From an optimization exercise on the open Yosys and OpenROAD flow, aimed at small area and a short achievable clock period; shortcuts taken in it are not production practice.
RTL that was checked went through simulation tests only; none was proved equivalent to the original.
The series may have gaps, and a smaller design here may also do less where the tests do not look.
Only the layout flow was run in runs 2 to 10; the RTL was not checked for function there.
Treat power and IR drop as tool artefacts here; the default activity estimate runs too high for this design.

**Run 1: gate-type map**

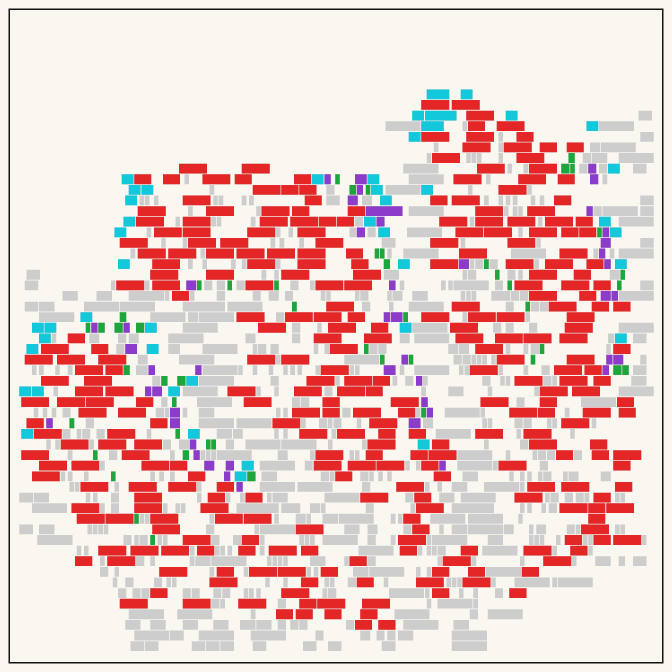
**Run 1: drive-strength map**

Bar = 50 um.
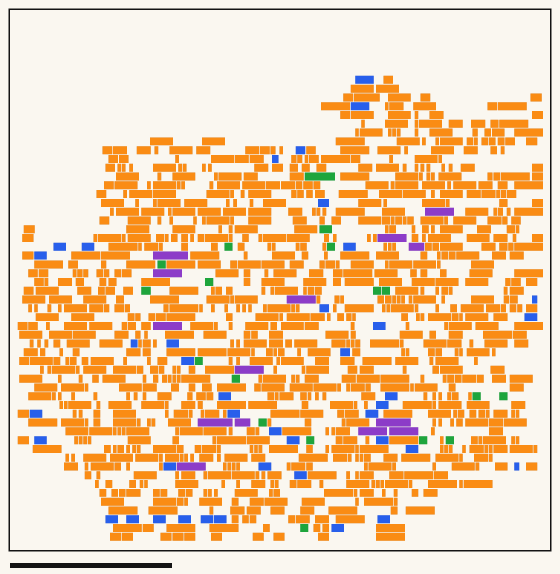
**Run 1: IR drop map**

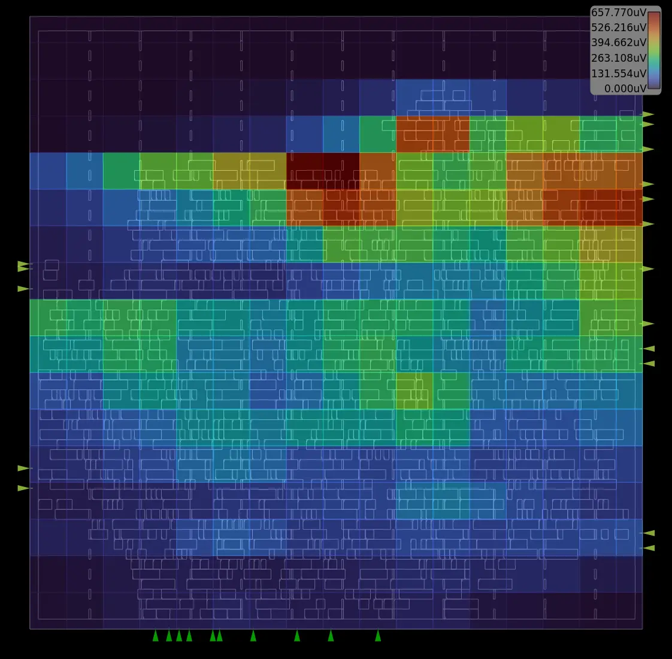
### design/flow/config.mk
export PLATFORM = sky130hd
export DESIGN_NAME = fir_gen
export DESIGN_NICKNAME = fir_gen
export VERILOG_FILES = /design/flow/design.v
export SDC_FILE = /design/flow/constraint.sdc
export NUM_CORES = 4
export LEC_CHECK = 0
export CAP_MARGIN = 20
export CORE_MARGIN = 2
export CORE_UTILIZATION = 40
export SLEW_MARGIN = 20
### design/flow/constraint.sdc
create_clock -name core_clock -period 5.5 [get_ports {clk}]
set_input_delay 1.1000 -clock core_clock [delete_from_list [all_inputs] [get_ports {clk}]]
set_output_delay 1.1000 -clock core_clock [all_outputs]
set_load 0.01 [all_outputs]
### design/flow/design.v
module fir_gen
    #(parameter W1 = 8,  
                W2 = 16,  
                W3 = 17,  
                W4 = 8,  
                L = 3)  
            (input clk,  
             input reset,  
             input Load_x,  
             input signed [W1-1:0] x_in,  
             input signed [W1-1:0] c_in,  
             output signed [W4-1:0] y_out);  
reg signed [W1-1:0] x;
wire signed [W3-1:0] y;
reg signed [W1-1:0] c [0:2];  
wire signed [W2-1:0] p [0:2];  
reg signed [W3-1:0] a [0:2];  
always @(posedge clk or posedge reset) begin: Load
        integer k;  
        if (reset) begin  
            for (k=0; k<=L-1; k=k+1) c[k] <= 0;
            x <= 0;
        end else if (!Load_x) begin
            c[2] <= c_in;  
            c[1] <= c[2];  
            c[0] <= c[1];
        end else
            x <= x_in;  
        end
always @(posedge clk or posedge reset)begin: SOP
    integer k;  
    if (reset)  
        for (k=0; k<=2; k=k+1) a[k] <= 0;
    else begin
        a[0] <= p[0] + a[1];
        a[1] <= p[1] + a[2];
        a[2] <= p[2];
    end
end
     assign y = a[0];
     genvar I;  
generate
        for (I=0; I<L; I=I+1) begin : MulGen
        assign p[I] = x * c[I];
    end
endgenerate
        assign y_out = y[W3-1:W3-W4];
endmodule
### design/flow/run.sh
#!/bin/bash
# synth_recipe.tcl (not shown) runs the flow's synth.tcl, then flattens the netlist and writes it again
# the make line also repeats each setting of config.mk as NAME=value (left out here)
make -C /OpenROAD-flow-scripts/flow DESIGN_CONFIG=/design/flow/config.mk WORK_HOME=/design/flow/orfs CLKGATE_MAP_FILE= SYNTH_SCRIPT=/design/flow/synth_recipe.tcl finish
==> impl_metrics.tcl, run 1 <==
set metrics [dict create \
    status "no timing/DRC/antenna violations" \
    crit_start "x[5]$_DFFE_PP0P_" \
    tns_ns 0 \
    largestRegisters "a x41, c x24, x x8" \
    postLayoutCoreUtil_pct 44.7 \
    cts_htree_levels 3 \
    synthSimpleGateAreaFrac_pct 12.2 \
    worst_path_max_delay_cell "dfrtp_1" \
    synthTopCellsByArea "fa_1, dfrtp_1, ha_1, inv_1, and2_1" \
    wl_per_cell_um 14.8 \
    path_max_fanout 17 \
    critPathCaptureType "flip-flop" \
    clkbuf_count 12 \
    reg2reg_to "a[1][15]$_DFF_PP0_" \
    grt_util_met1_pct 21.1 \
    worstHoldPathCells 1 \
    cts_tree "yes" \
    dominant-cell-class "multi-input gates" \
    fin_area_um2 11700 \
    drt-pass1-iter-count 23 \
    placed_cell_area_um2 11300 \
    place.gp.congestion 0.813 \
    vias 6616 \
    synth_largest_area_cell "fa_1" \
    grt_use_met2_pct 29.7 \
    synth-xor-area-share_pct 3.97 \
]
About 'gate-type map':
[XOR/XNOR gates] cyan | cells: 45
[inverting AOI/OAI gates] purple | cells: 47
[NOR gates] green | cells: 48
[adder and majority cells] red | cells: 308
post-route insts no fill: 1383
commonest non-fill, non-tap cell in the layout: inv_1
multi-input combinational area share: 67.4%

About 'drive-strength map':
[drive 2] blue | cells: 40 | share: 3.8%
[drive 6 and up] purple | cells: 14 | share: 1.3%
[drive 1 or less] orange | cells: 976 | share: 93%
[drive 3 to 4] green | cells: 18 | share: 1.7%

About 'IR drop map':

==> run 2: a larger rewrite; changed files in full <==
==> design/flow/design.v <==
module fir_gen (input clk, input reset, input Load_x,
    input signed [7:0] x_in, input signed [7:0] c_in, output signed [7:0] y_out);
reg [7:0] c0, c1, c2;
reg [3:0] xo, xt, xn;
reg [15:0] a2s;
reg [15:0] a2c;
reg [16:0] a1s;
reg [16:0] a1c;
reg [7:0] a0s;
reg [7:0] a0c;
reg [0:0] a0k;
wire [8:0] xe = {x_in, 1'b0};
wire [3:0] bo, bt, bn;
genvar gi;
generate for (gi = 0; gi < 4; gi = gi + 1) begin : rec
  assign bo[gi] = xe[2*gi+1] ^ xe[2*gi];
  assign bt[gi] = (xe[2*gi+2] & ~xe[2*gi+1] & ~xe[2*gi]) | (~xe[2*gi+2] & xe[2*gi+1] & xe[2*gi]);
  assign bn[gi] = xe[2*gi+2];
end endgenerate
wire p1;
wire p2;
wire p3;
wire p4;
wire p5;
wire p6;
wire p7;
wire p8;
wire p9;
wire p10;
wire p11;
wire p12;
wire p13;
wire p14;
wire p15;
wire p16;
wire p17;
wire p18;
wire p19;
wire p20;
wire p21;
wire p22;
wire p23;
wire p24;
wire p25;
wire p26;
wire p27;
wire p28;
wire p29;
wire p30;
wire p31;
wire p32;
wire p33;
wire p34;
wire p35;
wire p36;
wire s37;
wire c38;
wire s39;
wire c40;
wire s41;
wire c42;
wire s43;
wire c44;
wire s45;
wire c46;
wire s47;
wire c48;
wire s49;
wire c50;
wire s51;
wire c52;
wire s53;
wire c54;
wire s55;
wire c56;
wire s57;
wire c58;
wire s59;
wire c60;
wire s61;
wire c62;
wire s63;
wire c64;
wire s65;
wire c66;
wire s67;
wire c68;
wire s69;
wire c70;
wire s71;
wire c72;
wire s73;
wire c74;
wire s75;
wire c76;
wire s77;
wire c78;
wire p79;
wire p80;
wire p81;
wire p82;
wire p83;
wire p84;
wire p85;
wire p86;
wire p87;
wire p88;
wire p89;
wire p90;
wire p91;
wire p92;
wire p93;
wire p94;
wire p95;
wire p96;
wire p97;
wire p98;
wire p99;
wire p100;
wire p101;
wire p102;
wire p103;
wire p104;
wire p105;
wire p106;
wire p107;
wire p108;
wire p109;
wire p110;
wire p111;
wire p112;
wire p113;
wire p114;
wire s115;
wire c116;
wire s117;
wire c118;
wire s119;
wire c120;
wire s121;
wire c122;
wire s123;
wire c124;
wire s125;
wire c126;
wire s127;
wire c128;
wire s129;
wire c130;
wire s131;
wire c132;
wire s133;
wire c134;
wire s135;
wire c136;
wire s137;
wire c138;
wire s139;
wire c140;
wire s141;
wire c142;
wire s143;
wire c144;
wire s145;
wire c146;
wire s147;
wire c148;
wire s149;
wire c150;
wire s151;
wire c152;
wire s153;
wire c154;
wire s155;
wire c156;
wire s157;
wire c158;
wire s159;
wire c160;
wire s161;
wire c162;
wire s163;
wire c164;
wire s165;
wire c166;
wire s167;
wire c168;
wire s169;
wire c170;
wire s171;
wire c172;
wire s173;
wire c174;
wire s175;
wire c176;
wire s177;
wire c178;
wire s179;
wire c180;
wire s181;
wire c182;
wire s183;
wire c184;
wire s185;
wire c186;
wire s187;
wire c188;
wire s189;
wire c190;
wire s191;
wire c192;
wire s193;
wire c194;
wire s195;
wire c196;
wire s197;
wire c198;
wire s199;
wire c200;
wire s201;
wire c202;
wire s203;
wire c204;
wire s205;
wire c206;
wire s207;
wire c208;
wire s209;
wire c210;
wire s211;
wire c212;
wire p213;
wire p214;
wire p215;
wire p216;
wire p217;
wire p218;
wire p219;
wire p220;
wire p221;
wire p222;
wire p223;
wire p224;
wire p225;
wire p226;
wire p227;
wire p228;
wire p229;
wire p230;
wire p231;
wire p232;
wire p233;
wire p234;
wire p235;
wire p236;
wire p237;
wire p238;
wire p239;
wire p240;
wire p241;
wire p242;
wire p243;
wire p244;
wire p245;
wire p246;
wire p247;
wire p248;
wire s249;
wire c250;
wire s251;
wire c252;
wire s253;
wire c254;
wire s255;
wire c256;
wire s257;
wire c258;
wire s259;
wire c260;
wire s261;
wire c262;
wire s263;
wire c264;
wire s265;
wire c266;
wire s267;
wire c268;
wire s269;
wire c270;
wire s271;
wire c272;
wire s273;
wire c274;
wire s275;
wire c276;
wire s277;
wire c278;
wire s279;
wire c280;
wire s281;
wire c282;
wire s283;
wire c284;
wire s285;
wire c286;
wire s287;
wire c288;
wire s289;
wire c290;
wire s291;
wire c292;
wire s293;
wire c294;
wire s295;
wire c296;
wire s297;
wire c298;
wire s299;
wire c300;
wire s301;
wire c302;
wire s303;
wire c304;
wire s305;
wire c306;
wire s307;
wire c308;
wire s309;
wire c310;
wire s311;
wire c312;
wire s313;
wire c314;
wire s315;
wire c316;
wire s317;
wire c318;
wire s319;
wire c320;
wire s321;
wire c322;
wire s323;
wire c324;
wire s325;
wire c326;
wire s327;
wire c328;
wire s329;
wire c330;
wire s331;
wire c332;
wire s333;
wire c334;
wire s335;
wire c336;
wire s337;
wire c338;
wire s339;
wire c340;
wire s341;
wire c342;
wire s343;
wire c344;
wire s345;
wire c346;
wire s347;
wire c348;
wire s349;
wire c350;
wire s351;
wire c352;
wire g353;
wire g354;
wire g355;
wire g356;
wire g357;
wire g358;
wire g359;
wire g360;
wire g361;
wire x362;
wire x363;
wire x364;
wire x365;
wire x366;
wire x367;
wire x368;
wire x369;
wire x370;
wire g371;
wire o372;
wire g373;
wire o374;
wire g375;
wire o376;
wire g377;
wire o378;
wire g379;
wire o380;
wire g381;
wire o382;
wire g383;
wire o384;
wire g385;
wire o386;
assign p1 = (xo[0] & c2[0]) ^ xn[0];
assign p2 = ((xo[0] & c2[1]) | (xt[0] & c2[0])) ^ xn[0];
assign p3 = ((xo[0] & c2[2]) | (xt[0] & c2[1])) ^ xn[0];
assign p4 = ((xo[0] & c2[3]) | (xt[0] & c2[2])) ^ xn[0];
assign p5 = ((xo[0] & c2[4]) | (xt[0] & c2[3])) ^ xn[0];
assign p6 = ((xo[0] & c2[5]) | (xt[0] & c2[4])) ^ xn[0];
assign p7 = ((xo[0] & c2[6]) | (xt[0] & c2[5])) ^ xn[0];
assign p8 = ((xo[0] & c2[7]) | (xt[0] & c2[6])) ^ xn[0];
assign p9 = ~(((xo[0] & c2[7]) | (xt[0] & c2[7])) ^ xn[0]);
assign p10 = (xo[1] & c2[0]) ^ xn[1];
assign p11 = ((xo[1] & c2[1]) | (xt[1] & c2[0])) ^ xn[1];
assign p12 = ((xo[1] & c2[2]) | (xt[1] & c2[1])) ^ xn[1];
assign p13 = ((xo[1] & c2[3]) | (xt[1] & c2[2])) ^ xn[1];
assign p14 = ((xo[1] & c2[4]) | (xt[1] & c2[3])) ^ xn[1];
assign p15 = ((xo[1] & c2[5]) | (xt[1] & c2[4])) ^ xn[1];
assign p16 = ((xo[1] & c2[6]) | (xt[1] & c2[5])) ^ xn[1];
assign p17 = ((xo[1] & c2[7]) | (xt[1] & c2[6])) ^ xn[1];
assign p18 = ~(((xo[1] & c2[7]) | (xt[1] & c2[7])) ^ xn[1]);
assign p19 = (xo[2] & c2[0]) ^ xn[2];
assign p20 = ((xo[2] & c2[1]) | (xt[2] & c2[0])) ^ xn[2];
assign p21 = ((xo[2] & c2[2]) | (xt[2] & c2[1])) ^ xn[2];
assign p22 = ((xo[2] & c2[3]) | (xt[2] & c2[2])) ^ xn[2];
assign p23 = ((xo[2] & c2[4]) | (xt[2] & c2[3])) ^ xn[2];
assign p24 = ((xo[2] & c2[5]) | (xt[2] & c2[4])) ^ xn[2];
assign p25 = ((xo[2] & c2[6]) | (xt[2] & c2[5])) ^ xn[2];
assign p26 = ((xo[2] & c2[7]) | (xt[2] & c2[6])) ^ xn[2];
assign p27 = ~(((xo[2] & c2[7]) | (xt[2] & c2[7])) ^ xn[2]);
assign p28 = (xo[3] & c2[0]) ^ xn[3];
assign p29 = ((xo[3] & c2[1]) | (xt[3] & c2[0])) ^ xn[3];
assign p30 = ((xo[3] & c2[2]) | (xt[3] & c2[1])) ^ xn[3];
assign p31 = ((xo[3] & c2[3]) | (xt[3] & c2[2])) ^ xn[3];
assign p32 = ((xo[3] & c2[4]) | (xt[3] & c2[3])) ^ xn[3];
assign p33 = ((xo[3] & c2[5]) | (xt[3] & c2[4])) ^ xn[3];
assign p34 = ((xo[3] & c2[6]) | (xt[3] & c2[5])) ^ xn[3];
assign p35 = ((xo[3] & c2[7]) | (xt[3] & c2[6])) ^ xn[3];
assign p36 = ~(((xo[3] & c2[7]) | (xt[3] & c2[7])) ^ xn[3]);
ha_cell us37 (.a(p7), .b(p14), .s(s37), .co(c38));
ha_cell us39 (.a(p8), .b(p15), .s(s39), .co(c40));
ha_cell us41 (.a(p9), .b(p16), .s(s41), .co(c42));
ha_cell us43 (.a(p5), .b(p12), .s(s43), .co(c44));
ha_cell us45 (.a(p6), .b(p13), .s(s45), .co(c46));
fa_cell us47 (.a(p21), .b(p28), .c(xn[3]), .s(s47), .co(c48));
fa_cell us49 (.a(p22), .b(p29), .c(c38), .s(s49), .co(c50));
fa_cell us51 (.a(p23), .b(p30), .c(c40), .s(s51), .co(c52));
fa_cell us53 (.a(p17), .b(p24), .c(p31), .s(s53), .co(c54));
ha_cell us55 (.a(p18), .b(p25), .s(s55), .co(c56));
ha_cell us57 (.a(p3), .b(p10), .s(s57), .co(c58));
ha_cell us59 (.a(p4), .b(p11), .s(s59), .co(c60));
fa_cell us61 (.a(p19), .b(xn[2]), .c(s43), .s(s61), .co(c62));
fa_cell us63 (.a(p20), .b(c44), .c(s45), .s(s63), .co(c64));
fa_cell us65 (.a(s37), .b(c46), .c(s47), .s(s65), .co(c66));
fa_cell us67 (.a(s39), .b(c48), .c(s49), .s(s67), .co(c68));
fa_cell us69 (.a(s41), .b(c50), .c(s51), .s(s69), .co(c70));
fa_cell us71 (.a(c42), .b(c52), .c(s53), .s(s71), .co(c72));
fa_cell us73 (.a(p32), .b(c54), .c(s55), .s(s73), .co(c74));
fa_cell us75 (.a(p26), .b(p33), .c(c56), .s(s75), .co(c76));
ha_cell us77 (.a(p27), .b(p34), .s(s77), .co(c78));
assign p79 = (xo[0] & c1[0]) ^ xn[0];
assign p80 = ((xo[0] & c1[1]) | (xt[0] & c1[0])) ^ xn[0];
assign p81 = ((xo[0] & c1[2]) | (xt[0] & c1[1])) ^ xn[0];
assign p82 = ((xo[0] & c1[3]) | (xt[0] & c1[2])) ^ xn[0];
assign p83 = ((xo[0] & c1[4]) | (xt[0] & c1[3])) ^ xn[0];
assign p84 = ((xo[0] & c1[5]) | (xt[0] & c1[4])) ^ xn[0];
assign p85 = ((xo[0] & c1[6]) | (xt[0] & c1[5])) ^ xn[0];
assign p86 = ((xo[0] & c1[7]) | (xt[0] & c1[6])) ^ xn[0];
assign p87 = ~(((xo[0] & c1[7]) | (xt[0] & c1[7])) ^ xn[0]);
assign p88 = (xo[1] & c1[0]) ^ xn[1];
assign p89 = ((xo[1] & c1[1]) | (xt[1] & c1[0])) ^ xn[1];
assign p90 = ((xo[1] & c1[2]) | (xt[1] & c1[1])) ^ xn[1];
assign p91 = ((xo[1] & c1[3]) | (xt[1] & c1[2])) ^ xn[1];
assign p92 = ((xo[1] & c1[4]) | (xt[1] & c1[3])) ^ xn[1];
assign p93 = ((xo[1] & c1[5]) | (xt[1] & c1[4])) ^ xn[1];
assign p94 = ((xo[1] & c1[6]) | (xt[1] & c1[5])) ^ xn[1];
assign p95 = ((xo[1] & c1[7]) | (xt[1] & c1[6])) ^ xn[1];
assign p96 = ~(((xo[1] & c1[7]) | (xt[1] & c1[7])) ^ xn[1]);
assign p97 = (xo[2] & c1[0]) ^ xn[2];
assign p98 = ((xo[2] & c1[1]) | (xt[2] & c1[0])) ^ xn[2];
assign p99 = ((xo[2] & c1[2]) | (xt[2] & c1[1])) ^ xn[2];
assign p100 = ((xo[2] & c1[3]) | (xt[2] & c1[2])) ^ xn[2];
assign p101 = ((xo[2] & c1[4]) | (xt[2] & c1[3])) ^ xn[2];
assign p102 = ((xo[2] & c1[5]) | (xt[2] & c1[4])) ^ xn[2];
assign p103 = ((xo[2] & c1[6]) | (xt[2] & c1[5])) ^ xn[2];
assign p104 = ((xo[2] & c1[7]) | (xt[2] & c1[6])) ^ xn[2];
assign p105 = ~(((xo[2] & c1[7]) | (xt[2] & c1[7])) ^ xn[2]);
assign p106 = (xo[3] & c1[0]) ^ xn[3];
assign p107 = ((xo[3] & c1[1]) | (xt[3] & c1[0])) ^ xn[3];
assign p108 = ((xo[3] & c1[2]) | (xt[3] & c1[1])) ^ xn[3];
assign p109 = ((xo[3] & c1[3]) | (xt[3] & c1[2])) ^ xn[3];
assign p110 = ((xo[3] & c1[4]) | (xt[3] & c1[3])) ^ xn[3];
assign p111 = ((xo[3] & c1[5]) | (xt[3] & c1[4])) ^ xn[3];
assign p112 = ((xo[3] & c1[6]) | (xt[3] & c1[5])) ^ xn[3];
assign p113 = ((xo[3] & c1[7]) | (xt[3] & c1[6])) ^ xn[3];
assign p114 = ~(((xo[3] & c1[7]) | (xt[3] & c1[7])) ^ xn[3]);
ha_cell us115 (.a(p85), .b(p92), .s(s115), .co(c116));
ha_cell us117 (.a(p86), .b(p93), .s(s117), .co(c118));
ha_cell us119 (.a(p87), .b(p94), .s(s119), .co(c120));
ha_cell us121 (.a(p81), .b(p88), .s(s121), .co(c122));
ha_cell us123 (.a(p82), .b(p89), .s(s123), .co(c124));
fa_cell us125 (.a(p83), .b(p90), .c(p97), .s(s125), .co(c126));
ha_cell us127 (.a(xn[2]), .b(a2s[4]), .s(s127), .co(c128));
fa_cell us129 (.a(p84), .b(p91), .c(p98), .s(s129), .co(c130));
ha_cell us131 (.a(a2s[5]), .b(a2c[5]), .s(s131), .co(c132));
fa_cell us133 (.a(p99), .b(p106), .c(xn[3]), .s(s133), .co(c134));
fa_cell us135 (.a(a2s[6]), .b(a2c[6]), .c(s115), .s(s135), .co(c136));
fa_cell us137 (.a(p100), .b(p107), .c(a2s[7]), .s(s137), .co(c138));
fa_cell us139 (.a(a2c[7]), .b(c116), .c(s117), .s(s139), .co(c140));
fa_cell us141 (.a(p101), .b(p108), .c(a2s[8]), .s(s141), .co(c142));
fa_cell us143 (.a(a2c[8]), .b(c118), .c(s119), .s(s143), .co(c144));
fa_cell us145 (.a(p95), .b(p102), .c(p109), .s(s145), .co(c146));
fa_cell us147 (.a(a2s[9]), .b(a2c[9]), .c(c120), .s(s147), .co(c148));
fa_cell us149 (.a(p96), .b(p103), .c(p110), .s(s149), .co(c150));
ha_cell us151 (.a(a2s[10]), .b(a2c[10]), .s(s151), .co(c152));
fa_cell us153 (.a(p104), .b(p111), .c(a2s[11]), .s(s153), .co(c154));
ha_cell us155 (.a(p105), .b(p112), .s(s155), .co(c156));
ha_cell us157 (.a(p79), .b(xn[0]), .s(s157), .co(c158));
ha_cell us159 (.a(xn[1]), .b(a2s[2]), .s(s159), .co(c160));
fa_cell us161 (.a(a2s[3]), .b(a2c[3]), .c(c122), .s(s161), .co(c162));
fa_cell us163 (.a(a2c[4]), .b(c124), .c(s125), .s(s163), .co(c164));
fa_cell us165 (.a(c126), .b(c128), .c(s129), .s(s165), .co(c166));
fa_cell us167 (.a(c130), .b(c132), .c(s133), .s(s167), .co(c168));
fa_cell us169 (.a(c134), .b(c136), .c(s137), .s(s169), .co(c170));
fa_cell us171 (.a(c138), .b(c140), .c(s141), .s(s171), .co(c172));
fa_cell us173 (.a(c142), .b(c144), .c(s145), .s(s173), .co(c174));
fa_cell us175 (.a(c146), .b(c148), .c(s149), .s(s175), .co(c176));
fa_cell us177 (.a(a2c[11]), .b(c150), .c(c152), .s(s177), .co(c178));
fa_cell us179 (.a(a2s[12]), .b(a2c[12]), .c(c154), .s(s179), .co(c180));
fa_cell us181 (.a(p113), .b(a2s[13]), .c(a2c[13]), .s(s181), .co(c182));
ha_cell us183 (.a(a2s[0]), .b(a2c[0]), .s(s183), .co(c184));
fa_cell us185 (.a(p80), .b(a2s[1]), .c(c158), .s(s185), .co(c186));
fa_cell us187 (.a(a2c[2]), .b(s121), .c(s159), .s(s187), .co(c188));
fa_cell us189 (.a(s123), .b(c160), .c(s161), .s(s189), .co(c190));
fa_cell us191 (.a(s127), .b(c162), .c(s163), .s(s191), .co(c192));
fa_cell us193 (.a(s131), .b(c164), .c(s165), .s(s193), .co(c194));
fa_cell us195 (.a(s135), .b(c166), .c(s167), .s(s195), .co(c196));
fa_cell us197 (.a(s139), .b(c168), .c(s169), .s(s197), .co(c198));
fa_cell us199 (.a(s143), .b(c170), .c(s171), .s(s199), .co(c200));
fa_cell us201 (.a(s147), .b(c172), .c(s173), .s(s201), .co(c202));
fa_cell us203 (.a(s151), .b(c174), .c(s175), .s(s203), .co(c204));
fa_cell us205 (.a(s153), .b(c176), .c(s177), .s(s205), .co(c206));
fa_cell us207 (.a(s155), .b(c178), .c(s179), .s(s207), .co(c208));
fa_cell us209 (.a(c156), .b(c180), .c(s181), .s(s209), .co(c210));
fa_cell us211 (.a(p114), .b(a2s[14]), .c(c182), .s(s211), .co(c212));
assign p213 = (xo[0] & c0[0]) ^ xn[0];
assign p214 = ((xo[0] & c0[1]) | (xt[0] & c0[0])) ^ xn[0];
assign p215 = ((xo[0] & c0[2]) | (xt[0] & c0[1])) ^ xn[0];
assign p216 = ((xo[0] & c0[3]) | (xt[0] & c0[2])) ^ xn[0];
assign p217 = ((xo[0] & c0[4]) | (xt[0] & c0[3])) ^ xn[0];
assign p218 = ((xo[0] & c0[5]) | (xt[0] & c0[4])) ^ xn[0];
assign p219 = ((xo[0] & c0[6]) | (xt[0] & c0[5])) ^ xn[0];
assign p220 = ((xo[0] & c0[7]) | (xt[0] & c0[6])) ^ xn[0];
assign p221 = ~(((xo[0] & c0[7]) | (xt[0] & c0[7])) ^ xn[0]);
assign p222 = (xo[1] & c0[0]) ^ xn[1];
assign p223 = ((xo[1] & c0[1]) | (xt[1] & c0[0])) ^ xn[1];
assign p224 = ((xo[1] & c0[2]) | (xt[1] & c0[1])) ^ xn[1];
assign p225 = ((xo[1] & c0[3]) | (xt[1] & c0[2])) ^ xn[1];
assign p226 = ((xo[1] & c0[4]) | (xt[1] & c0[3])) ^ xn[1];
assign p227 = ((xo[1] & c0[5]) | (xt[1] & c0[4])) ^ xn[1];
assign p228 = ((xo[1] & c0[6]) | (xt[1] & c0[5])) ^ xn[1];
assign p229 = ((xo[1] & c0[7]) | (xt[1] & c0[6])) ^ xn[1];
assign p230 = ~(((xo[1] & c0[7]) | (xt[1] & c0[7])) ^ xn[1]);
assign p231 = (xo[2] & c0[0]) ^ xn[2];
assign p232 = ((xo[2] & c0[1]) | (xt[2] & c0[0])) ^ xn[2];
assign p233 = ((xo[2] & c0[2]) | (xt[2] & c0[1])) ^ xn[2];
assign p234 = ((xo[2] & c0[3]) | (xt[2] & c0[2])) ^ xn[2];
assign p235 = ((xo[2] & c0[4]) | (xt[2] & c0[3])) ^ xn[2];
assign p236 = ((xo[2] & c0[5]) | (xt[2] & c0[4])) ^ xn[2];
assign p237 = ((xo[2] & c0[6]) | (xt[2] & c0[5])) ^ xn[2];
assign p238 = ((xo[2] & c0[7]) | (xt[2] & c0[6])) ^ xn[2];
assign p239 = ~(((xo[2] & c0[7]) | (xt[2] & c0[7])) ^ xn[2]);
assign p240 = (xo[3] & c0[0]) ^ xn[3];
assign p241 = ((xo[3] & c0[1]) | (xt[3] & c0[0])) ^ xn[3];
assign p242 = ((xo[3] & c0[2]) | (xt[3] & c0[1])) ^ xn[3];
assign p243 = ((xo[3] & c0[3]) | (xt[3] & c0[2])) ^ xn[3];
assign p244 = ((xo[3] & c0[4]) | (xt[3] & c0[3])) ^ xn[3];
assign p245 = ((xo[3] & c0[5]) | (xt[3] & c0[4])) ^ xn[3];
assign p246 = ((xo[3] & c0[6]) | (xt[3] & c0[5])) ^ xn[3];
assign p247 = ((xo[3] & c0[7]) | (xt[3] & c0[6])) ^ xn[3];
assign p248 = ~(((xo[3] & c0[7]) | (xt[3] & c0[7])) ^ xn[3]);
ha_cell us249 (.a(p219), .b(p226), .s(s249), .co(c250));
ha_cell us251 (.a(p220), .b(p227), .s(s251), .co(c252));
assign s253 = ~(p221 ^ p228);
assign c254 = p221 | p228;
ha_cell us255 (.a(p215), .b(p222), .s(s255), .co(c256));
ha_cell us257 (.a(p216), .b(p223), .s(s257), .co(c258));
fa_cell us259 (.a(p217), .b(p224), .c(p231), .s(s259), .co(c260));
ha_cell us261 (.a(xn[2]), .b(a1s[4]), .s(s261), .co(c262));
fa_cell us263 (.a(p218), .b(p225), .c(p232), .s(s263), .co(c264));
ha_cell us265 (.a(a1s[5]), .b(a1c[5]), .s(s265), .co(c266));
fa_cell us267 (.a(p233), .b(p240), .c(xn[3]), .s(s267), .co(c268));
fa_cell us269 (.a(a1s[6]), .b(a1c[6]), .c(s249), .s(s269), .co(c270));
fa_cell us271 (.a(p234), .b(p241), .c(a1s[7]), .s(s271), .co(c272));
fa_cell us273 (.a(a1c[7]), .b(c250), .c(s251), .s(s273), .co(c274));
fa_cell us275 (.a(p235), .b(p242), .c(a1s[8]), .s(s275), .co(c276));
fa_cell us277 (.a(a1c[8]), .b(c252), .c(s253), .s(s277), .co(c278));
fa_cell us279 (.a(p229), .b(p236), .c(p243), .s(s279), .co(c280));
fa_cell us281 (.a(a1s[9]), .b(a1c[9]), .c(c254), .s(s281), .co(c282));
fa_cell us283 (.a(p230), .b(p237), .c(p244), .s(s283), .co(c284));
ha_cell us285 (.a(a1s[10]), .b(a1c[10]), .s(s285), .co(c286));
fa_cell us287 (.a(p238), .b(p245), .c(a1s[11]), .s(s287), .co(c288));
ha_cell us289 (.a(p239), .b(p246), .s(s289), .co(c290));
ha_cell us291 (.a(p213), .b(xn[0]), .s(s291), .co(c292));
ha_cell us293 (.a(p214), .b(a1s[1]), .s(s293), .co(c294));
fa_cell us295 (.a(xn[1]), .b(a1s[2]), .c(a1c[2]), .s(s295), .co(c296));
fa_cell us297 (.a(a1s[3]), .b(a1c[3]), .c(c256), .s(s297), .co(c298));
fa_cell us299 (.a(a1c[4]), .b(c258), .c(s259), .s(s299), .co(c300));
fa_cell us301 (.a(c260), .b(c262), .c(s263), .s(s301), .co(c302));
fa_cell us303 (.a(c264), .b(c266), .c(s267), .s(s303), .co(c304));
fa_cell us305 (.a(c268), .b(c270), .c(s271), .s(s305), .co(c306));
fa_cell us307 (.a(c272), .b(c274), .c(s275), .s(s307), .co(c308));
fa_cell us309 (.a(c276), .b(c278), .c(s279), .s(s309), .co(c310));
fa_cell us311 (.a(c280), .b(c282), .c(s283), .s(s311), .co(c312));
fa_cell us313 (.a(a1c[11]), .b(c284), .c(c286), .s(s313), .co(c314));
fa_cell us315 (.a(a1s[12]), .b(a1c[12]), .c(c288), .s(s315), .co(c316));
fa_cell us317 (.a(p247), .b(a1s[13]), .c(a1c[13]), .s(s317), .co(c318));
ha_cell us319 (.a(p248), .b(a1s[14]), .s(s319), .co(c320));
ha_cell us321 (.a(a1s[0]), .b(a1c[0]), .s(s321), .co(c322));
fa_cell us323 (.a(a1c[1]), .b(c292), .c(s293), .s(s323), .co(c324));
fa_cell us325 (.a(s255), .b(c294), .c(s295), .s(s325), .co(c326));
fa_cell us327 (.a(s257), .b(c296), .c(s297), .s(s327), .co(c328));
fa_cell us329 (.a(s261), .b(c298), .c(s299), .s(s329), .co(c330));
fa_cell us331 (.a(s265), .b(c300), .c(s301), .s(s331), .co(c332));
fa_cell us333 (.a(s269), .b(c302), .c(s303), .s(s333), .co(c334));
fa_cell us335 (.a(s273), .b(c304), .c(s305), .s(s335), .co(c336));
fa_cell us337 (.a(s277), .b(c306), .c(s307), .s(s337), .co(c338));
fa_cell us339 (.a(s281), .b(c308), .c(s309), .s(s339), .co(c340));
fa_cell us341 (.a(s285), .b(c310), .c(s311), .s(s341), .co(c342));
fa_cell us343 (.a(s287), .b(c312), .c(s313), .s(s343), .co(c344));
fa_cell us345 (.a(s289), .b(c314), .c(s315), .s(s345), .co(c346));
fa_cell us347 (.a(c290), .b(c316), .c(s317), .s(s347), .co(c348));
fa_cell us349 (.a(a1c[14]), .b(c318), .c(s319), .s(s349), .co(c350));
ha_cell us351 (.a(a1s[15]), .b(c320), .s(s351), .co(c352));
assign g353 = s291 & s321;
assign g354 = c322 & s323;
assign g355 = c324 & s325;
assign g356 = c326 & s327;
assign g357 = c328 & s329;
assign g358 = c330 & s331;
assign g359 = c332 & s333;
assign g360 = c334 & s335;
assign g361 = c336 & s337;
assign x362 = s291 ^ s321;
assign x363 = c322 ^ s323;
assign x364 = c324 ^ s325;
assign x365 = c326 ^ s327;
assign x366 = c328 ^ s329;
assign x367 = c330 ^ s331;
assign x368 = c332 ^ s333;
assign x369 = c334 ^ s335;
assign x370 = c336 ^ s337;
assign g371 = x363 & g353;
assign o372 = g354 | g371;
assign g373 = x364 & o372;
assign o374 = g355 | g373;
assign g375 = x365 & o374;
assign o376 = g356 | g375;
assign g377 = x366 & o376;
assign o378 = g357 | g377;
assign g379 = x367 & o378;
assign o380 = g358 | g379;
assign g381 = x368 & o380;
assign o382 = g359 | g381;
assign g383 = x369 & o382;
assign o384 = g360 | g383;
assign g385 = x370 & o384;
assign o386 = g361 | g385;
always @(posedge clk or posedge reset)
  if (reset) begin
    xo <= 4'd0; xt <= 4'd0; xn <= 4'd0; c0 <= 8'd0; c1 <= 8'd0; c2 <= 8'd0;
    a2s <= 16'd21760; a2c <= 16'd0; a1s <= 17'd43520; a1c <= 17'd0; a0s <= 8'd0; a0c <= 8'd0; a0k <= 1'd0;
  end else begin
    if (Load_x) begin xo <= bo; xt <= bt; xn <= bn; end
    if (!Load_x) begin c2 <= c_in; c1 <= c2; c0 <= c1; end
        a2s <= {1'b0,p36,p35,c76,c74,c72,c70,c68,c66,c64,c62,c60,c58,xn[1],p2,p1};
    a2c <= {1'b0,1'b0,c78,s77,s75,s73,s71,s69,s67,s65,s63,s61,s59,s57,1'b0,xn[0]};
    a1s <= {1'b0,c212,c210,c208,c206,c204,c202,c200,c198,c196,c194,c192,c190,c188,c186,c184,s157};
    a1c <= {1'b0,1'b0,s211,s209,s207,s205,s203,s201,s199,s197,s195,s193,s191,s189,s187,s185,s183};
    a0s <= {1'b1,c350,c348,c346,c344,c342,c340,c338};
    a0c <= {c352,s351,s349,s347,s345,s343,s341,s339};
    a0k <= {o386};
  end
assign y_out = {a0s[7],a0s[6],a0s[5],a0s[4],a0s[3],a0s[2],a0s[1],a0s[0]} + {a0c[7],a0c[6],a0c[5],a0c[4],a0c[3],a0c[2],a0c[1],a0c[0]} + {7'd0, a0k[0]};
endmodule
module fa_cell (input a, input b, input c, output s, output co);
assign {co, s} = a + b + c;
endmodule
module ha_cell (input a, input b, output s, output co);
assign {co, s} = a + b;
endmodule
==> design/flow/config.mk <==
export PLATFORM = sky130hd
export DESIGN_NAME = fir_gen
export DESIGN_NICKNAME = fir_gen
export VERILOG_FILES = /design/flow/design.v
export SDC_FILE = /design/flow/constraint.sdc
export NUM_CORES = 4
export LEC_CHECK = 0
export CAP_MARGIN = 20
export CORE_MARGIN = 2
export CORE_UTILIZATION = 40
export SETUP_SLACK_MARGIN = 2.5
export SLEW_MARGIN = 20
export SYNTH_HIERARCHICAL = 1
export SYNTH_MINIMUM_KEEP_SIZE = 0
**Run 2: where the registers sit**

Bar = 50 um. Other sequential cells in the stronger gray, the rest of the logic in the fainter gray.
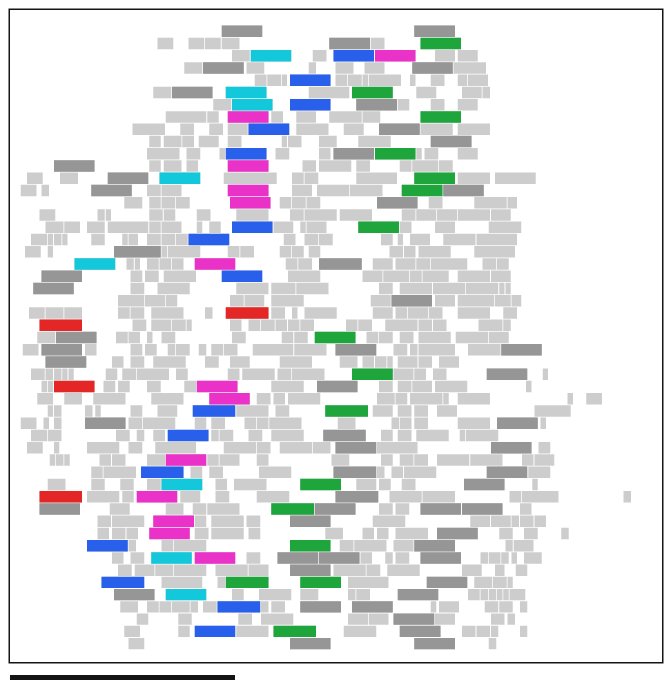
[c1] cyan | placed flops: 8
[xn] red | placed flops: 4 | where: west
[a2c] magenta | placed flops: 13
[a1s] green | placed flops: 16
[a2s] blue | placed flops: 15
not colored: 56

==> run 2 against run 1 <==
Effect of this change: non-clock buffer count is 13 higher; synthesized cell count shrank 38%; first-iteration DRC count decreased by 5.2%; sequential share of layout area rose by 16 points; setup slack better by 1.9 ns; final cell count shrank 34%; clock-buffer cell count down 3; flip-flop and latch count is 39 higher; critical endpoint is now y_out[6].
==> impl_metrics.tcl, run 2 <==
set metrics [dict create \
    drt-pass1-iter-count 5 \
    clkSinkCount 112 \
    multi_input_area_share_pct 55.2 \
    clkbuf_count 9 \
    final_common_cell "xnor2_1" \
    critPathTopFamily "adder cells" \
    relSlewSlack_pct 36.1 \
    core-area_um2 19500 \
    status "no timing/DRC/antenna violations" \
    synthSimpleGateAreaFrac_pct 2.30 \
    worstPathArrival_ns 2.14 \
    place.gp.congestion 0.826 \
    cts_htree_levels 3 \
    synth_largest_area_cell "dfrtp_1" \
    finalClockSkew_ns 0.00444 \
    placed_cell_area_um2 8400 \
    critPathRequiredTime_ns 4.40 \
    vias 4861 \
    synth_top_family_by_area "adder cells" \
    antennaDiodeCount 0 \
    critPathCaptureType "output pin" \
    period_share_pct 58.8 \
    grt_util_met1_pct 22.6 \
    synth_top_area_share_pct 32.8 \
    wl_per_cell_um 18.5 \
    synthAdderAreaFrac_pct 30.2 \
    clk_path_buf_depth 2 \
    worstHoldPathCells 1 \
    tns_ns 0 \
    port_buffers 26 \
    cts_tree "yes" \
    stdcell_count 911 \
    synth-xor-area-share_pct 12.8 \
    postLayoutCoreUtil_pct 46.1 \
    avgViaCountPerCell 5.34 \
    synth-seq-area-share_pct 35.5 \
    largestRegisters "a1s x16, a1c x15, a2s x15" \
    synthTopCellsByArea "dfrtp_1, fa_1, xnor2_1, a22oi_1, ha_1" \
    critical_path_class "flip-flop to output pin" \
    crit_start "a0s[0]$_DFF_PP0_" \
    grt_use_met2_pct 30.8 \
    dominant-cell-class "multi-input gates" \
    path_max_fanout 3 \
    grt_max_degree 57 \
    max_freq_mhz 309 \
    reg2reg_to "a0k$_DFF_PP0_" \
    cts_hold_buf 0 \
    worst_path_max_delay_cell "dfrtp_1" \
]
**Run 2: drive-strength map**

Bar = 50 um.
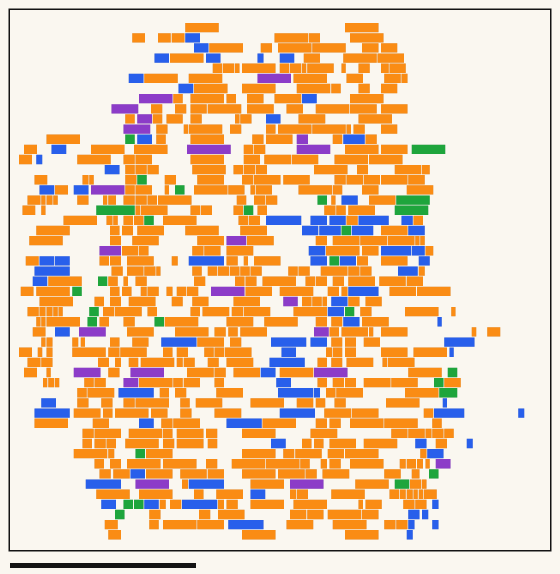
[drive 1 or less] orange | cells: 514 | share: 80%
[drive 3 to 4] green | cells: 27 | share: 4.2%
[drive 6 and up] purple | cells: 22 | share: 3.4%
[drive 2] blue | cells: 83 | share: 13%
buffers outside the clock class: 54
post-route cell area: 8980 um^2
synthesis-to-layout area growth: 13.2%
PnR worst setup slack: 2.26 ns

--- run 3 (diff from run 2) ---
--- a/design/flow/config.mk
+++ b/design/flow/config.mk
@@ -8,7 +8,7 @@
 export CAP_MARGIN = 20
 export CORE_MARGIN = 2
 export CORE_UTILIZATION = 40
-export SETUP_SLACK_MARGIN = 2.5
+export SETUP_SLACK_MARGIN = 3.0
 export SLEW_MARGIN = 20
 export SYNTH_HIERARCHICAL = 1
 export SYNTH_MINIMUM_KEEP_SIZE = 0
**Run 3: drive-strength map**

Bar = 50 um.
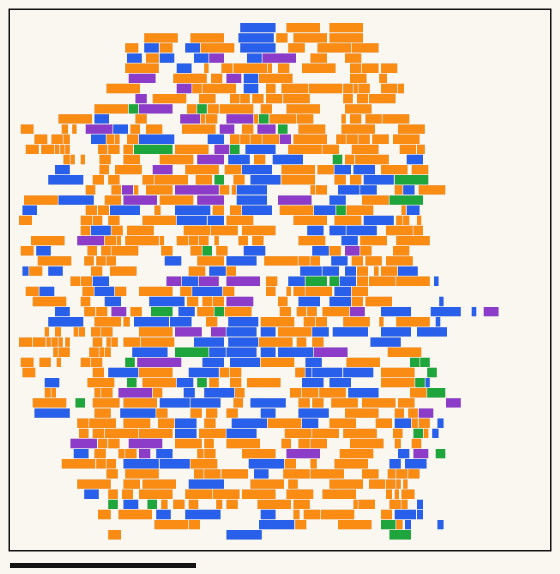
[drive 1 or less] orange | cells: 438 | share: 66%
[drive 3 to 4] green | cells: 32 | share: 4.8%
[drive 6 and up] purple | cells: 42 | share: 6.3%
[drive 2] blue | cells: 153 | share: 23%
buffers outside the clock class: 73
post-route cell area: 9570 um^2
PnR worst setup slack: 2.23 ns
synthesis-to-layout area growth: 20.6%

**Run 3: where the registers sit**

Bar = 50 um. Other sequential cells in the stronger gray, the rest of the logic in the fainter gray.
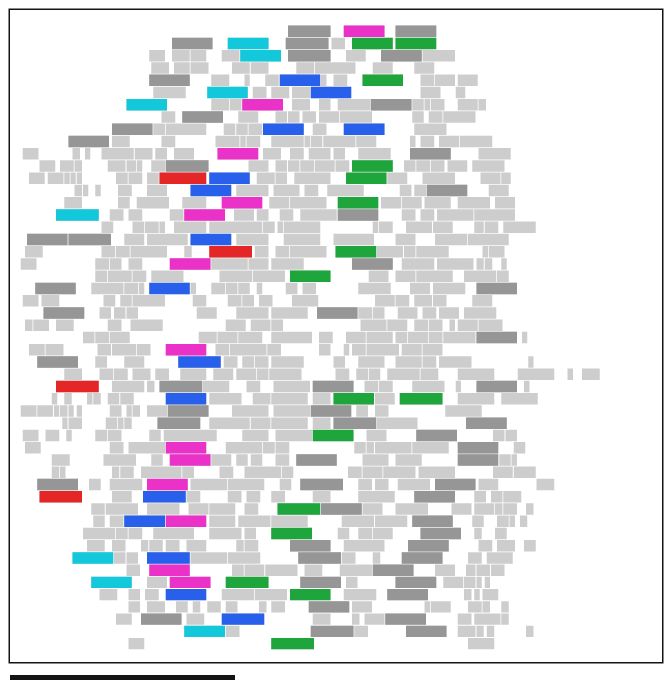
[a2s] blue | placed flops: 15
[a1s] green | placed flops: 16
[xn] red | placed flops: 4 | where: west
[c1] cyan | placed flops: 8
[a2c] magenta | placed flops: 13
not colored: 56
Final Core Density: 49.1%
sequential fraction of total cell area: 29.6%
Register Area: 2840 um^2

==> run 3 against run 2 <==
Effect of this change: cell area rose by 6.5%; flip-flop and latch count is the same; clock skew increased by 0.0068 ns; sequential share of layout area is 1.8 points lower; synthesized cell count is the same; area after synthesis stayed put; global-route usage is 0.80 points higher.
==> impl_metrics.tcl, run 3 <==
set metrics [dict create \
    grt_util_met1_pct 23.2 \
    clkSinkCount 112 \
    critPathTopFamily "adder cells" \
    placed_cell_area_um2 8470 \
    cts_htree_levels 3 \
    vias 4886 \
    synth-xor-area-share_pct 12.8 \
    reg2reg_to "a0k$_DFF_PP0_" \
    cts_hold_buf 0 \
    synth-seq-area-share_pct 35.5 \
    synthSimpleGateAreaFrac_pct 2.30 \
    clk_path_buf_depth 2 \
    worstHoldPathCells 1 \
    critPathCaptureType "flip-flop" \
    period_share_pct 59.5 \
    path_max_fanout 27 \
    synthAdderAreaFrac_pct 30.2 \
    max_freq_mhz 306 \
    core-area_um2 19500 \
    grt_max_degree 52 \
    status "no timing/DRC/antenna violations" \
    critPathRequiredTime_ns 5.75 \
    largestRegisters "a1s x16, a1c x15, a2s x15" \
    multi_input_area_share_pct 54.9 \
    stdcell_count 930 \
    synthTopCellsByArea "dfrtp_1, fa_1, xnor2_1, a22oi_1, ha_1" \
    grt_use_met2_pct 32.1 \
    final_common_cell "xnor2_1" \
    synth_top_area_share_pct 32.8 \
]
**Run 3: met3 routing**

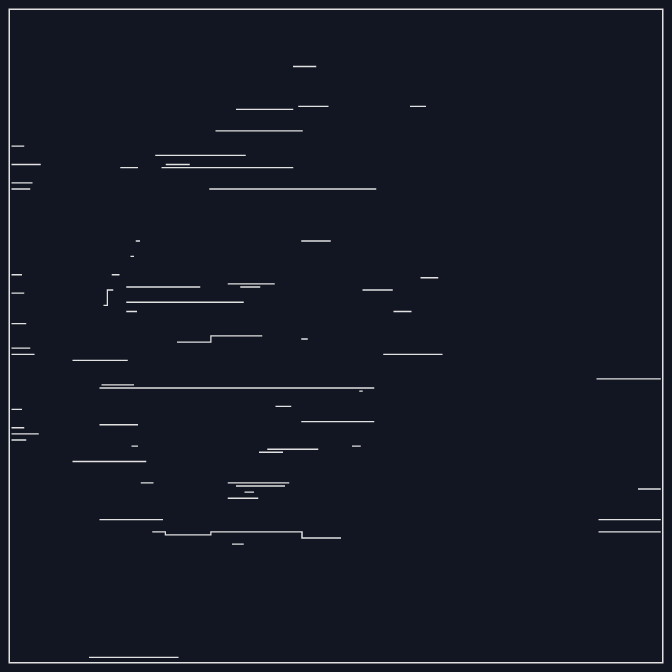

--- run 4 (changed files replaced; the others as in run 3) ---
==> design/flow/design.v <==
module fir_gen (input clk, input reset, input Load_x,
    input signed [7:0] x_in, input signed [7:0] c_in, output signed [7:0] y_out);
reg [7:0] c0, c1, c2;
reg [3:0] xo, xt, xn;
reg [15:0] a2r0;
reg [15:0] a2r1;
reg [15:0] a2r2;
reg [16:0] a1r0;
reg [16:0] a1r1;
reg [16:0] a1r2;
reg [7:0] a0s;
reg [7:0] a0c;
reg [0:0] a0k;
wire [8:0] xe = {x_in, 1'b0};
wire [3:0] bo, bt, bn;
genvar gi;
generate for (gi = 0; gi < 4; gi = gi + 1) begin : rec
  assign bo[gi] = xe[2*gi+1] ^ xe[2*gi];
  assign bt[gi] = (xe[2*gi+2] & ~xe[2*gi+1] & ~xe[2*gi]) | (~xe[2*gi+2] & xe[2*gi+1] & xe[2*gi]);
  assign bn[gi] = xe[2*gi+2];
end endgenerate
wire p1;
wire p2;
wire p3;
wire p4;
wire p5;
wire p6;
wire p7;
wire p8;
wire p9;
wire p10;
wire p11;
wire p12;
wire p13;
wire p14;
wire p15;
wire p16;
wire p17;
wire p18;
wire p19;
wire p20;
wire p21;
wire p22;
wire p23;
wire p24;
wire p25;
wire p26;
wire p27;
wire p28;
wire p29;
wire p30;
wire p31;
wire p32;
wire p33;
wire p34;
wire p35;
wire p36;
wire s37;
wire c38;
wire s39;
wire c40;
wire s41;
wire c42;
wire s43;
wire c44;
wire s45;
wire c46;
wire s47;
wire c48;
wire s49;
wire c50;
wire s51;
wire c52;
wire s53;
wire c54;
wire s55;
wire c56;
wire s57;
wire c58;
wire s59;
wire c60;
wire s61;
wire c62;
wire s63;
wire c64;
wire s65;
wire c66;
wire s67;
wire c68;
wire s69;
wire c70;
wire s71;
wire c72;
wire s73;
wire c74;
wire p75;
wire p76;
wire p77;
wire p78;
wire p79;
wire p80;
wire p81;
wire p82;
wire p83;
wire p84;
wire p85;
wire p86;
wire p87;
wire p88;
wire p89;
wire p90;
wire p91;
wire p92;
wire p93;
wire p94;
wire p95;
wire p96;
wire p97;
wire p98;
wire p99;
wire p100;
wire p101;
wire p102;
wire p103;
wire p104;
wire p105;
wire p106;
wire p107;
wire p108;
wire p109;
wire p110;
wire s111;
wire c112;
wire s113;
wire c114;
wire s115;
wire c116;
wire s117;
wire c118;
wire s119;
wire c120;
wire s121;
wire c122;
wire s123;
wire c124;
wire s125;
wire c126;
wire s127;
wire c128;
wire s129;
wire c130;
wire s131;
wire c132;
wire s133;
wire c134;
wire s135;
wire c136;
wire s137;
wire c138;
wire s139;
wire c140;
wire s141;
wire c142;
wire s143;
wire c144;
wire s145;
wire c146;
wire s147;
wire c148;
wire s149;
wire c150;
wire s151;
wire c152;
wire s153;
wire c154;
wire s155;
wire c156;
wire s157;
wire c158;
wire s159;
wire c160;
wire s161;
wire c162;
wire s163;
wire c164;
wire s165;
wire c166;
wire s167;
wire c168;
wire s169;
wire c170;
wire s171;
wire c172;
wire s173;
wire c174;
wire s175;
wire c176;
wire s177;
wire c178;
wire s179;
wire c180;
wire p181;
wire p182;
wire p183;
wire p184;
wire p185;
wire p186;
wire p187;
wire p188;
wire p189;
wire p190;
wire p191;
wire p192;
wire p193;
wire p194;
wire p195;
wire p196;
wire p197;
wire p198;
wire p199;
wire p200;
wire p201;
wire p202;
wire p203;
wire p204;
wire p205;
wire p206;
wire p207;
wire p208;
wire p209;
wire p210;
wire p211;
wire p212;
wire p213;
wire p214;
wire p215;
wire p216;
wire s217;
wire c218;
wire s219;
wire c220;
wire s221;
wire c222;
wire s223;
wire c224;
wire s225;
wire c226;
wire s227;
wire c228;
wire s229;
wire c230;
wire s231;
wire c232;
wire s233;
wire c234;
wire s235;
wire c236;
wire s237;
wire c238;
wire s239;
wire c240;
wire s241;
wire c242;
wire s243;
wire c244;
wire s245;
wire c246;
wire s247;
wire c248;
wire s249;
wire c250;
wire s251;
wire c252;
wire s253;
wire c254;
wire s255;
wire c256;
wire s257;
wire c258;
wire s259;
wire c260;
wire s261;
wire c262;
wire s263;
wire c264;
wire s265;
wire c266;
wire s267;
wire c268;
wire s269;
wire c270;
wire s271;
wire c272;
wire s273;
wire c274;
wire s275;
wire c276;
wire s277;
wire c278;
wire s279;
wire c280;
wire s281;
wire c282;
wire s283;
wire c284;
wire s285;
wire c286;
wire s287;
wire c288;
wire s289;
wire c290;
wire s291;
wire c292;
wire s293;
wire c294;
wire s295;
wire c296;
wire s297;
wire c298;
wire s299;
wire c300;
wire s301;
wire c302;
wire g303;
wire g304;
wire g305;
wire g306;
wire g307;
wire g308;
wire g309;
wire g310;
wire g311;
wire x312;
wire x313;
wire x314;
wire x315;
wire x316;
wire x317;
wire x318;
wire x319;
wire x320;
wire g321;
wire o322;
wire g323;
wire o324;
wire g325;
wire o326;
wire g327;
wire o328;
wire g329;
wire o330;
wire g331;
wire o332;
wire g333;
wire o334;
wire g335;
wire o336;
assign p1 = (xo[0] & c2[0]) ^ xn[0];
assign p2 = ((xo[0] & c2[1]) | (xt[0] & c2[0])) ^ xn[0];
assign p3 = ((xo[0] & c2[2]) | (xt[0] & c2[1])) ^ xn[0];
assign p4 = ((xo[0] & c2[3]) | (xt[0] & c2[2])) ^ xn[0];
assign p5 = ((xo[0] & c2[4]) | (xt[0] & c2[3])) ^ xn[0];
assign p6 = ((xo[0] & c2[5]) | (xt[0] & c2[4])) ^ xn[0];
assign p7 = ((xo[0] & c2[6]) | (xt[0] & c2[5])) ^ xn[0];
assign p8 = ((xo[0] & c2[7]) | (xt[0] & c2[6])) ^ xn[0];
assign p9 = ~(((xo[0] & c2[7]) | (xt[0] & c2[7])) ^ xn[0]);
assign p10 = (xo[1] & c2[0]) ^ xn[1];
assign p11 = ((xo[1] & c2[1]) | (xt[1] & c2[0])) ^ xn[1];
assign p12 = ((xo[1] & c2[2]) | (xt[1] & c2[1])) ^ xn[1];
assign p13 = ((xo[1] & c2[3]) | (xt[1] & c2[2])) ^ xn[1];
assign p14 = ((xo[1] & c2[4]) | (xt[1] & c2[3])) ^ xn[1];
assign p15 = ((xo[1] & c2[5]) | (xt[1] & c2[4])) ^ xn[1];
assign p16 = ((xo[1] & c2[6]) | (xt[1] & c2[5])) ^ xn[1];
assign p17 = ((xo[1] & c2[7]) | (xt[1] & c2[6])) ^ xn[1];
assign p18 = ~(((xo[1] & c2[7]) | (xt[1] & c2[7])) ^ xn[1]);
assign p19 = (xo[2] & c2[0]) ^ xn[2];
assign p20 = ((xo[2] & c2[1]) | (xt[2] & c2[0])) ^ xn[2];
assign p21 = ((xo[2] & c2[2]) | (xt[2] & c2[1])) ^ xn[2];
assign p22 = ((xo[2] & c2[3]) | (xt[2] & c2[2])) ^ xn[2];
assign p23 = ((xo[2] & c2[4]) | (xt[2] & c2[3])) ^ xn[2];
assign p24 = ((xo[2] & c2[5]) | (xt[2] & c2[4])) ^ xn[2];
assign p25 = ((xo[2] & c2[6]) | (xt[2] & c2[5])) ^ xn[2];
assign p26 = ((xo[2] & c2[7]) | (xt[2] & c2[6])) ^ xn[2];
assign p27 = ~(((xo[2] & c2[7]) | (xt[2] & c2[7])) ^ xn[2]);
assign p28 = (xo[3] & c2[0]) ^ xn[3];
assign p29 = ((xo[3] & c2[1]) | (xt[3] & c2[0])) ^ xn[3];
assign p30 = ((xo[3] & c2[2]) | (xt[3] & c2[1])) ^ xn[3];
assign p31 = ((xo[3] & c2[3]) | (xt[3] & c2[2])) ^ xn[3];
assign p32 = ((xo[3] & c2[4]) | (xt[3] & c2[3])) ^ xn[3];
assign p33 = ((xo[3] & c2[5]) | (xt[3] & c2[4])) ^ xn[3];
assign p34 = ((xo[3] & c2[6]) | (xt[3] & c2[5])) ^ xn[3];
assign p35 = ((xo[3] & c2[7]) | (xt[3] & c2[6])) ^ xn[3];
assign p36 = ~(((xo[3] & c2[7]) | (xt[3] & c2[7])) ^ xn[3]);
fa_cell us37 (.a(xn[1]), .b(p3), .c(p10), .s(s37), .co(c38));
fa_cell us39 (.a(xn[2]), .b(p5), .c(p12), .s(s39), .co(c40));
fa_cell us41 (.a(p6), .b(p13), .c(p20), .s(s41), .co(c42));
fa_cell us43 (.a(xn[3]), .b(p7), .c(p14), .s(s43), .co(c44));
fa_cell us45 (.a(p8), .b(p15), .c(p22), .s(s45), .co(c46));
assign s47 = ~(p9 ^ p16);
assign c48 = p9 | p16;
fa_cell us49 (.a(p17), .b(p24), .c(p31), .s(s49), .co(c50));
fa_cell us51 (.a(p18), .b(p25), .c(p32), .s(s51), .co(c52));
fa_cell us53 (.a(p4), .b(p11), .c(c38), .s(s53), .co(c54));
fa_cell us55 (.a(p21), .b(p28), .c(c42), .s(s55), .co(c56));
fa_cell us57 (.a(p29), .b(c44), .c(s45), .s(s57), .co(c58));
fa_cell us59 (.a(p23), .b(p30), .c(s47), .s(s59), .co(c60));
fa_cell us61 (.a(p26), .b(p33), .c(c52), .s(s61), .co(c62));
fa_cell us63 (.a(p19), .b(s39), .c(c54), .s(s63), .co(c64));
fa_cell us65 (.a(c46), .b(s59), .c(c58), .s(s65), .co(c66));
fa_cell us67 (.a(c48), .b(s49), .c(c60), .s(s67), .co(c68));
fa_cell us69 (.a(p27), .b(p34), .c(c62), .s(s69), .co(c70));
fa_cell us71 (.a(c40), .b(s41), .c(c64), .s(s71), .co(c72));
fa_cell us73 (.a(c50), .b(s51), .c(c68), .s(s73), .co(c74));
assign p75 = (xo[0] & c1[0]) ^ xn[0];
assign p76 = ((xo[0] & c1[1]) | (xt[0] & c1[0])) ^ xn[0];
assign p77 = ((xo[0] & c1[2]) | (xt[0] & c1[1])) ^ xn[0];
assign p78 = ((xo[0] & c1[3]) | (xt[0] & c1[2])) ^ xn[0];
assign p79 = ((xo[0] & c1[4]) | (xt[0] & c1[3])) ^ xn[0];
assign p80 = ((xo[0] & c1[5]) | (xt[0] & c1[4])) ^ xn[0];
assign p81 = ((xo[0] & c1[6]) | (xt[0] & c1[5])) ^ xn[0];
assign p82 = ((xo[0] & c1[7]) | (xt[0] & c1[6])) ^ xn[0];
assign p83 = ~(((xo[0] & c1[7]) | (xt[0] & c1[7])) ^ xn[0]);
assign p84 = (xo[1] & c1[0]) ^ xn[1];
assign p85 = ((xo[1] & c1[1]) | (xt[1] & c1[0])) ^ xn[1];
assign p86 = ((xo[1] & c1[2]) | (xt[1] & c1[1])) ^ xn[1];
assign p87 = ((xo[1] & c1[3]) | (xt[1] & c1[2])) ^ xn[1];
assign p88 = ((xo[1] & c1[4]) | (xt[1] & c1[3])) ^ xn[1];
assign p89 = ((xo[1] & c1[5]) | (xt[1] & c1[4])) ^ xn[1];
assign p90 = ((xo[1] & c1[6]) | (xt[1] & c1[5])) ^ xn[1];
assign p91 = ((xo[1] & c1[7]) | (xt[1] & c1[6])) ^ xn[1];
assign p92 = ~(((xo[1] & c1[7]) | (xt[1] & c1[7])) ^ xn[1]);
assign p93 = (xo[2] & c1[0]) ^ xn[2];
assign p94 = ((xo[2] & c1[1]) | (xt[2] & c1[0])) ^ xn[2];
assign p95 = ((xo[2] & c1[2]) | (xt[2] & c1[1])) ^ xn[2];
assign p96 = ((xo[2] & c1[3]) | (xt[2] & c1[2])) ^ xn[2];
assign p97 = ((xo[2] & c1[4]) | (xt[2] & c1[3])) ^ xn[2];
assign p98 = ((xo[2] & c1[5]) | (xt[2] & c1[4])) ^ xn[2];
assign p99 = ((xo[2] & c1[6]) | (xt[2] & c1[5])) ^ xn[2];
assign p100 = ((xo[2] & c1[7]) | (xt[2] & c1[6])) ^ xn[2];
assign p101 = ~(((xo[2] & c1[7]) | (xt[2] & c1[7])) ^ xn[2]);
assign p102 = (xo[3] & c1[0]) ^ xn[3];
assign p103 = ((xo[3] & c1[1]) | (xt[3] & c1[0])) ^ xn[3];
assign p104 = ((xo[3] & c1[2]) | (xt[3] & c1[1])) ^ xn[3];
assign p105 = ((xo[3] & c1[3]) | (xt[3] & c1[2])) ^ xn[3];
assign p106 = ((xo[3] & c1[4]) | (xt[3] & c1[3])) ^ xn[3];
assign p107 = ((xo[3] & c1[5]) | (xt[3] & c1[4])) ^ xn[3];
assign p108 = ((xo[3] & c1[6]) | (xt[3] & c1[5])) ^ xn[3];
assign p109 = ((xo[3] & c1[7]) | (xt[3] & c1[6])) ^ xn[3];
assign p110 = ~(((xo[3] & c1[7]) | (xt[3] & c1[7])) ^ xn[3]);
fa_cell us111 (.a(xn[0]), .b(a2r0[0]), .c(a2r1[0]), .s(s111), .co(c112));
fa_cell us113 (.a(xn[1]), .b(a2r0[2]), .c(p77), .s(s113), .co(c114));
fa_cell us115 (.a(a2r0[3]), .b(p78), .c(p85), .s(s115), .co(c116));
fa_cell us117 (.a(xn[2]), .b(a2r0[4]), .c(p79), .s(s117), .co(c118));
fa_cell us119 (.a(a2r0[5]), .b(p80), .c(p87), .s(s119), .co(c120));
fa_cell us121 (.a(xn[3]), .b(a2r0[6]), .c(a2r1[6]), .s(s121), .co(c122));
fa_cell us123 (.a(a2r2[6]), .b(p81), .c(p88), .s(s123), .co(c124));
fa_cell us125 (.a(a2r0[7]), .b(a2r1[7]), .c(p82), .s(s125), .co(c126));
fa_cell us127 (.a(p89), .b(p96), .c(p103), .s(s127), .co(c128));
fa_cell us129 (.a(a2r0[8]), .b(p83), .c(p90), .s(s129), .co(c130));
fa_cell us131 (.a(a2r0[9]), .b(a2r1[9]), .c(p91), .s(s131), .co(c132));
fa_cell us133 (.a(a2r0[10]), .b(p92), .c(p99), .s(s133), .co(c134));
fa_cell us135 (.a(a2r0[11]), .b(a2r1[11]), .c(p100), .s(s135), .co(c136));
fa_cell us137 (.a(a2r0[12]), .b(p101), .c(p108), .s(s137), .co(c138));
fa_cell us139 (.a(a2r0[13]), .b(a2r1[13]), .c(p109), .s(s139), .co(c140));
fa_cell us141 (.a(a2r0[1]), .b(c112), .c(p76), .s(s141), .co(c142));
fa_cell us143 (.a(p86), .b(p93), .c(c116), .s(s143), .co(c144));
fa_cell us145 (.a(p94), .b(c118), .c(s119), .s(s145), .co(c146));
fa_cell us147 (.a(s121), .b(p95), .c(p102), .s(s147), .co(c148));
fa_cell us149 (.a(c122), .b(c124), .c(s125), .s(s149), .co(c150));
fa_cell us151 (.a(p97), .b(p104), .c(c126), .s(s151), .co(c152));
fa_cell us153 (.a(p98), .b(p105), .c(c130), .s(s153), .co(c154));
fa_cell us155 (.a(p106), .b(c132), .c(s133), .s(s155), .co(c156));
fa_cell us157 (.a(p107), .b(c134), .c(s135), .s(s157), .co(c158));
fa_cell us159 (.a(a2r0[14]), .b(p110), .c(c140), .s(s159), .co(c160));
fa_cell us161 (.a(p84), .b(c142), .c(s113), .s(s161), .co(c162));
fa_cell us163 (.a(c120), .b(s147), .c(s123), .s(s163), .co(c164));
fa_cell us165 (.a(c148), .b(s127), .c(s149), .s(s165), .co(c166));
fa_cell us167 (.a(c128), .b(s129), .c(c150), .s(s167), .co(c168));
fa_cell us169 (.a(s131), .b(c152), .c(s153), .s(s169), .co(c170));
fa_cell us171 (.a(c136), .b(s137), .c(c158), .s(s171), .co(c172));
fa_cell us173 (.a(c114), .b(s115), .c(c162), .s(s173), .co(c174));
fa_cell us175 (.a(s151), .b(c166), .c(s167), .s(s175), .co(c176));
fa_cell us177 (.a(c154), .b(s155), .c(c170), .s(s177), .co(c178));
fa_cell us179 (.a(c138), .b(s139), .c(c172), .s(s179), .co(c180));
assign p181 = (xo[0] & c0[0]) ^ xn[0];
assign p182 = ((xo[0] & c0[1]) | (xt[0] & c0[0])) ^ xn[0];
assign p183 = ((xo[0] & c0[2]) | (xt[0] & c0[1])) ^ xn[0];
assign p184 = ((xo[0] & c0[3]) | (xt[0] & c0[2])) ^ xn[0];
assign p185 = ((xo[0] & c0[4]) | (xt[0] & c0[3])) ^ xn[0];
assign p186 = ((xo[0] & c0[5]) | (xt[0] & c0[4])) ^ xn[0];
assign p187 = ((xo[0] & c0[6]) | (xt[0] & c0[5])) ^ xn[0];
assign p188 = ((xo[0] & c0[7]) | (xt[0] & c0[6])) ^ xn[0];
assign p189 = ~(((xo[0] & c0[7]) | (xt[0] & c0[7])) ^ xn[0]);
assign p190 = (xo[1] & c0[0]) ^ xn[1];
assign p191 = ((xo[1] & c0[1]) | (xt[1] & c0[0])) ^ xn[1];
assign p192 = ((xo[1] & c0[2]) | (xt[1] & c0[1])) ^ xn[1];
assign p193 = ((xo[1] & c0[3]) | (xt[1] & c0[2])) ^ xn[1];
assign p194 = ((xo[1] & c0[4]) | (xt[1] & c0[3])) ^ xn[1];
assign p195 = ((xo[1] & c0[5]) | (xt[1] & c0[4])) ^ xn[1];
assign p196 = ((xo[1] & c0[6]) | (xt[1] & c0[5])) ^ xn[1];
assign p197 = ((xo[1] & c0[7]) | (xt[1] & c0[6])) ^ xn[1];
assign p198 = ~(((xo[1] & c0[7]) | (xt[1] & c0[7])) ^ xn[1]);
assign p199 = (xo[2] & c0[0]) ^ xn[2];
assign p200 = ((xo[2] & c0[1]) | (xt[2] & c0[0])) ^ xn[2];
assign p201 = ((xo[2] & c0[2]) | (xt[2] & c0[1])) ^ xn[2];
assign p202 = ((xo[2] & c0[3]) | (xt[2] & c0[2])) ^ xn[2];
assign p203 = ((xo[2] & c0[4]) | (xt[2] & c0[3])) ^ xn[2];
assign p204 = ((xo[2] & c0[5]) | (xt[2] & c0[4])) ^ xn[2];
assign p205 = ((xo[2] & c0[6]) | (xt[2] & c0[5])) ^ xn[2];
assign p206 = ((xo[2] & c0[7]) | (xt[2] & c0[6])) ^ xn[2];
assign p207 = ~(((xo[2] & c0[7]) | (xt[2] & c0[7])) ^ xn[2]);
assign p208 = (xo[3] & c0[0]) ^ xn[3];
assign p209 = ((xo[3] & c0[1]) | (xt[3] & c0[0])) ^ xn[3];
assign p210 = ((xo[3] & c0[2]) | (xt[3] & c0[1])) ^ xn[3];
assign p211 = ((xo[3] & c0[3]) | (xt[3] & c0[2])) ^ xn[3];
assign p212 = ((xo[3] & c0[4]) | (xt[3] & c0[3])) ^ xn[3];
assign p213 = ((xo[3] & c0[5]) | (xt[3] & c0[4])) ^ xn[3];
assign p214 = ((xo[3] & c0[6]) | (xt[3] & c0[5])) ^ xn[3];
assign p215 = ((xo[3] & c0[7]) | (xt[3] & c0[6])) ^ xn[3];
assign p216 = ~(((xo[3] & c0[7]) | (xt[3] & c0[7])) ^ xn[3]);
ha_cell us217 (.a(p185), .b(p192), .s(s217), .co(c218));
ha_cell us219 (.a(p187), .b(p194), .s(s219), .co(c220));
ha_cell us221 (.a(p188), .b(p195), .s(s221), .co(c222));
fa_cell us223 (.a(xn[2]), .b(a1r0[4]), .c(p199), .s(s223), .co(c224));
fa_cell us225 (.a(p186), .b(p193), .c(p200), .s(s225), .co(c226));
ha_cell us227 (.a(a1r0[5]), .b(a1r1[5]), .s(s227), .co(c228));
fa_cell us229 (.a(xn[3]), .b(p201), .c(p208), .s(s229), .co(c230));
fa_cell us231 (.a(a1r0[6]), .b(a1r1[6]), .c(s219), .s(s231), .co(c232));
fa_cell us233 (.a(a1r0[7]), .b(p202), .c(p209), .s(s233), .co(c234));
fa_cell us235 (.a(a1r1[7]), .b(c220), .c(s221), .s(s235), .co(c236));
fa_cell us237 (.a(p189), .b(p196), .c(p203), .s(s237), .co(c238));
fa_cell us239 (.a(a1r0[8]), .b(p210), .c(c222), .s(s239), .co(c240));
fa_cell us241 (.a(p197), .b(p204), .c(p211), .s(s241), .co(c242));
fa_cell us243 (.a(a1r0[9]), .b(a1r1[9]), .c(a1r2[9]), .s(s243), .co(c244));
fa_cell us245 (.a(p198), .b(p205), .c(p212), .s(s245), .co(c246));
fa_cell us247 (.a(a1r0[11]), .b(p206), .c(p213), .s(s247), .co(c248));
ha_cell us249 (.a(p181), .b(xn[0]), .s(s249), .co(c250));
ha_cell us251 (.a(p183), .b(p190), .s(s251), .co(c252));
ha_cell us253 (.a(p184), .b(p191), .s(s253), .co(c254));
fa_cell us255 (.a(a1r1[4]), .b(a1r2[4]), .c(s217), .s(s255), .co(c256));
fa_cell us257 (.a(c218), .b(c224), .c(s225), .s(s257), .co(c258));
fa_cell us259 (.a(c228), .b(c226), .c(s229), .s(s259), .co(c260));
fa_cell us261 (.a(c230), .b(s233), .c(c232), .s(s261), .co(c262));
fa_cell us263 (.a(c234), .b(s237), .c(c236), .s(s263), .co(c264));
fa_cell us265 (.a(c238), .b(s241), .c(c240), .s(s265), .co(c266));
fa_cell us267 (.a(a1r0[10]), .b(c244), .c(c242), .s(s267), .co(c268));
fa_cell us269 (.a(a1r1[11]), .b(a1r2[11]), .c(c246), .s(s269), .co(c270));
fa_cell us271 (.a(a1r0[12]), .b(p207), .c(p214), .s(s271), .co(c272));
ha_cell us273 (.a(a1r0[0]), .b(a1r1[0]), .s(s273), .co(c274));
fa_cell us275 (.a(a1r0[1]), .b(p182), .c(c250), .s(s275), .co(c276));
fa_cell us277 (.a(xn[1]), .b(a1r0[2]), .c(s251), .s(s277), .co(c278));
fa_cell us279 (.a(a1r0[3]), .b(c252), .c(s253), .s(s279), .co(c280));
fa_cell us281 (.a(c254), .b(s223), .c(s255), .s(s281), .co(c282));
fa_cell us283 (.a(s227), .b(c256), .c(s257), .s(s283), .co(c284));
fa_cell us285 (.a(s231), .b(c258), .c(s259), .s(s285), .co(c286));
fa_cell us287 (.a(s235), .b(c260), .c(s261), .s(s287), .co(c288));
fa_cell us289 (.a(s239), .b(c262), .c(s263), .s(s289), .co(c290));
fa_cell us291 (.a(s243), .b(s265), .c(c264), .s(s291), .co(c292));
fa_cell us293 (.a(s245), .b(s267), .c(c266), .s(s293), .co(c294));
fa_cell us295 (.a(s247), .b(c268), .c(s269), .s(s295), .co(c296));
fa_cell us297 (.a(c248), .b(s271), .c(c270), .s(s297), .co(c298));
fa_cell us299 (.a(a1r0[13]), .b(p215), .c(c272), .s(s299), .co(c300));
fa_cell us301 (.a(a1r0[14]), .b(a1r1[14]), .c(p216), .s(s301), .co(c302));
assign g303 = s249 & s273;
assign g304 = c274 & s275;
assign g305 = c276 & s277;
assign g306 = c278 & s279;
assign g307 = c280 & s281;
assign g308 = c282 & s283;
assign g309 = c284 & s285;
assign g310 = c286 & s287;
assign g311 = c288 & s289;
assign x312 = s249 ^ s273;
assign x313 = c274 ^ s275;
assign x314 = c276 ^ s277;
assign x315 = c278 ^ s279;
assign x316 = c280 ^ s281;
assign x317 = c282 ^ s283;
assign x318 = c284 ^ s285;
assign x319 = c286 ^ s287;
assign x320 = c288 ^ s289;
assign g321 = x313 & g303;
assign o322 = g304 | g321;
assign g323 = x314 & o322;
assign o324 = g305 | g323;
assign g325 = x315 & o324;
assign o326 = g306 | g325;
assign g327 = x316 & o326;
assign o328 = g307 | g327;
assign g329 = x317 & o328;
assign o330 = g308 | g329;
assign g331 = x318 & o330;
assign o332 = g309 | g331;
assign g333 = x319 & o332;
assign o334 = g310 | g333;
assign g335 = x320 & o334;
assign o336 = g311 | g335;
always @(posedge clk or posedge reset)
  if (reset) begin
    xo <= 4'd0; xt <= 4'd0; xn <= 4'd0; c0 <= 8'd0; c1 <= 8'd0; c2 <= 8'd0;
    a2r0 <= 16'd22016; a2r1 <= 16'd0; a2r2 <= 16'd0; a1r0 <= 17'd43776; a1r1 <= 17'd0; a1r2 <= 17'd0; a0s <= 8'd0; a0c <= 8'd0; a0k <= 1'd0;
  end else begin
    if (Load_x) begin xo <= bo; xt <= bt; xn <= bn; end
    if (!Load_x) begin c2 <= c_in; c1 <= c2; c0 <= c1; end
        a2r0 <= {1'b0,p36,p35,s69,c74,s73,s67,s65,c56,c72,s71,s63,s53,s37,p2,xn[0]};
    a2r1 <= {1'b0,1'b0,c70,1'b0,s61,1'b0,c66,1'b0,s57,s43,1'b0,1'b0,1'b0,1'b0,1'b0,p1};
    a2r2 <= {1'b0,1'b0,1'b0,1'b0,1'b0,1'b0,1'b0,1'b0,1'b0,s55,1'b0,1'b0,1'b0,1'b0,1'b0,1'b0};
    a1r0 <= {1'b0,c160,c180,s179,s171,c178,s177,c176,s175,c164,c146,c144,c174,s173,s161,s141,s111};
    a1r1 <= {1'b0,1'b0,s159,1'b0,1'b0,c156,1'b0,c168,1'b0,s165,s163,s145,s117,1'b0,1'b0,1'b0,p75};
    a1r2 <= {1'b0,1'b0,1'b0,1'b0,1'b0,s157,1'b0,s169,1'b0,1'b0,1'b0,1'b0,s143,1'b0,1'b0,1'b0,1'b0};
    a0s <= {1'b1,a1r0[15],c300,c298,c296,c294,c292,c290};
    a0c <= {1'b0,c302,s301,s299,s297,s295,s293,s291};
    a0k <= {o336};
  end
assign y_out = {a0s[7],a0s[6],a0s[5],a0s[4],a0s[3],a0s[2],a0s[1],a0s[0]} + {1'b0,a0c[6],a0c[5],a0c[4],a0c[3],a0c[2],a0c[1],a0c[0]} + {7'd0, a0k[0]};
endmodule
module fa_cell (input a, input b, input c, output s, output co);
assign {co, s} = a + b + c;
endmodule
module ha_cell (input a, input b, output s, output co);
assign {co, s} = a + b;
endmodule
==> design/flow/config.mk <==
export PLATFORM = sky130hd
export DESIGN_NAME = fir_gen
export DESIGN_NICKNAME = fir_gen
export VERILOG_FILES = /design/flow/design.v
export SDC_FILE = /design/flow/constraint.sdc
export NUM_CORES = 4
export LEC_CHECK = 0
export CAP_MARGIN = 20
export CORE_MARGIN = 2
export CORE_UTILIZATION = 40
export SETUP_SLACK_MARGIN = 2.5
export SLEW_MARGIN = 20
export SYNTH_HIERARCHICAL = 1
export SYNTH_MINIMUM_KEEP_SIZE = 0
**Run 4: met3 routing**

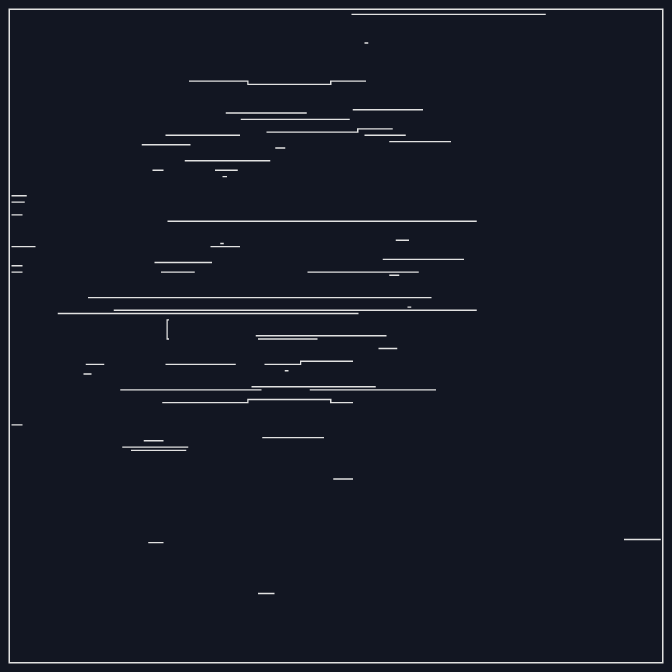
share of all routed wire: 5.4%
wire length on this layer: 878 um
main direction: horizontal
longest straight run: 77.3 um
nets with wire on the layer: 37

==> run 4 against run 3 <==
Effect of this change: still clean; die area down 7.5%; final cell count down 9.2%; sequential share of layout area up 0.73 points; highest routed layer unchanged.
==> impl_metrics.tcl, run 4 <==
set metrics [dict create \
    status "no timing/DRC/antenna violations" \
    antenna_found_initial 0 \
    area_delta_synth_final_pct 15.2 \
    grt_max_degree 44 \
    synthTopCellsByArea "dfrtp_1, fa_1, xnor2_1, a22oi_1, mux2_2" \
    buffers 62 \
    critPathCaptureType "output pin" \
    placed_cell_area_um2 7750 \
    max_freq_mhz 307 \
    worstHoldStart "a1r0[15]$_DFF_PP1_" \
    core-area_um2 18000 \
    stdcell_count 844 \
    cp-endpoint "y_out[6]" \
    avgViaCountPerCell 5.43 \
    period_share_pct 59.2 \
    die_h_um 139 \
    synth_top_area_share_pct 31.4 \
    clk_path_buf_depth 2 \
    clkSinkCount 101 \
    multi_input_area_share_pct 54.8 \
    worstHoldPathCells 0 \
    wl_met2_um 8210 \
    synthSimpleGateAreaFrac_pct 2.84 \
    grt_use_met2_pct 29.1 \
    fin_area_um2 8440 \
    synthAdderAreaFrac_pct 28.5 \
    multi_input_gates 423 \
    vias 4582 \
    multi_input_area_um2 4620 \
    synth-compound-area-share_pct 11.5 \
    synth-xor-area-share_pct 13.9 \
    path_max_fanout 2 \
    port_buffers 26 \
    cts_resized 65 \
    cts_hold_buf 0 \
    setup_slack_ns 2.24 \
    min_to "a0s[6]$_DFF_PP0_" \
    cts_htree_levels 3 \
    critPathTopFamily "adder cells" \
    synth-seq-area-share_pct 34.7 \
    final_common_cell "xnor2_1" \
    critPathRequiredTime_ns 4.40 \
    taps 229 \
    grt_util_met1_pct 24.4 \
    final_layout_size_suffix_gt1_share_pct 22.9 \
    path_buf_inv 3 \
    reg2reg_to "a0k$_DFF_PP0_" \
    largestRegisters "a1r0 x16, a2r0 x15" \
    grt_overflow 0 \
]
**Run 4: where the registers sit**

Bar = 50 um. Other sequential cells in the stronger gray, the rest of the logic in the fainter gray.
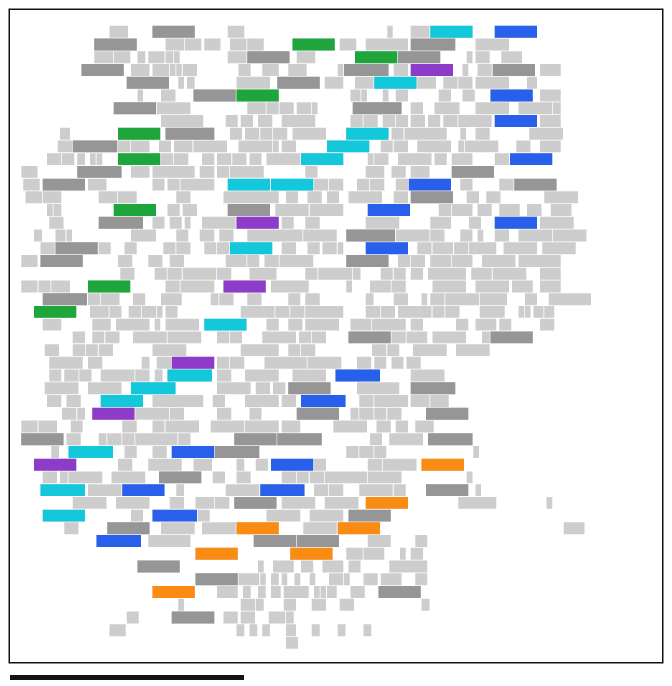
[a1r0] blue | placed flops: 16
[a2r0] cyan | placed flops: 15
[a2r1] purple | placed flops: 6
[a0c] orange | placed flops: 7 | where: south
[c1] green | placed flops: 8 | where: north-west
not colored: 49
Register Area: 2560 um^2
sequential fraction of total cell area: 30.4%
Final Core Density: 47.0%

--- run 5 (diff from run 4) ---
--- a/design/flow/config.mk
+++ b/design/flow/config.mk
@@ -8,7 +8,7 @@
 export CAP_MARGIN = 20
 export CORE_MARGIN = 2
 export CORE_UTILIZATION = 40
-export SETUP_SLACK_MARGIN = 2.5
+export SETUP_SLACK_MARGIN = 2.0
 export SLEW_MARGIN = 20
 export SYNTH_HIERARCHICAL = 1
 export SYNTH_MINIMUM_KEEP_SIZE = 0
**Run 5: where the registers sit**

Bar = 50 um. Other sequential cells in the stronger gray, the rest of the logic in the fainter gray.
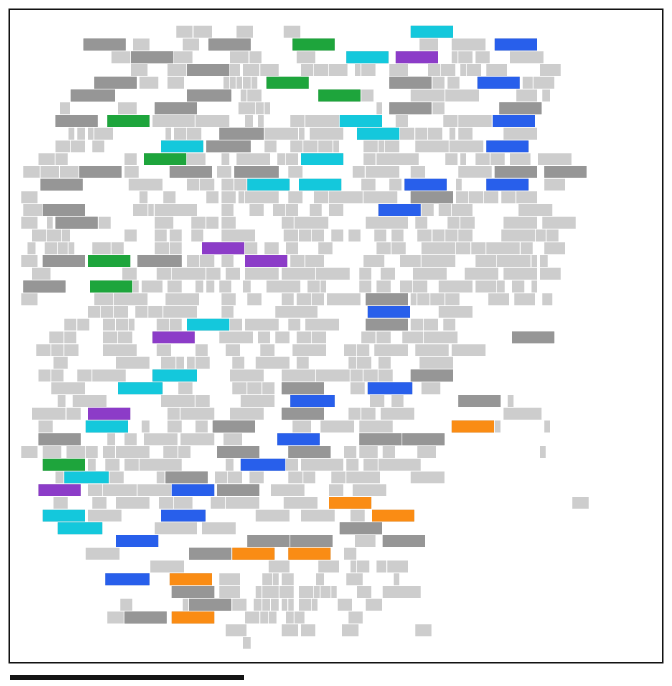
[c1] green | placed flops: 8
[a0c] orange | placed flops: 7 | where: south
[a2r0] cyan | placed flops: 15
[a1r0] blue | placed flops: 16
[a2r1] purple | placed flops: 6
not colored: 49
Register Area: 2550 um^2
sequential fraction of total cell area: 31.5%

==> run 5 against run 4 <==
Effect of this change: clock skew rose by 0.0046 ns; die area stayed put; first-iteration DRC count down 17%; critical path depth fell by 3; hold slack gained 0.00090 ns; maximum frequency fell by 4.1%; global-route usage decreased by 1.0 points; sequential share of layout area up 1.2 points; area after synthesis stayed put; setup slack lost 0.14 ns; critical endpoint is now y_out[5].
==> impl_metrics.tcl, run 5 <==
set metrics [dict create \
    critPathTopFamily "simple AND/OR/NAND/NOR gates" \
    status "no timing/DRC/antenna violations" \
    postLayoutCoreUtil_pct 44.9 \
    cp-endpoint "y_out[5]" \
    multi_input_gates 423 \
    grt_max_degree 44 \
    multi_input_area_um2 4490 \
    synth_top_area_share_pct 31.4 \
    setup_slack_ns 2.10 \
    vias 4454 \
    critPathCaptureType "output pin" \
    synthSimpleGateAreaFrac_pct 2.84 \
    period_share_pct 61.8 \
    placed_cell_area_um2 7720 \
    port_buffers 26 \
    max_freq_mhz 294 \
    grt_use_met2_pct 28.5 \
    core-area_um2 18000 \
    multi_input_area_share_pct 55.6 \
    path_max_fanout 3 \
    critPathRequiredTime_ns 4.40 \
    final_layout_size_suffix_gt1_share_pct 14.5 \
    cts_resized 11 \
    synth-compound-area-share_pct 11.5 \
    fin_area_um2 8070 \
    worstHoldStart "a1r0[15]$_DFF_PP1_" \
    grt_overflow 0 \
]
**Run 5: gate-type map**

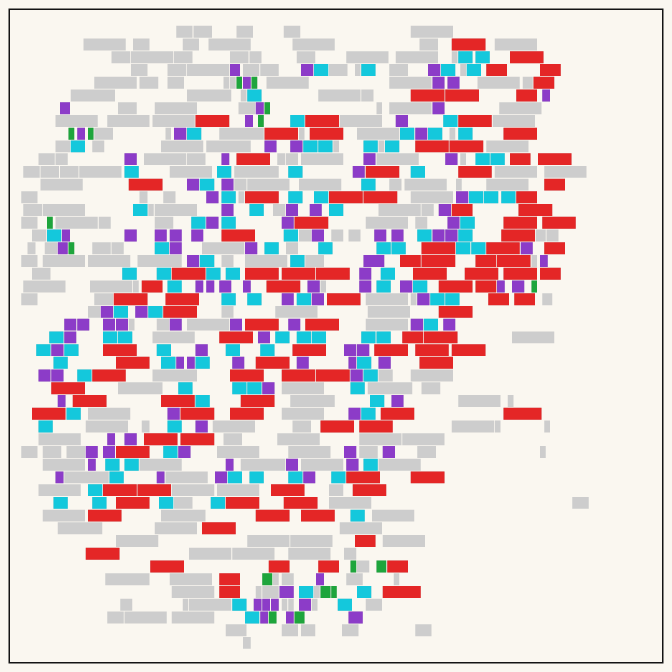
[XOR/XNOR gates] cyan | cells: 116
[NOR gates] green | cells: 16
[inverting AOI/OAI gates] purple | cells: 119
[adder and majority cells] red | cells: 113
commonest non-fill, non-tap cell in the layout: xnor2_1
post-route insts no fill: 831

**Run 5: met3 routing**

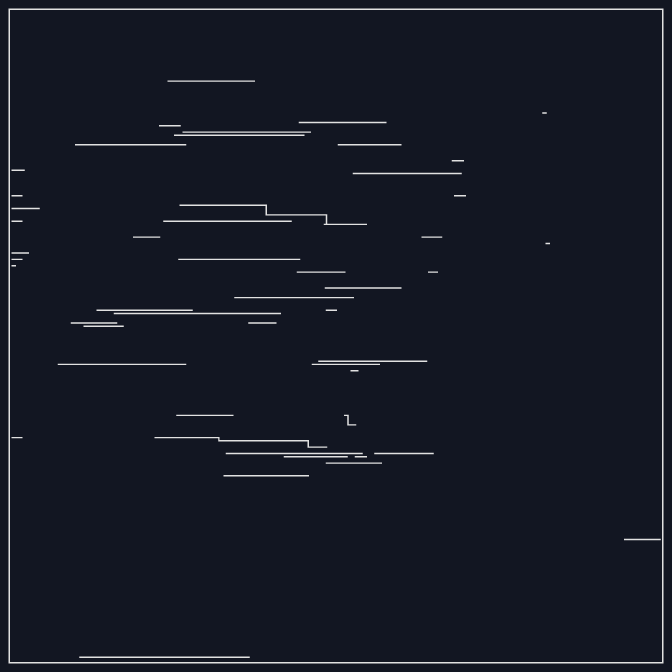

--- run 6 (diff from run 5) ---
--- a/design/flow/config.mk
+++ b/design/flow/config.mk
@@ -8,7 +8,8 @@
 export CAP_MARGIN = 20
 export CORE_MARGIN = 2
 export CORE_UTILIZATION = 40
-export SETUP_SLACK_MARGIN = 2.0
+export CTS_BUF_LIST = sky130_fd_sc_hd__clkbuf_8
+export SETUP_SLACK_MARGIN = 2.5
 export SLEW_MARGIN = 20
 export SYNTH_HIERARCHICAL = 1
 export SYNTH_MINIMUM_KEEP_SIZE = 0
**Run 6: met3 routing**

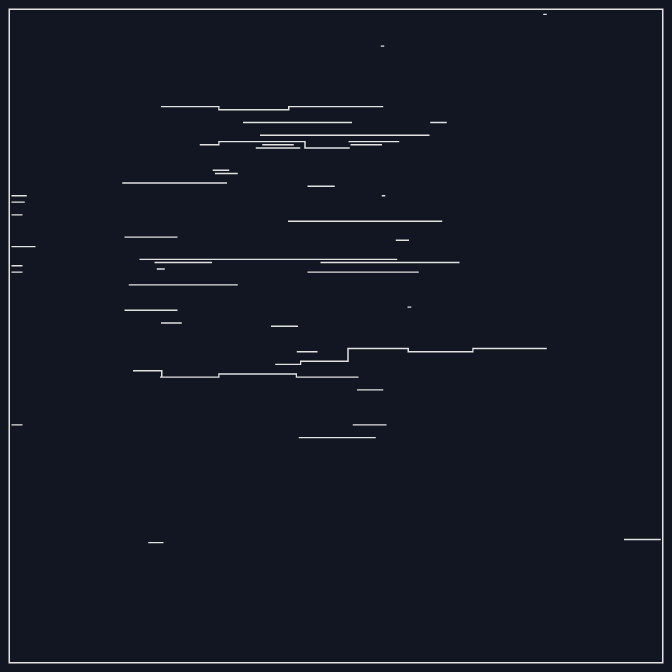
share of all routed wire: 3.7%
main direction: horizontal
longest straight run: 54.7 um
nets with wire on the layer: 32

**Run 6: IR drop map**

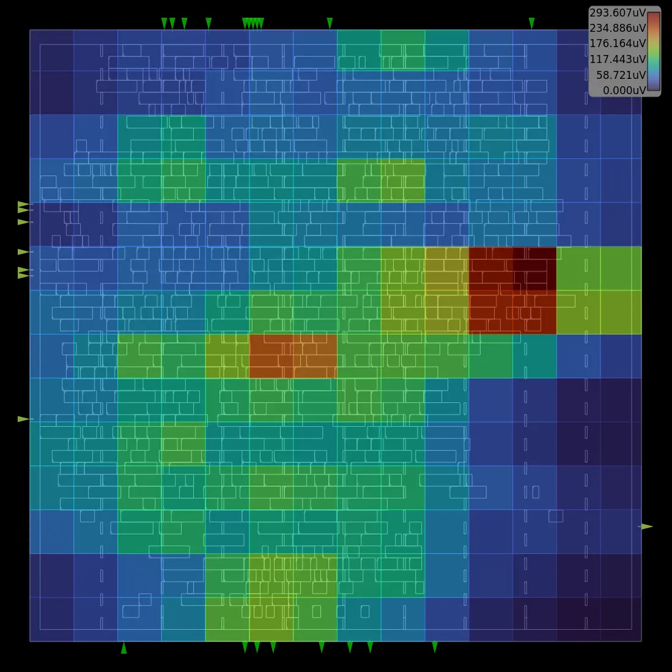

==> run 6 against run 5 <==
Effect of this change: still clean on timing, DRC and antenna; non-clock buffer count grew 16; synthesized cell count did not move; clock-buffer cell count fell by 2; sequential share of layout area down 1.0 points; hold slack improved by 0.0020 ns; global-route usage increased by 1.0 points; cell area up 4.0%; final cell count up 1.9%; flip-flop and latch count did not move; core utilization grew 1.8 points; clock skew rose by 0.0015 ns; critical path type unchanged.
==> impl_metrics.tcl, run 6 <==
set metrics [dict create \
    final_layout_size_suffix_gt1_share_pct 23.8 \
    multi_input_area_um2 4640 \
    synth-compound-area-share_pct 11.5 \
    critical-path-max-stage-delay_ns 0.40 \
    max_freq_mhz 303 \
    stdcell_count 847 \
    worstPathArrival_ns 2.20 \
    critPathRequiredTime_ns 4.40 \
    synth_top_area_share_pct 31.4 \
    cp-endpoint "y_out[6]" \
    port_buffers 26 \
    fin_area_um2 8400 \
    sh_seq_area_pct 30.5 \
    status "no timing/DRC/antenna violations" \
    critPathTopFamily "adder cells" \
    placed_cell_area_um2 7750 \
    multi_input_gates 423 \
    setup_slack_ns 2.20 \
    clkSinkCount 101 \
    synth-main-ff-cell "dfrtp_1" \
    vias 4537 \
    postLayoutCoreUtil_pct 46.8 \
    multi_input_area_share_pct 55.2 \
    seqCellArea_um2 2560 \
    final_common_cell "xnor2_1" \
    cts_resized 67 \
    critPathCaptureType "output pin" \
    postCtsSetupRepairBufs 19 \
    grt_overflow 0 \
    path_max_fanout 2 \
    seq_cells 101 \
    synthMuxAreaShare_pct 4.31 \
    grt_use_met2_pct 29.3 \
    core-area_um2 18000 \
    avgViaCountPerCell 5.36 \
    grt_max_degree 44 \
    worstHoldStart "a1r0[15]$_DFF_PP1_" \
    min_to "a0s[6]$_DFF_PP0_" \
    synthSimpleGateAreaFrac_pct 2.84 \
    buffers 65 \
    syn_inst 598 \
    synth_nets 730 \
]
**Run 6: drive-strength map**

Bar = 50 um.
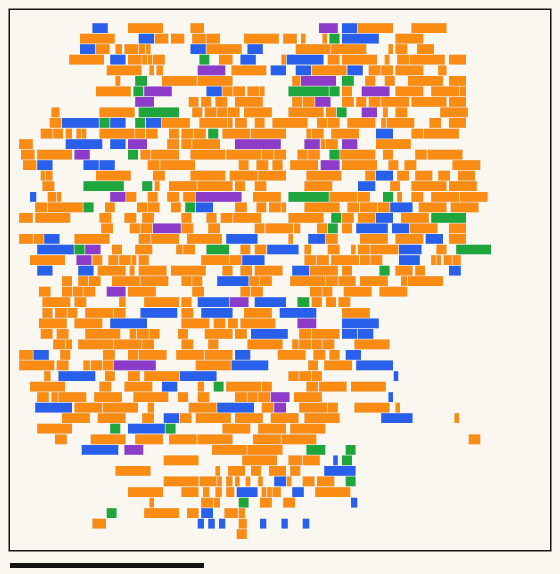

--- run 7 (diff from run 6) ---
--- a/design/flow/config.mk
+++ b/design/flow/config.mk
@@ -5,10 +5,10 @@
 export SDC_FILE = /design/flow/constraint.sdc
 export NUM_CORES = 4
 export LEC_CHECK = 0
+export ABC_AREA = 1
 export CAP_MARGIN = 20
 export CORE_MARGIN = 2
 export CORE_UTILIZATION = 40
-export CTS_BUF_LIST = sky130_fd_sc_hd__clkbuf_8
 export SETUP_SLACK_MARGIN = 2.5
 export SLEW_MARGIN = 20
 export SYNTH_HIERARCHICAL = 1
**Run 7: drive-strength map**

Bar = 50 um.
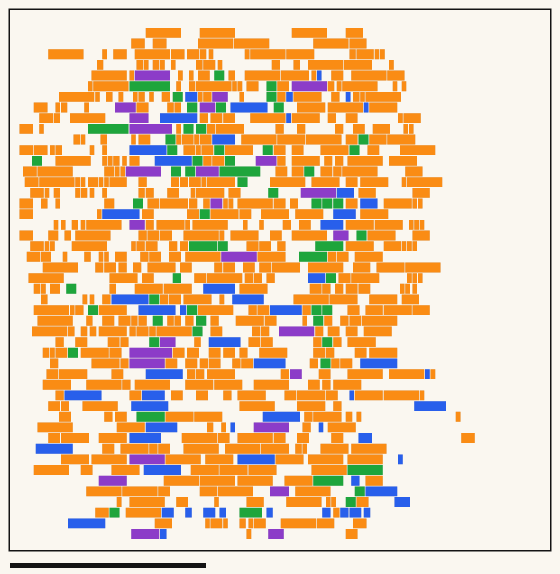
[drive 6 and up] purple | cells: 26 | share: 3.7%
[drive 3 to 4] green | cells: 59 | share: 8.4%
[drive 1 or less] orange | cells: 559 | share: 80%
[drive 2] blue | cells: 57 | share: 8.1%

**Run 7: where the registers sit**

Bar = 50 um. Other sequential cells in the stronger gray, the rest of the logic in the fainter gray.
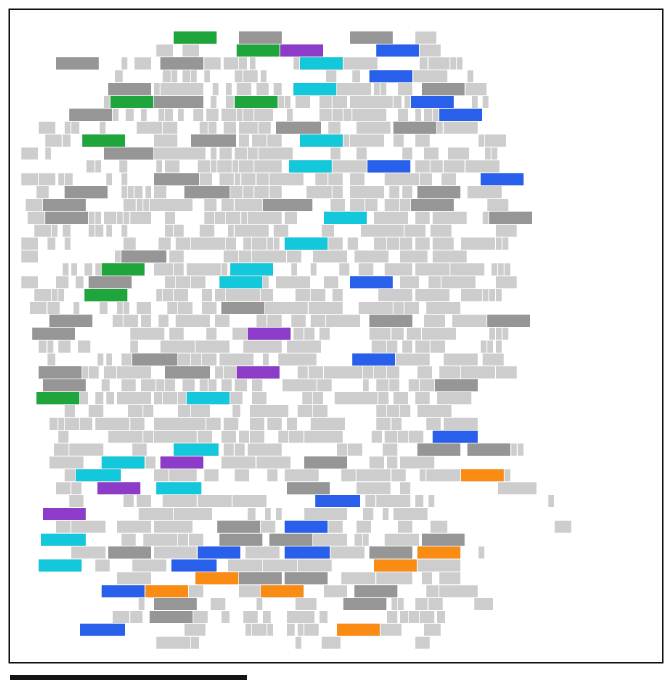
[a1r0] blue | placed flops: 16
[a2r1] purple | placed flops: 6
[a0c] orange | placed flops: 7 | where: south
[a2r0] cyan | placed flops: 15
[c1] green | placed flops: 8 | where: north-west
not colored: 49
Final Core Density: 49.0%
sequential fraction of total cell area: 30.0%

==> run 7 against run 6 <==
Effect of this change: still clean; wire length increased by 9.1%; via count increased by 12%; sequential share of layout area decreased by 0.58 points; clock-buffer cell count increased by 2; flip-flop and latch count unchanged; clock skew decreased by 0.0079 ns; final cell count increased by 9.3%; hold slack got worse by 0.0031 ns; cell area increased by 1.7%; non-clock buffer count increased by 8; critical endpoint is now a0k$_DFF_PP0_; largest cell class unchanged.
==> impl_metrics.tcl, run 7 <==
set metrics [dict create \
    status "no timing/DRC/antenna violations" \
    clkSinkCount 101 \
    placed_cell_area_um2 7630 \
    final_common_cell "xor2_1" \
    max_freq_mhz 307 \
    dp_hpwl_um 11400 \
    cp-endpoint "a0k$_DFF_PP0_" \
    buffers 73 \
    setup_slack_ns 2.25 \
    syn_inst 641 \
    critPathRequiredTime_ns 5.75 \
    critPathCaptureType "flip-flop" \
    grt_overflow 0 \
    taps 225 \
    multi_input_area_um2 4400 \
    postCtsSetupRepairBufs 18 \
    multi_input_gates 442 \
    final_cell_mix "xor2_1, dfrtp_1, fa_1" \
    synth_nets 773 \
    grt_pass1_vias 5238 \
    synth-main-ff-cell "dfrtp_1" \
    seqCellArea_um2 2560 \
    multi_input_area_share_pct 51.5 \
    port_buffers 26 \
    vias 5097 \
    grt_max_degree 60 \
    cts_resized 51 \
    synthMuxAreaShare_pct 0 \
    avgViaCountPerCell 5.50 \
    seq_cells 101 \
    stdcell_count 926 \
    critical-path-max-stage-delay_ns 0.51 \
    ant_nets 0 \
    grt_use_met2_pct 32.4 \
    synth_top_area_share_pct 32.2 \
    grt-busiest-layer "met2" \
    layout_min_cycle_time_ns 3.25 \
    worstHoldStart "a1r0[15]$_DFF_PP1_" \
    min_to "a0s[6]$_DFF_PP0_" \
    final_layout_size_suffix_gt1_share_pct 20.3 \
    synth-compound-area-share_pct 12.1 \
    worstPathArrival_ns 3.51 \
    fin_area_um2 8540 \
    grt_util_met1_pct 26.3 \
    cap_violations 0 \
    num_rows 48 \
    crit_start "xo[0]$_DFFE_PP0P_" \
    core-area_um2 17400 \
    path_max_fanout 4 \
    num_io_pins 27 \
]
--- run 8 (diff from run 7) ---
==> design/flow/config.mk (replaced) <==
export PLATFORM = sky130hd
export DESIGN_NAME = fir_gen
export DESIGN_NICKNAME = fir_gen
export VERILOG_FILES = /design/flow/design.v
export SDC_FILE = /design/flow/constraint.sdc
export NUM_CORES = 4
export LEC_CHECK = 0
export CAP_MARGIN = 20
export CORE_MARGIN = 2
export CORE_UTILIZATION = 40
export SETUP_SLACK_MARGIN = 2.75
export SLEW_MARGIN = 20
export SYNTH_HIERARCHICAL = 1
export SYNTH_MINIMUM_KEEP_SIZE = 0
**Run 8: where the registers sit**

Bar = 50 um. Other sequential cells in the stronger gray, the rest of the logic in the fainter gray.
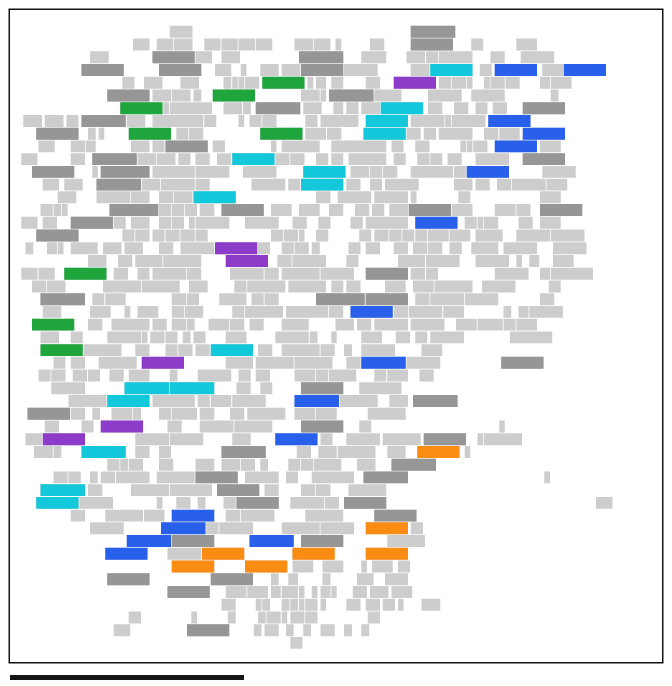
[a0c] orange | placed flops: 7 | where: south
[c1] green | placed flops: 8 | where: north-west
[a2r1] purple | placed flops: 6
[a2r0] cyan | placed flops: 15
[a1r0] blue | placed flops: 16
not colored: 49
Register Area: 2560 um^2
Final Core Density: 48.9%

**Run 8: IR drop map**

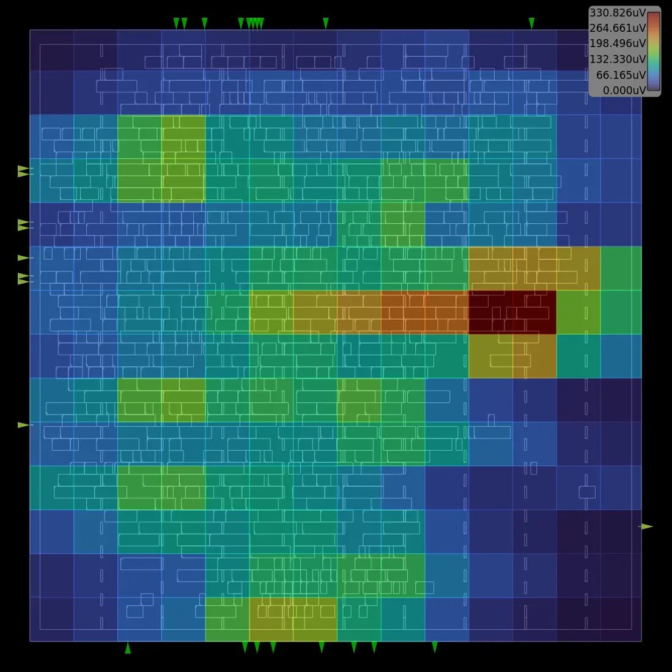

==> run 8 against run 7 <==
Effect of this change: still clean; core utilization fell by 0.18 points; maximum frequency fell by 0.44%; synthesized cell count fell by 6.7%; cell area rose by 2.8%; clock-buffer cell count did not move; global-route usage fell by 1.2 points; critical endpoint is now y_out[6].
==> impl_metrics.tcl, run 8 <==
set metrics [dict create \
    crit_start "a0k$_DFF_PP0_" \
    cap_violations 0 \
    grt_util_met1_pct 24.6 \
    multi_input_gates 423 \
    ant_nets 0 \
    critPathRequiredTime_ns 4.40 \
    buffers 77 \
    cts_resized 108 \
    critPathCaptureType "output pin" \
    worstPathArrival_ns 2.17 \
    layout_min_cycle_time_ns 3.27 \
    path_max_fanout 2 \
    synthMuxAreaShare_pct 4.31 \
    status "no timing/DRC/antenna violations" \
    dp_hpwl_um 10900 \
    core-area_um2 18000 \
    multi_input_area_share_pct 54.8 \
    placed_cell_area_um2 7760 \
    final_common_cell "xnor2_1" \
    num_rows 49 \
    final_cell_mix "xnor2_1, dfrtp_1, a22oi_1" \
    clkSinkCount 101 \
    min_to "a0s[6]$_DFF_PP0_" \
    cp-endpoint "y_out[6]" \
    setup_slack_ns 2.23 \
    synth_nets 730 \
    syn_inst 598 \
    sh_seq_area_pct 29.2 \
    port_buffers 26 \
    avgViaCountPerCell 5.55 \
    taps 229 \
    fin_area_um2 8780 \
    vias 4764 \
    synth-main-ff-cell "dfrtp_1" \
    grt_overflow 0 \
    synth_top_area_share_pct 31.4 \
    seq_cells 101 \
    grt-busiest-layer "met2" \
]
--- run 9 (diff from run 8) ---
--- a/design/flow/design.v
+++ b/design/flow/design.v
@@ -8,9 +8,9 @@
 reg [16:0] a1r0;
 reg [16:0] a1r1;
 reg [16:0] a1r2;
-reg [7:0] a0s;
-reg [7:0] a0c;
 reg [0:0] a0k;
+reg [7:0] a0g;
+reg [7:0] a0p;
 wire [8:0] xe = {x_in, 1'b0};
 wire [3:0] bo, bt, bn;
 genvar gi;
@@ -355,6 +355,58 @@
 wire o334;
 wire g335;
 wire o336;
+wire s337;
+wire c338;
+wire s339;
+wire c340;
+wire s341;
+wire c342;
+wire s343;
+wire c344;
+wire s345;
+wire c346;
+wire s347;
+wire c348;
+wire s349;
+wire c350;
+wire g351;
+wire o352;
+wire g353;
+wire o354;
+wire g355;
+wire g356;
+wire o357;
+wire g358;
+wire g359;
+wire o360;
+wire g361;
+wire g362;
+wire o363;
+wire g364;
+wire o365;
+wire g366;
+wire o367;
+wire g368;
+wire g369;
+wire o370;
+wire g371;
+wire g372;
+wire o373;
+wire g374;
+wire o375;
+wire g376;
+wire o377;
+wire g378;
+wire o379;
+wire g380;
+wire x381;
+wire x382;
+wire x383;
+wire x384;
+wire x385;
+wire x386;
+wire x387;
+wire x388;
 assign p1 = (xo[0] & c2[0]) ^ xn[0];
 assign p2 = ((xo[0] & c2[1]) | (xt[0] & c2[0])) ^ xn[0];
 assign p3 = ((xo[0] & c2[2]) | (xt[0] & c2[1])) ^ xn[0];
@@ -595,10 +647,55 @@
 assign o334 = g310 | g333;
 assign g335 = x320 & o334;
 assign o336 = g311 | g335;
+ha_cell us337 (.a(c290), .b(s291), .s(s337), .co(c338));
+ha_cell us339 (.a(c292), .b(s293), .s(s339), .co(c340));
+ha_cell us341 (.a(c294), .b(s295), .s(s341), .co(c342));
+ha_cell us343 (.a(c296), .b(s297), .s(s343), .co(c344));
+ha_cell us345 (.a(c298), .b(s299), .s(s345), .co(c346));
+ha_cell us347 (.a(c300), .b(s301), .s(s347), .co(c348));
+ha_cell us349 (.a(a1r0[15]), .b(c302), .s(s349), .co(c350));
+assign g351 = a0p[0] & a0k[0];
+assign o352 = a0g[0] | g351;
+assign g353 = a0p[2] & a0g[1];
+assign o354 = a0g[2] | g353;
+assign g355 = a0p[2] & a0p[1];
+assign g356 = a0p[4] & a0g[3];
+assign o357 = a0g[4] | g356;
+assign g358 = a0p[4] & a0p[3];
+assign g359 = a0p[6] & a0g[5];
+assign o360 = a0g[6] | g359;
+assign g361 = a0p[6] & a0p[5];
+assign g362 = a0p[1] & o352;
+assign o363 = a0g[1] | g362;
+assign g364 = g355 & o352;
+assign o365 = o354 | g364;
+assign g366 = a0p[5] & o357;
+assign o367 = a0g[5] | g366;
+assign g368 = a0p[5] & g358;
+assign g369 = g361 & o357;
+assign o370 = o360 | g369;
+assign g371 = g361 & g358;
+assign g372 = a0p[3] & o365;
+assign o373 = a0g[3] | g372;
+assign g374 = g358 & o365;
+assign o375 = o357 | g374;
+assign g376 = g368 & o365;
+assign o377 = o367 | g376;
+assign g378 = g371 & o365;
+assign o379 = o370 | g378;
+assign g380 = a0p[7] & o379;
+assign x381 = a0p[0] ^ a0k[0];
+assign x382 = a0p[1] ^ o352;
+assign x383 = a0p[2] ^ o363;
+assign x384 = a0p[3] ^ o365;
+assign x385 = a0p[4] ^ o373;
+assign x386 = a0p[5] ^ o375;
+assign x387 = a0p[6] ^ o377;
+assign x388 = a0p[7] ^ o379;
 always @(posedge clk or posedge reset)
   if (reset) begin
     xo <= 4'd0; xt <= 4'd0; xn <= 4'd0; c0 <= 8'd0; c1 <= 8'd0; c2 <= 8'd0;
-    a2r0 <= 16'd22016; a2r1 <= 16'd0; a2r2 <= 16'd0; a1r0 <= 17'd43776; a1r1 <= 17'd0; a1r2 <= 17'd0; a0s <= 8'd0; a0c <= 8'd0; a0k <= 1'd0;
+    a2r0 <= 16'd22016; a2r1 <= 16'd0; a2r2 <= 16'd0; a1r0 <= 17'd43776; a1r1 <= 17'd0; a1r2 <= 17'd0; a0k <= 1'd0; a0g <= 8'd0; a0p <= 8'd0;
   end else begin
     if (Load_x) begin xo <= bo; xt <= bt; xn <= bn; end
     if (!Load_x) begin c2 <= c_in; c1 <= c2; c0 <= c1; end
@@ -608,11 +705,11 @@
     a1r0 <= {1'b0,c160,c180,s179,s171,c178,s177,c176,s175,c164,c146,c144,c174,s173,s161,s141,s111};
     a1r1 <= {1'b0,1'b0,s159,1'b0,1'b0,c156,1'b0,c168,1'b0,s165,s163,s145,s117,1'b0,1'b0,1'b0,p75};
     a1r2 <= {1'b0,1'b0,1'b0,1'b0,1'b0,s157,1'b0,s169,1'b0,1'b0,1'b0,1'b0,s143,1'b0,1'b0,1'b0,1'b0};
-    a0s <= {1'b1,a1r0[15],c300,c298,c296,c294,c292,c290};
-    a0c <= {1'b0,c302,s301,s299,s297,s295,s293,s291};
     a0k <= {o336};
+    a0g <= {1'b0,c350,c348,c346,c344,c342,c340,c338};
+    a0p <= {1'b1,s349,s347,s345,s343,s341,s339,s337};
   end
-assign y_out = {a0s[7],a0s[6],a0s[5],a0s[4],a0s[3],a0s[2],a0s[1],a0s[0]} + {1'b0,a0c[6],a0c[5],a0c[4],a0c[3],a0c[2],a0c[1],a0c[0]} + {7'd0, a0k[0]};
+assign y_out = {x388,x387,x386,x385,x384,x383,x382,x381};
 endmodule
 module fa_cell (input a, input b, input c, output s, output co);
 assign {co, s} = a + b + c;
--- a/design/flow/config.mk
+++ b/design/flow/config.mk
@@ -8,7 +8,7 @@
 export CAP_MARGIN = 20
 export CORE_MARGIN = 2
 export CORE_UTILIZATION = 40
-export SETUP_SLACK_MARGIN = 2.75
+export SETUP_SLACK_MARGIN = 2.5
 export SLEW_MARGIN = 20
 export SYNTH_HIERARCHICAL = 1
 export SYNTH_MINIMUM_KEEP_SIZE = 0
**Run 9: IR drop map**

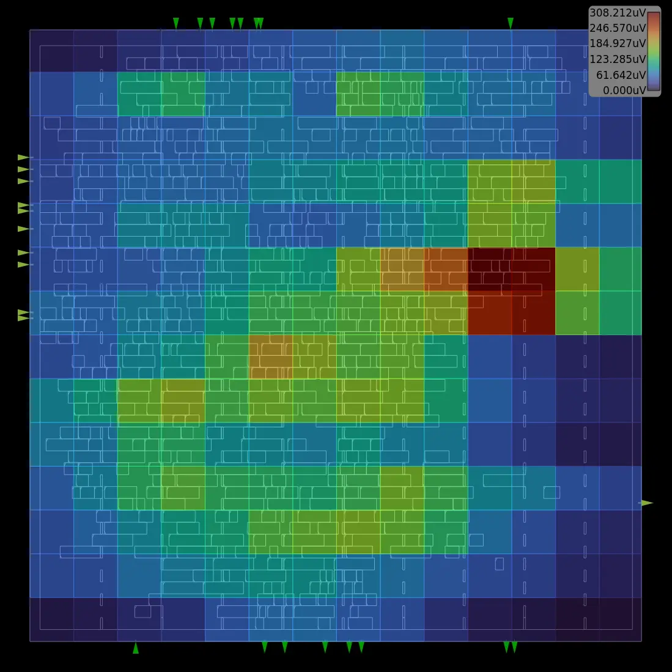

**Run 9: where the registers sit**

Bar = 50 um. Other sequential cells in the stronger gray, the rest of the logic in the fainter gray.
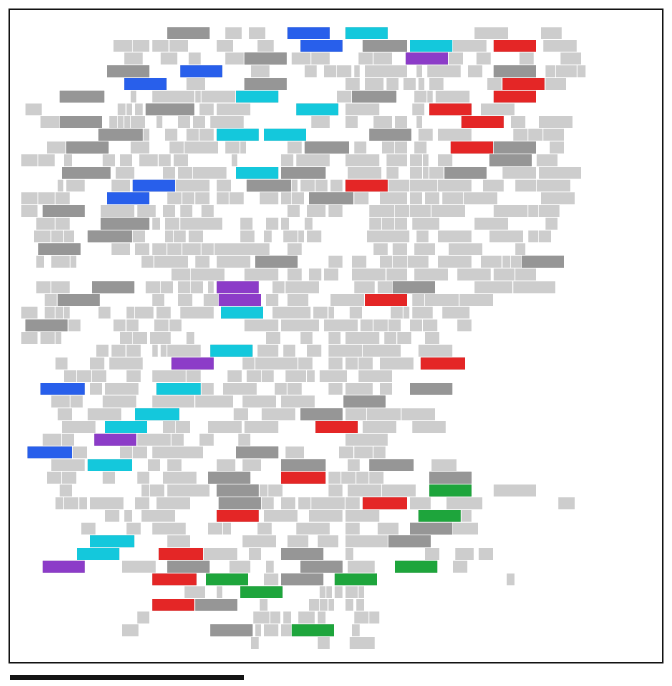
[c1] blue | placed flops: 8
[a0g] green | placed flops: 7 | where: south
[a2r1] purple | placed flops: 6
[a1r0] red | placed flops: 16
[a2r0] cyan | placed flops: 15
not colored: 49
Register Area: 2570 um^2

==> run 9 against run 8 <==
Effect of this change: area after synthesis up 0.43%; wire length shrank 6.2%; flip-flop and latch count unchanged; synthesized cell count up 0.17%; hold slack improved by 0.15 ns; maximum frequency shrank 2.7%; cell area decreased by 4.5%; clock-buffer cell count stayed put.
==> impl_metrics.tcl, run 9 <==
set metrics [dict create \
    sh_seq_area_pct 30.6 \
    grt_overflow 0 \
    vias 4523 \
    synthMuxAreaShare_pct 4.29 \
    placed_cell_area_um2 7720 \
    synth_nets 733 \
    synth_top_area_share_pct 31.3 \
    grt-busiest-layer "met2" \
    critPathRequiredTime_ns 5.75 \
    cp-endpoint "a0k$_DFF_PP0_" \
    critPathCaptureType "flip-flop" \
    seq_cells 101 \
    final_cell_mix "xnor2_1, fa_1, dfrtp_1" \
    path_max_fanout 8 \
    final_common_cell "xnor2_1" \
    postLayoutCoreUtil_pct 46.5 \
    multi_input_gates 422 \
    fin_area_um2 8380 \
    worstPathArrival_ns 3.61 \
    syn_inst 599 \
    buffers 58 \
    clkSinkCount 101 \
    dp_hpwl_um 11000 \
    status "no timing/DRC/antenna violations" \
    multi_input_area_share_pct 55.6 \
    min_to "a1r0[0]$_DFF_PP0_" \
    crit_start "xt[2]$_DFFE_PP0P_" \
    setup_slack_ns 2.14 \
]
**Run 9: drive-strength map**

Bar = 50 um.
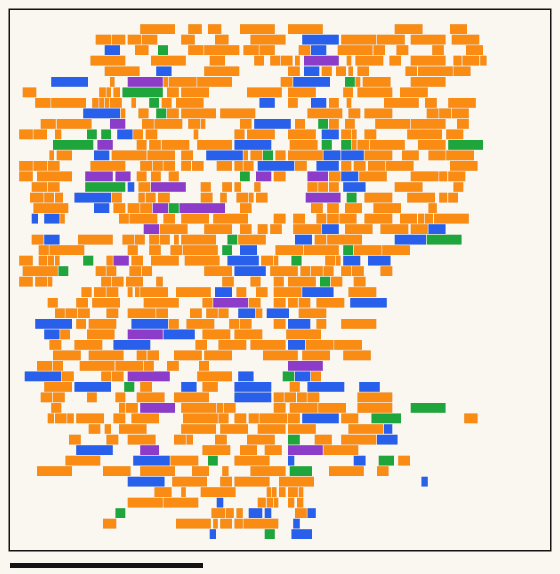

--- run 10 (diff from run 9) ---
--- a/design/flow/config.mk
+++ b/design/flow/config.mk
@@ -8,7 +8,7 @@
 export CAP_MARGIN = 20
 export CORE_MARGIN = 2
 export CORE_UTILIZATION = 40
-export SETUP_SLACK_MARGIN = 2.5
+export SETUP_SLACK_MARGIN = 3.0
 export SLEW_MARGIN = 20
 export SYNTH_HIERARCHICAL = 1
 export SYNTH_MINIMUM_KEEP_SIZE = 0
**Run 10: drive-strength map**

Bar = 50 um.
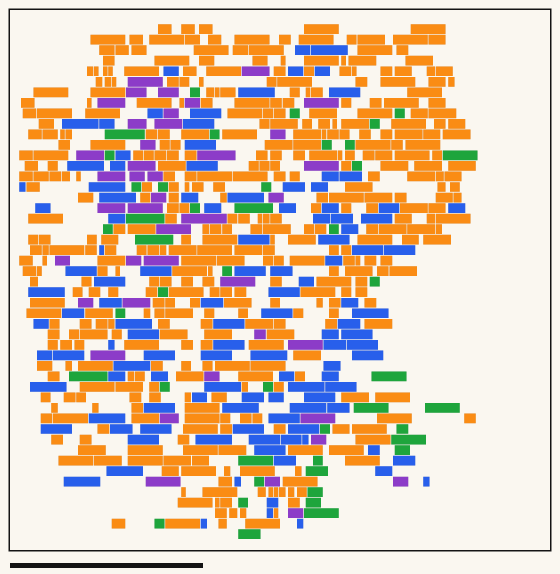
[drive 6 and up] purple | cells: 42 | share: 6.8%
[drive 2] blue | cells: 117 | share: 19%
[drive 3 to 4] green | cells: 44 | share: 7.1%
[drive 1 or less] orange | cells: 419 | share: 67%

**Run 10: IR drop map**

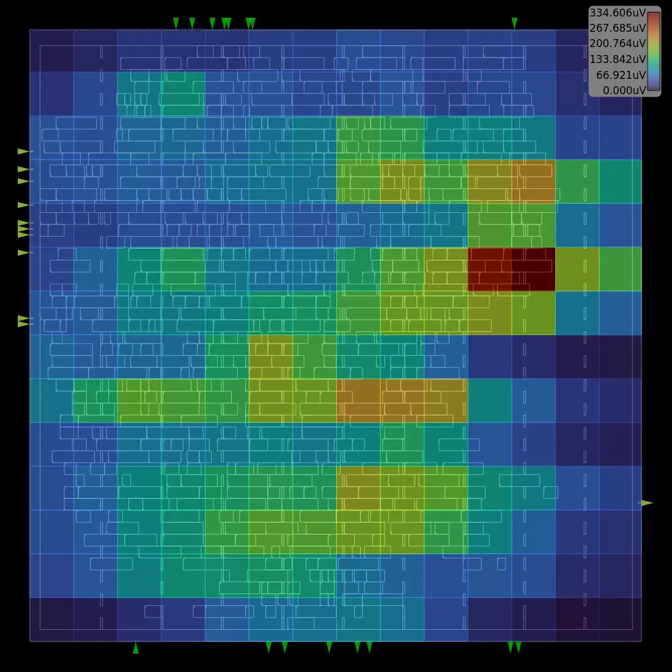

==> run 10 against run 9 <==
Effect of this change: still clean on timing, DRC and antenna; via count rose by 3.7%; cell area rose by 7.3%; maximum frequency down 2.7%; global-route usage rose by 0.35 points; core utilization increased by 3.4 points; hold slack got worse by 0.014 ns; flip-flop and latch count stayed put; critical path type unchanged; critical endpoint unchanged.
==> impl_metrics.tcl, run 10 <==
set metrics [dict create \
    sh_seq_area_pct 28.5 \
    drt-met1-wl_um 7220 \
    num_rows 49 \
    worstPathArrival_ns 3.71 \
    synth_top_area_share_pct 31.3 \
    grtUsageTotal_pct 18.3 \
    syn_area_um2 7350 \
    period_share_pct 62.8 \
    fin_area_um2 8990 \
    path_max_fanout 25 \
    postCtsSetupRepairBufs 20 \
    seq_cells 101 \
    async_reset_ff_share_pct 100 \
    synth_nets 733 \
    setup_slack_ns 2.05 \
    die_h_um 140 \
    grt-busiest-layer "met2" \
    final_common_cell "xnor2_1" \
    multi_input_gates 422 \
    placed_cell_area_um2 7800 \
    synth_largest_area_cell "dfrtp_1" \
    status "no timing/DRC/antenna violations" \
    final_cell_mix "xnor2_1, dfrtp_1, a22oi_1" \
    crit_chain "buf_12, a22oi_2, xnor2_2, fa_1, fa_1, fa_1, ha_4, a21o_1, a211oi_2, a31oi_1, or2_1" \
    vias 4692 \
    multi_input_area_share_pct 55.3 \
    critPathRequiredTime_ns 5.75 \
    dp_cells 798 \
    stdcell_count 851 \
    clkSinkCount 101 \
    tns_ns 0 \
    layout_min_cycle_time_ns 3.45 \
    setup_viol 0 \
    dp_hpwl_um 10800 \
    min_to "a1r0[0]$_DFF_PP0_" \
    synthMuxAreaShare_pct 4.29 \
    synthTopCellsByArea "dfrtp_1, fa_1, xnor2_1, a22oi_1, ha_1" \
    critPathCaptureType "flip-flop" \
    seqCellArea_um2 2560 \
    cts_root_buffer "clkbuf_16" \
    clk_pin_slew_ns 0.08 \
    crit_start "xt[1]$_DFFE_PP0P_" \
    buffers 77 \
    whs_ns 0.536 \
    postLayoutCoreUtil_pct 49.9 \
    syn_inst 599 \
    synth-xor-area-share_pct 13.6 \
    cp-endpoint "a0k$_DFF_PP0_" \
]

==> gallery <==
Met3 routing.
image #1
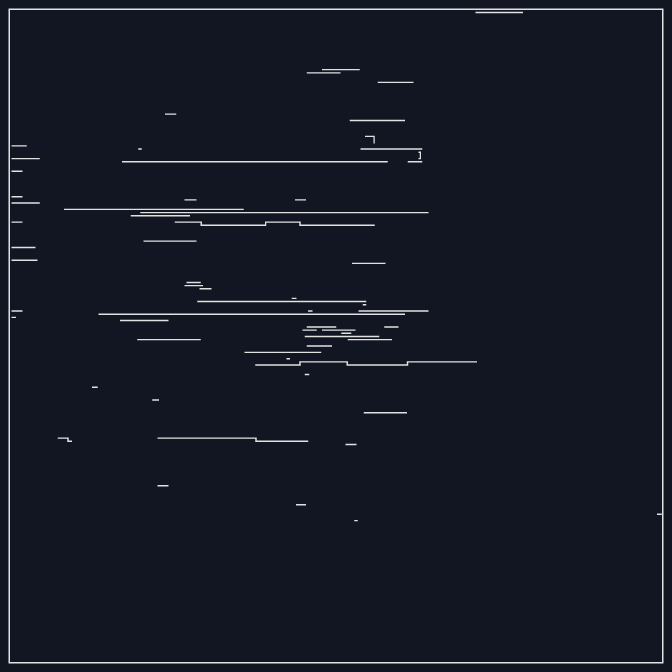
image #2
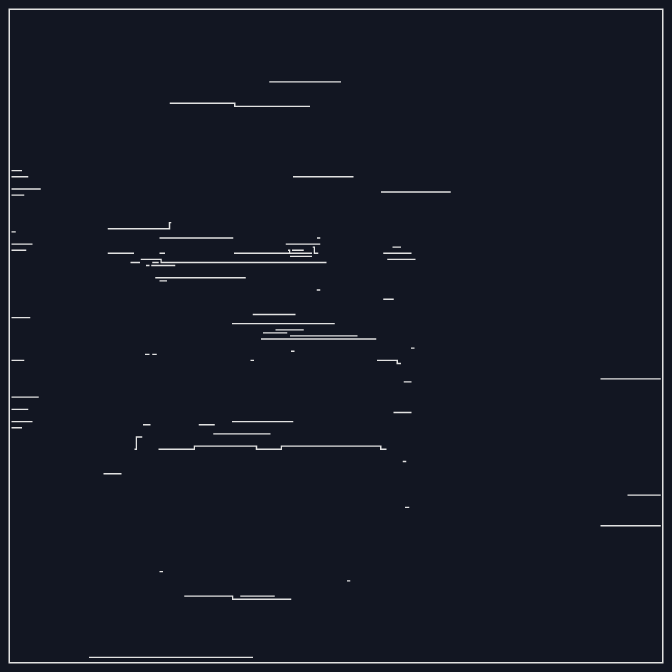
| picture | from |
|---|---|
| image #2 | run 2 |
| image #1 | run 9 |

Key to image #2:
longest straight run: 36.6 um
main direction: horizontal
share of all routed wire: 3.4%
nets with wire on the layer: 46
wire length on this layer: 568 um

[what the ideal ports hide]
How much do the figures lean on ideal ports? The routed layouts below were timed once more, with nothing changed but the port constraints. Step 1: set_driving_cell puts a clkbuf_16 on clk and a buf_2 on each other input, an assumption about the parent block. Step 2, shift: input delay + t, output delay - t, t = (earliest + latest rising clock arrival at the registers) / 2. This alone moves slack from input paths to output paths. Three values: no drivers, after step 1, after step 2; two values: the first two.
| run | t, ns | slack for setup (ns) | worst setup path at the end | clock arrival spread, ns |
|---|---|---|---|---|
| run 1 | 0.392 | 0.365 / 0.365 / 0.365 | register to register | 0.011 / 0.012 |
| run 2 | 0.400 | 2.264 / 2.226 / 2.269 | register to register | 0.005 / 0.005 |
| run 3 | 0.397 | 2.227 / 2.220 / 2.227 | register to register | 0.012 / 0.012 |
| run 4 | 0.403 | 2.242 / 2.197 / 2.331 | register to register | 0.008 / 0.008 |
| run 5 | 0.384 | 2.102 / 2.062 / 2.108 | register to register | 0.012 / 0.012 |
| run 6 | 0.433 | 2.203 / 2.161 / 2.326 | register to register | 0.014 / 0.014 |
| run 7 | 0.397 | 2.246 / 2.246 / 2.246 | register to register | 0.006 / 0.006 |
| run 8 | 0.392 | 2.232 / 2.189 / 2.320 | register to register | 0.010 / 0.010 |
| run 9 | 0.399 | 2.141 / 2.141 / 2.141 | register to register | 0.012 / 0.012 |
| run 10 | 0.402 | 2.048 / 2.048 / 2.048 | register to register | 0.010 / 0.010 |
After both steps every run listed still meets setup and hold.
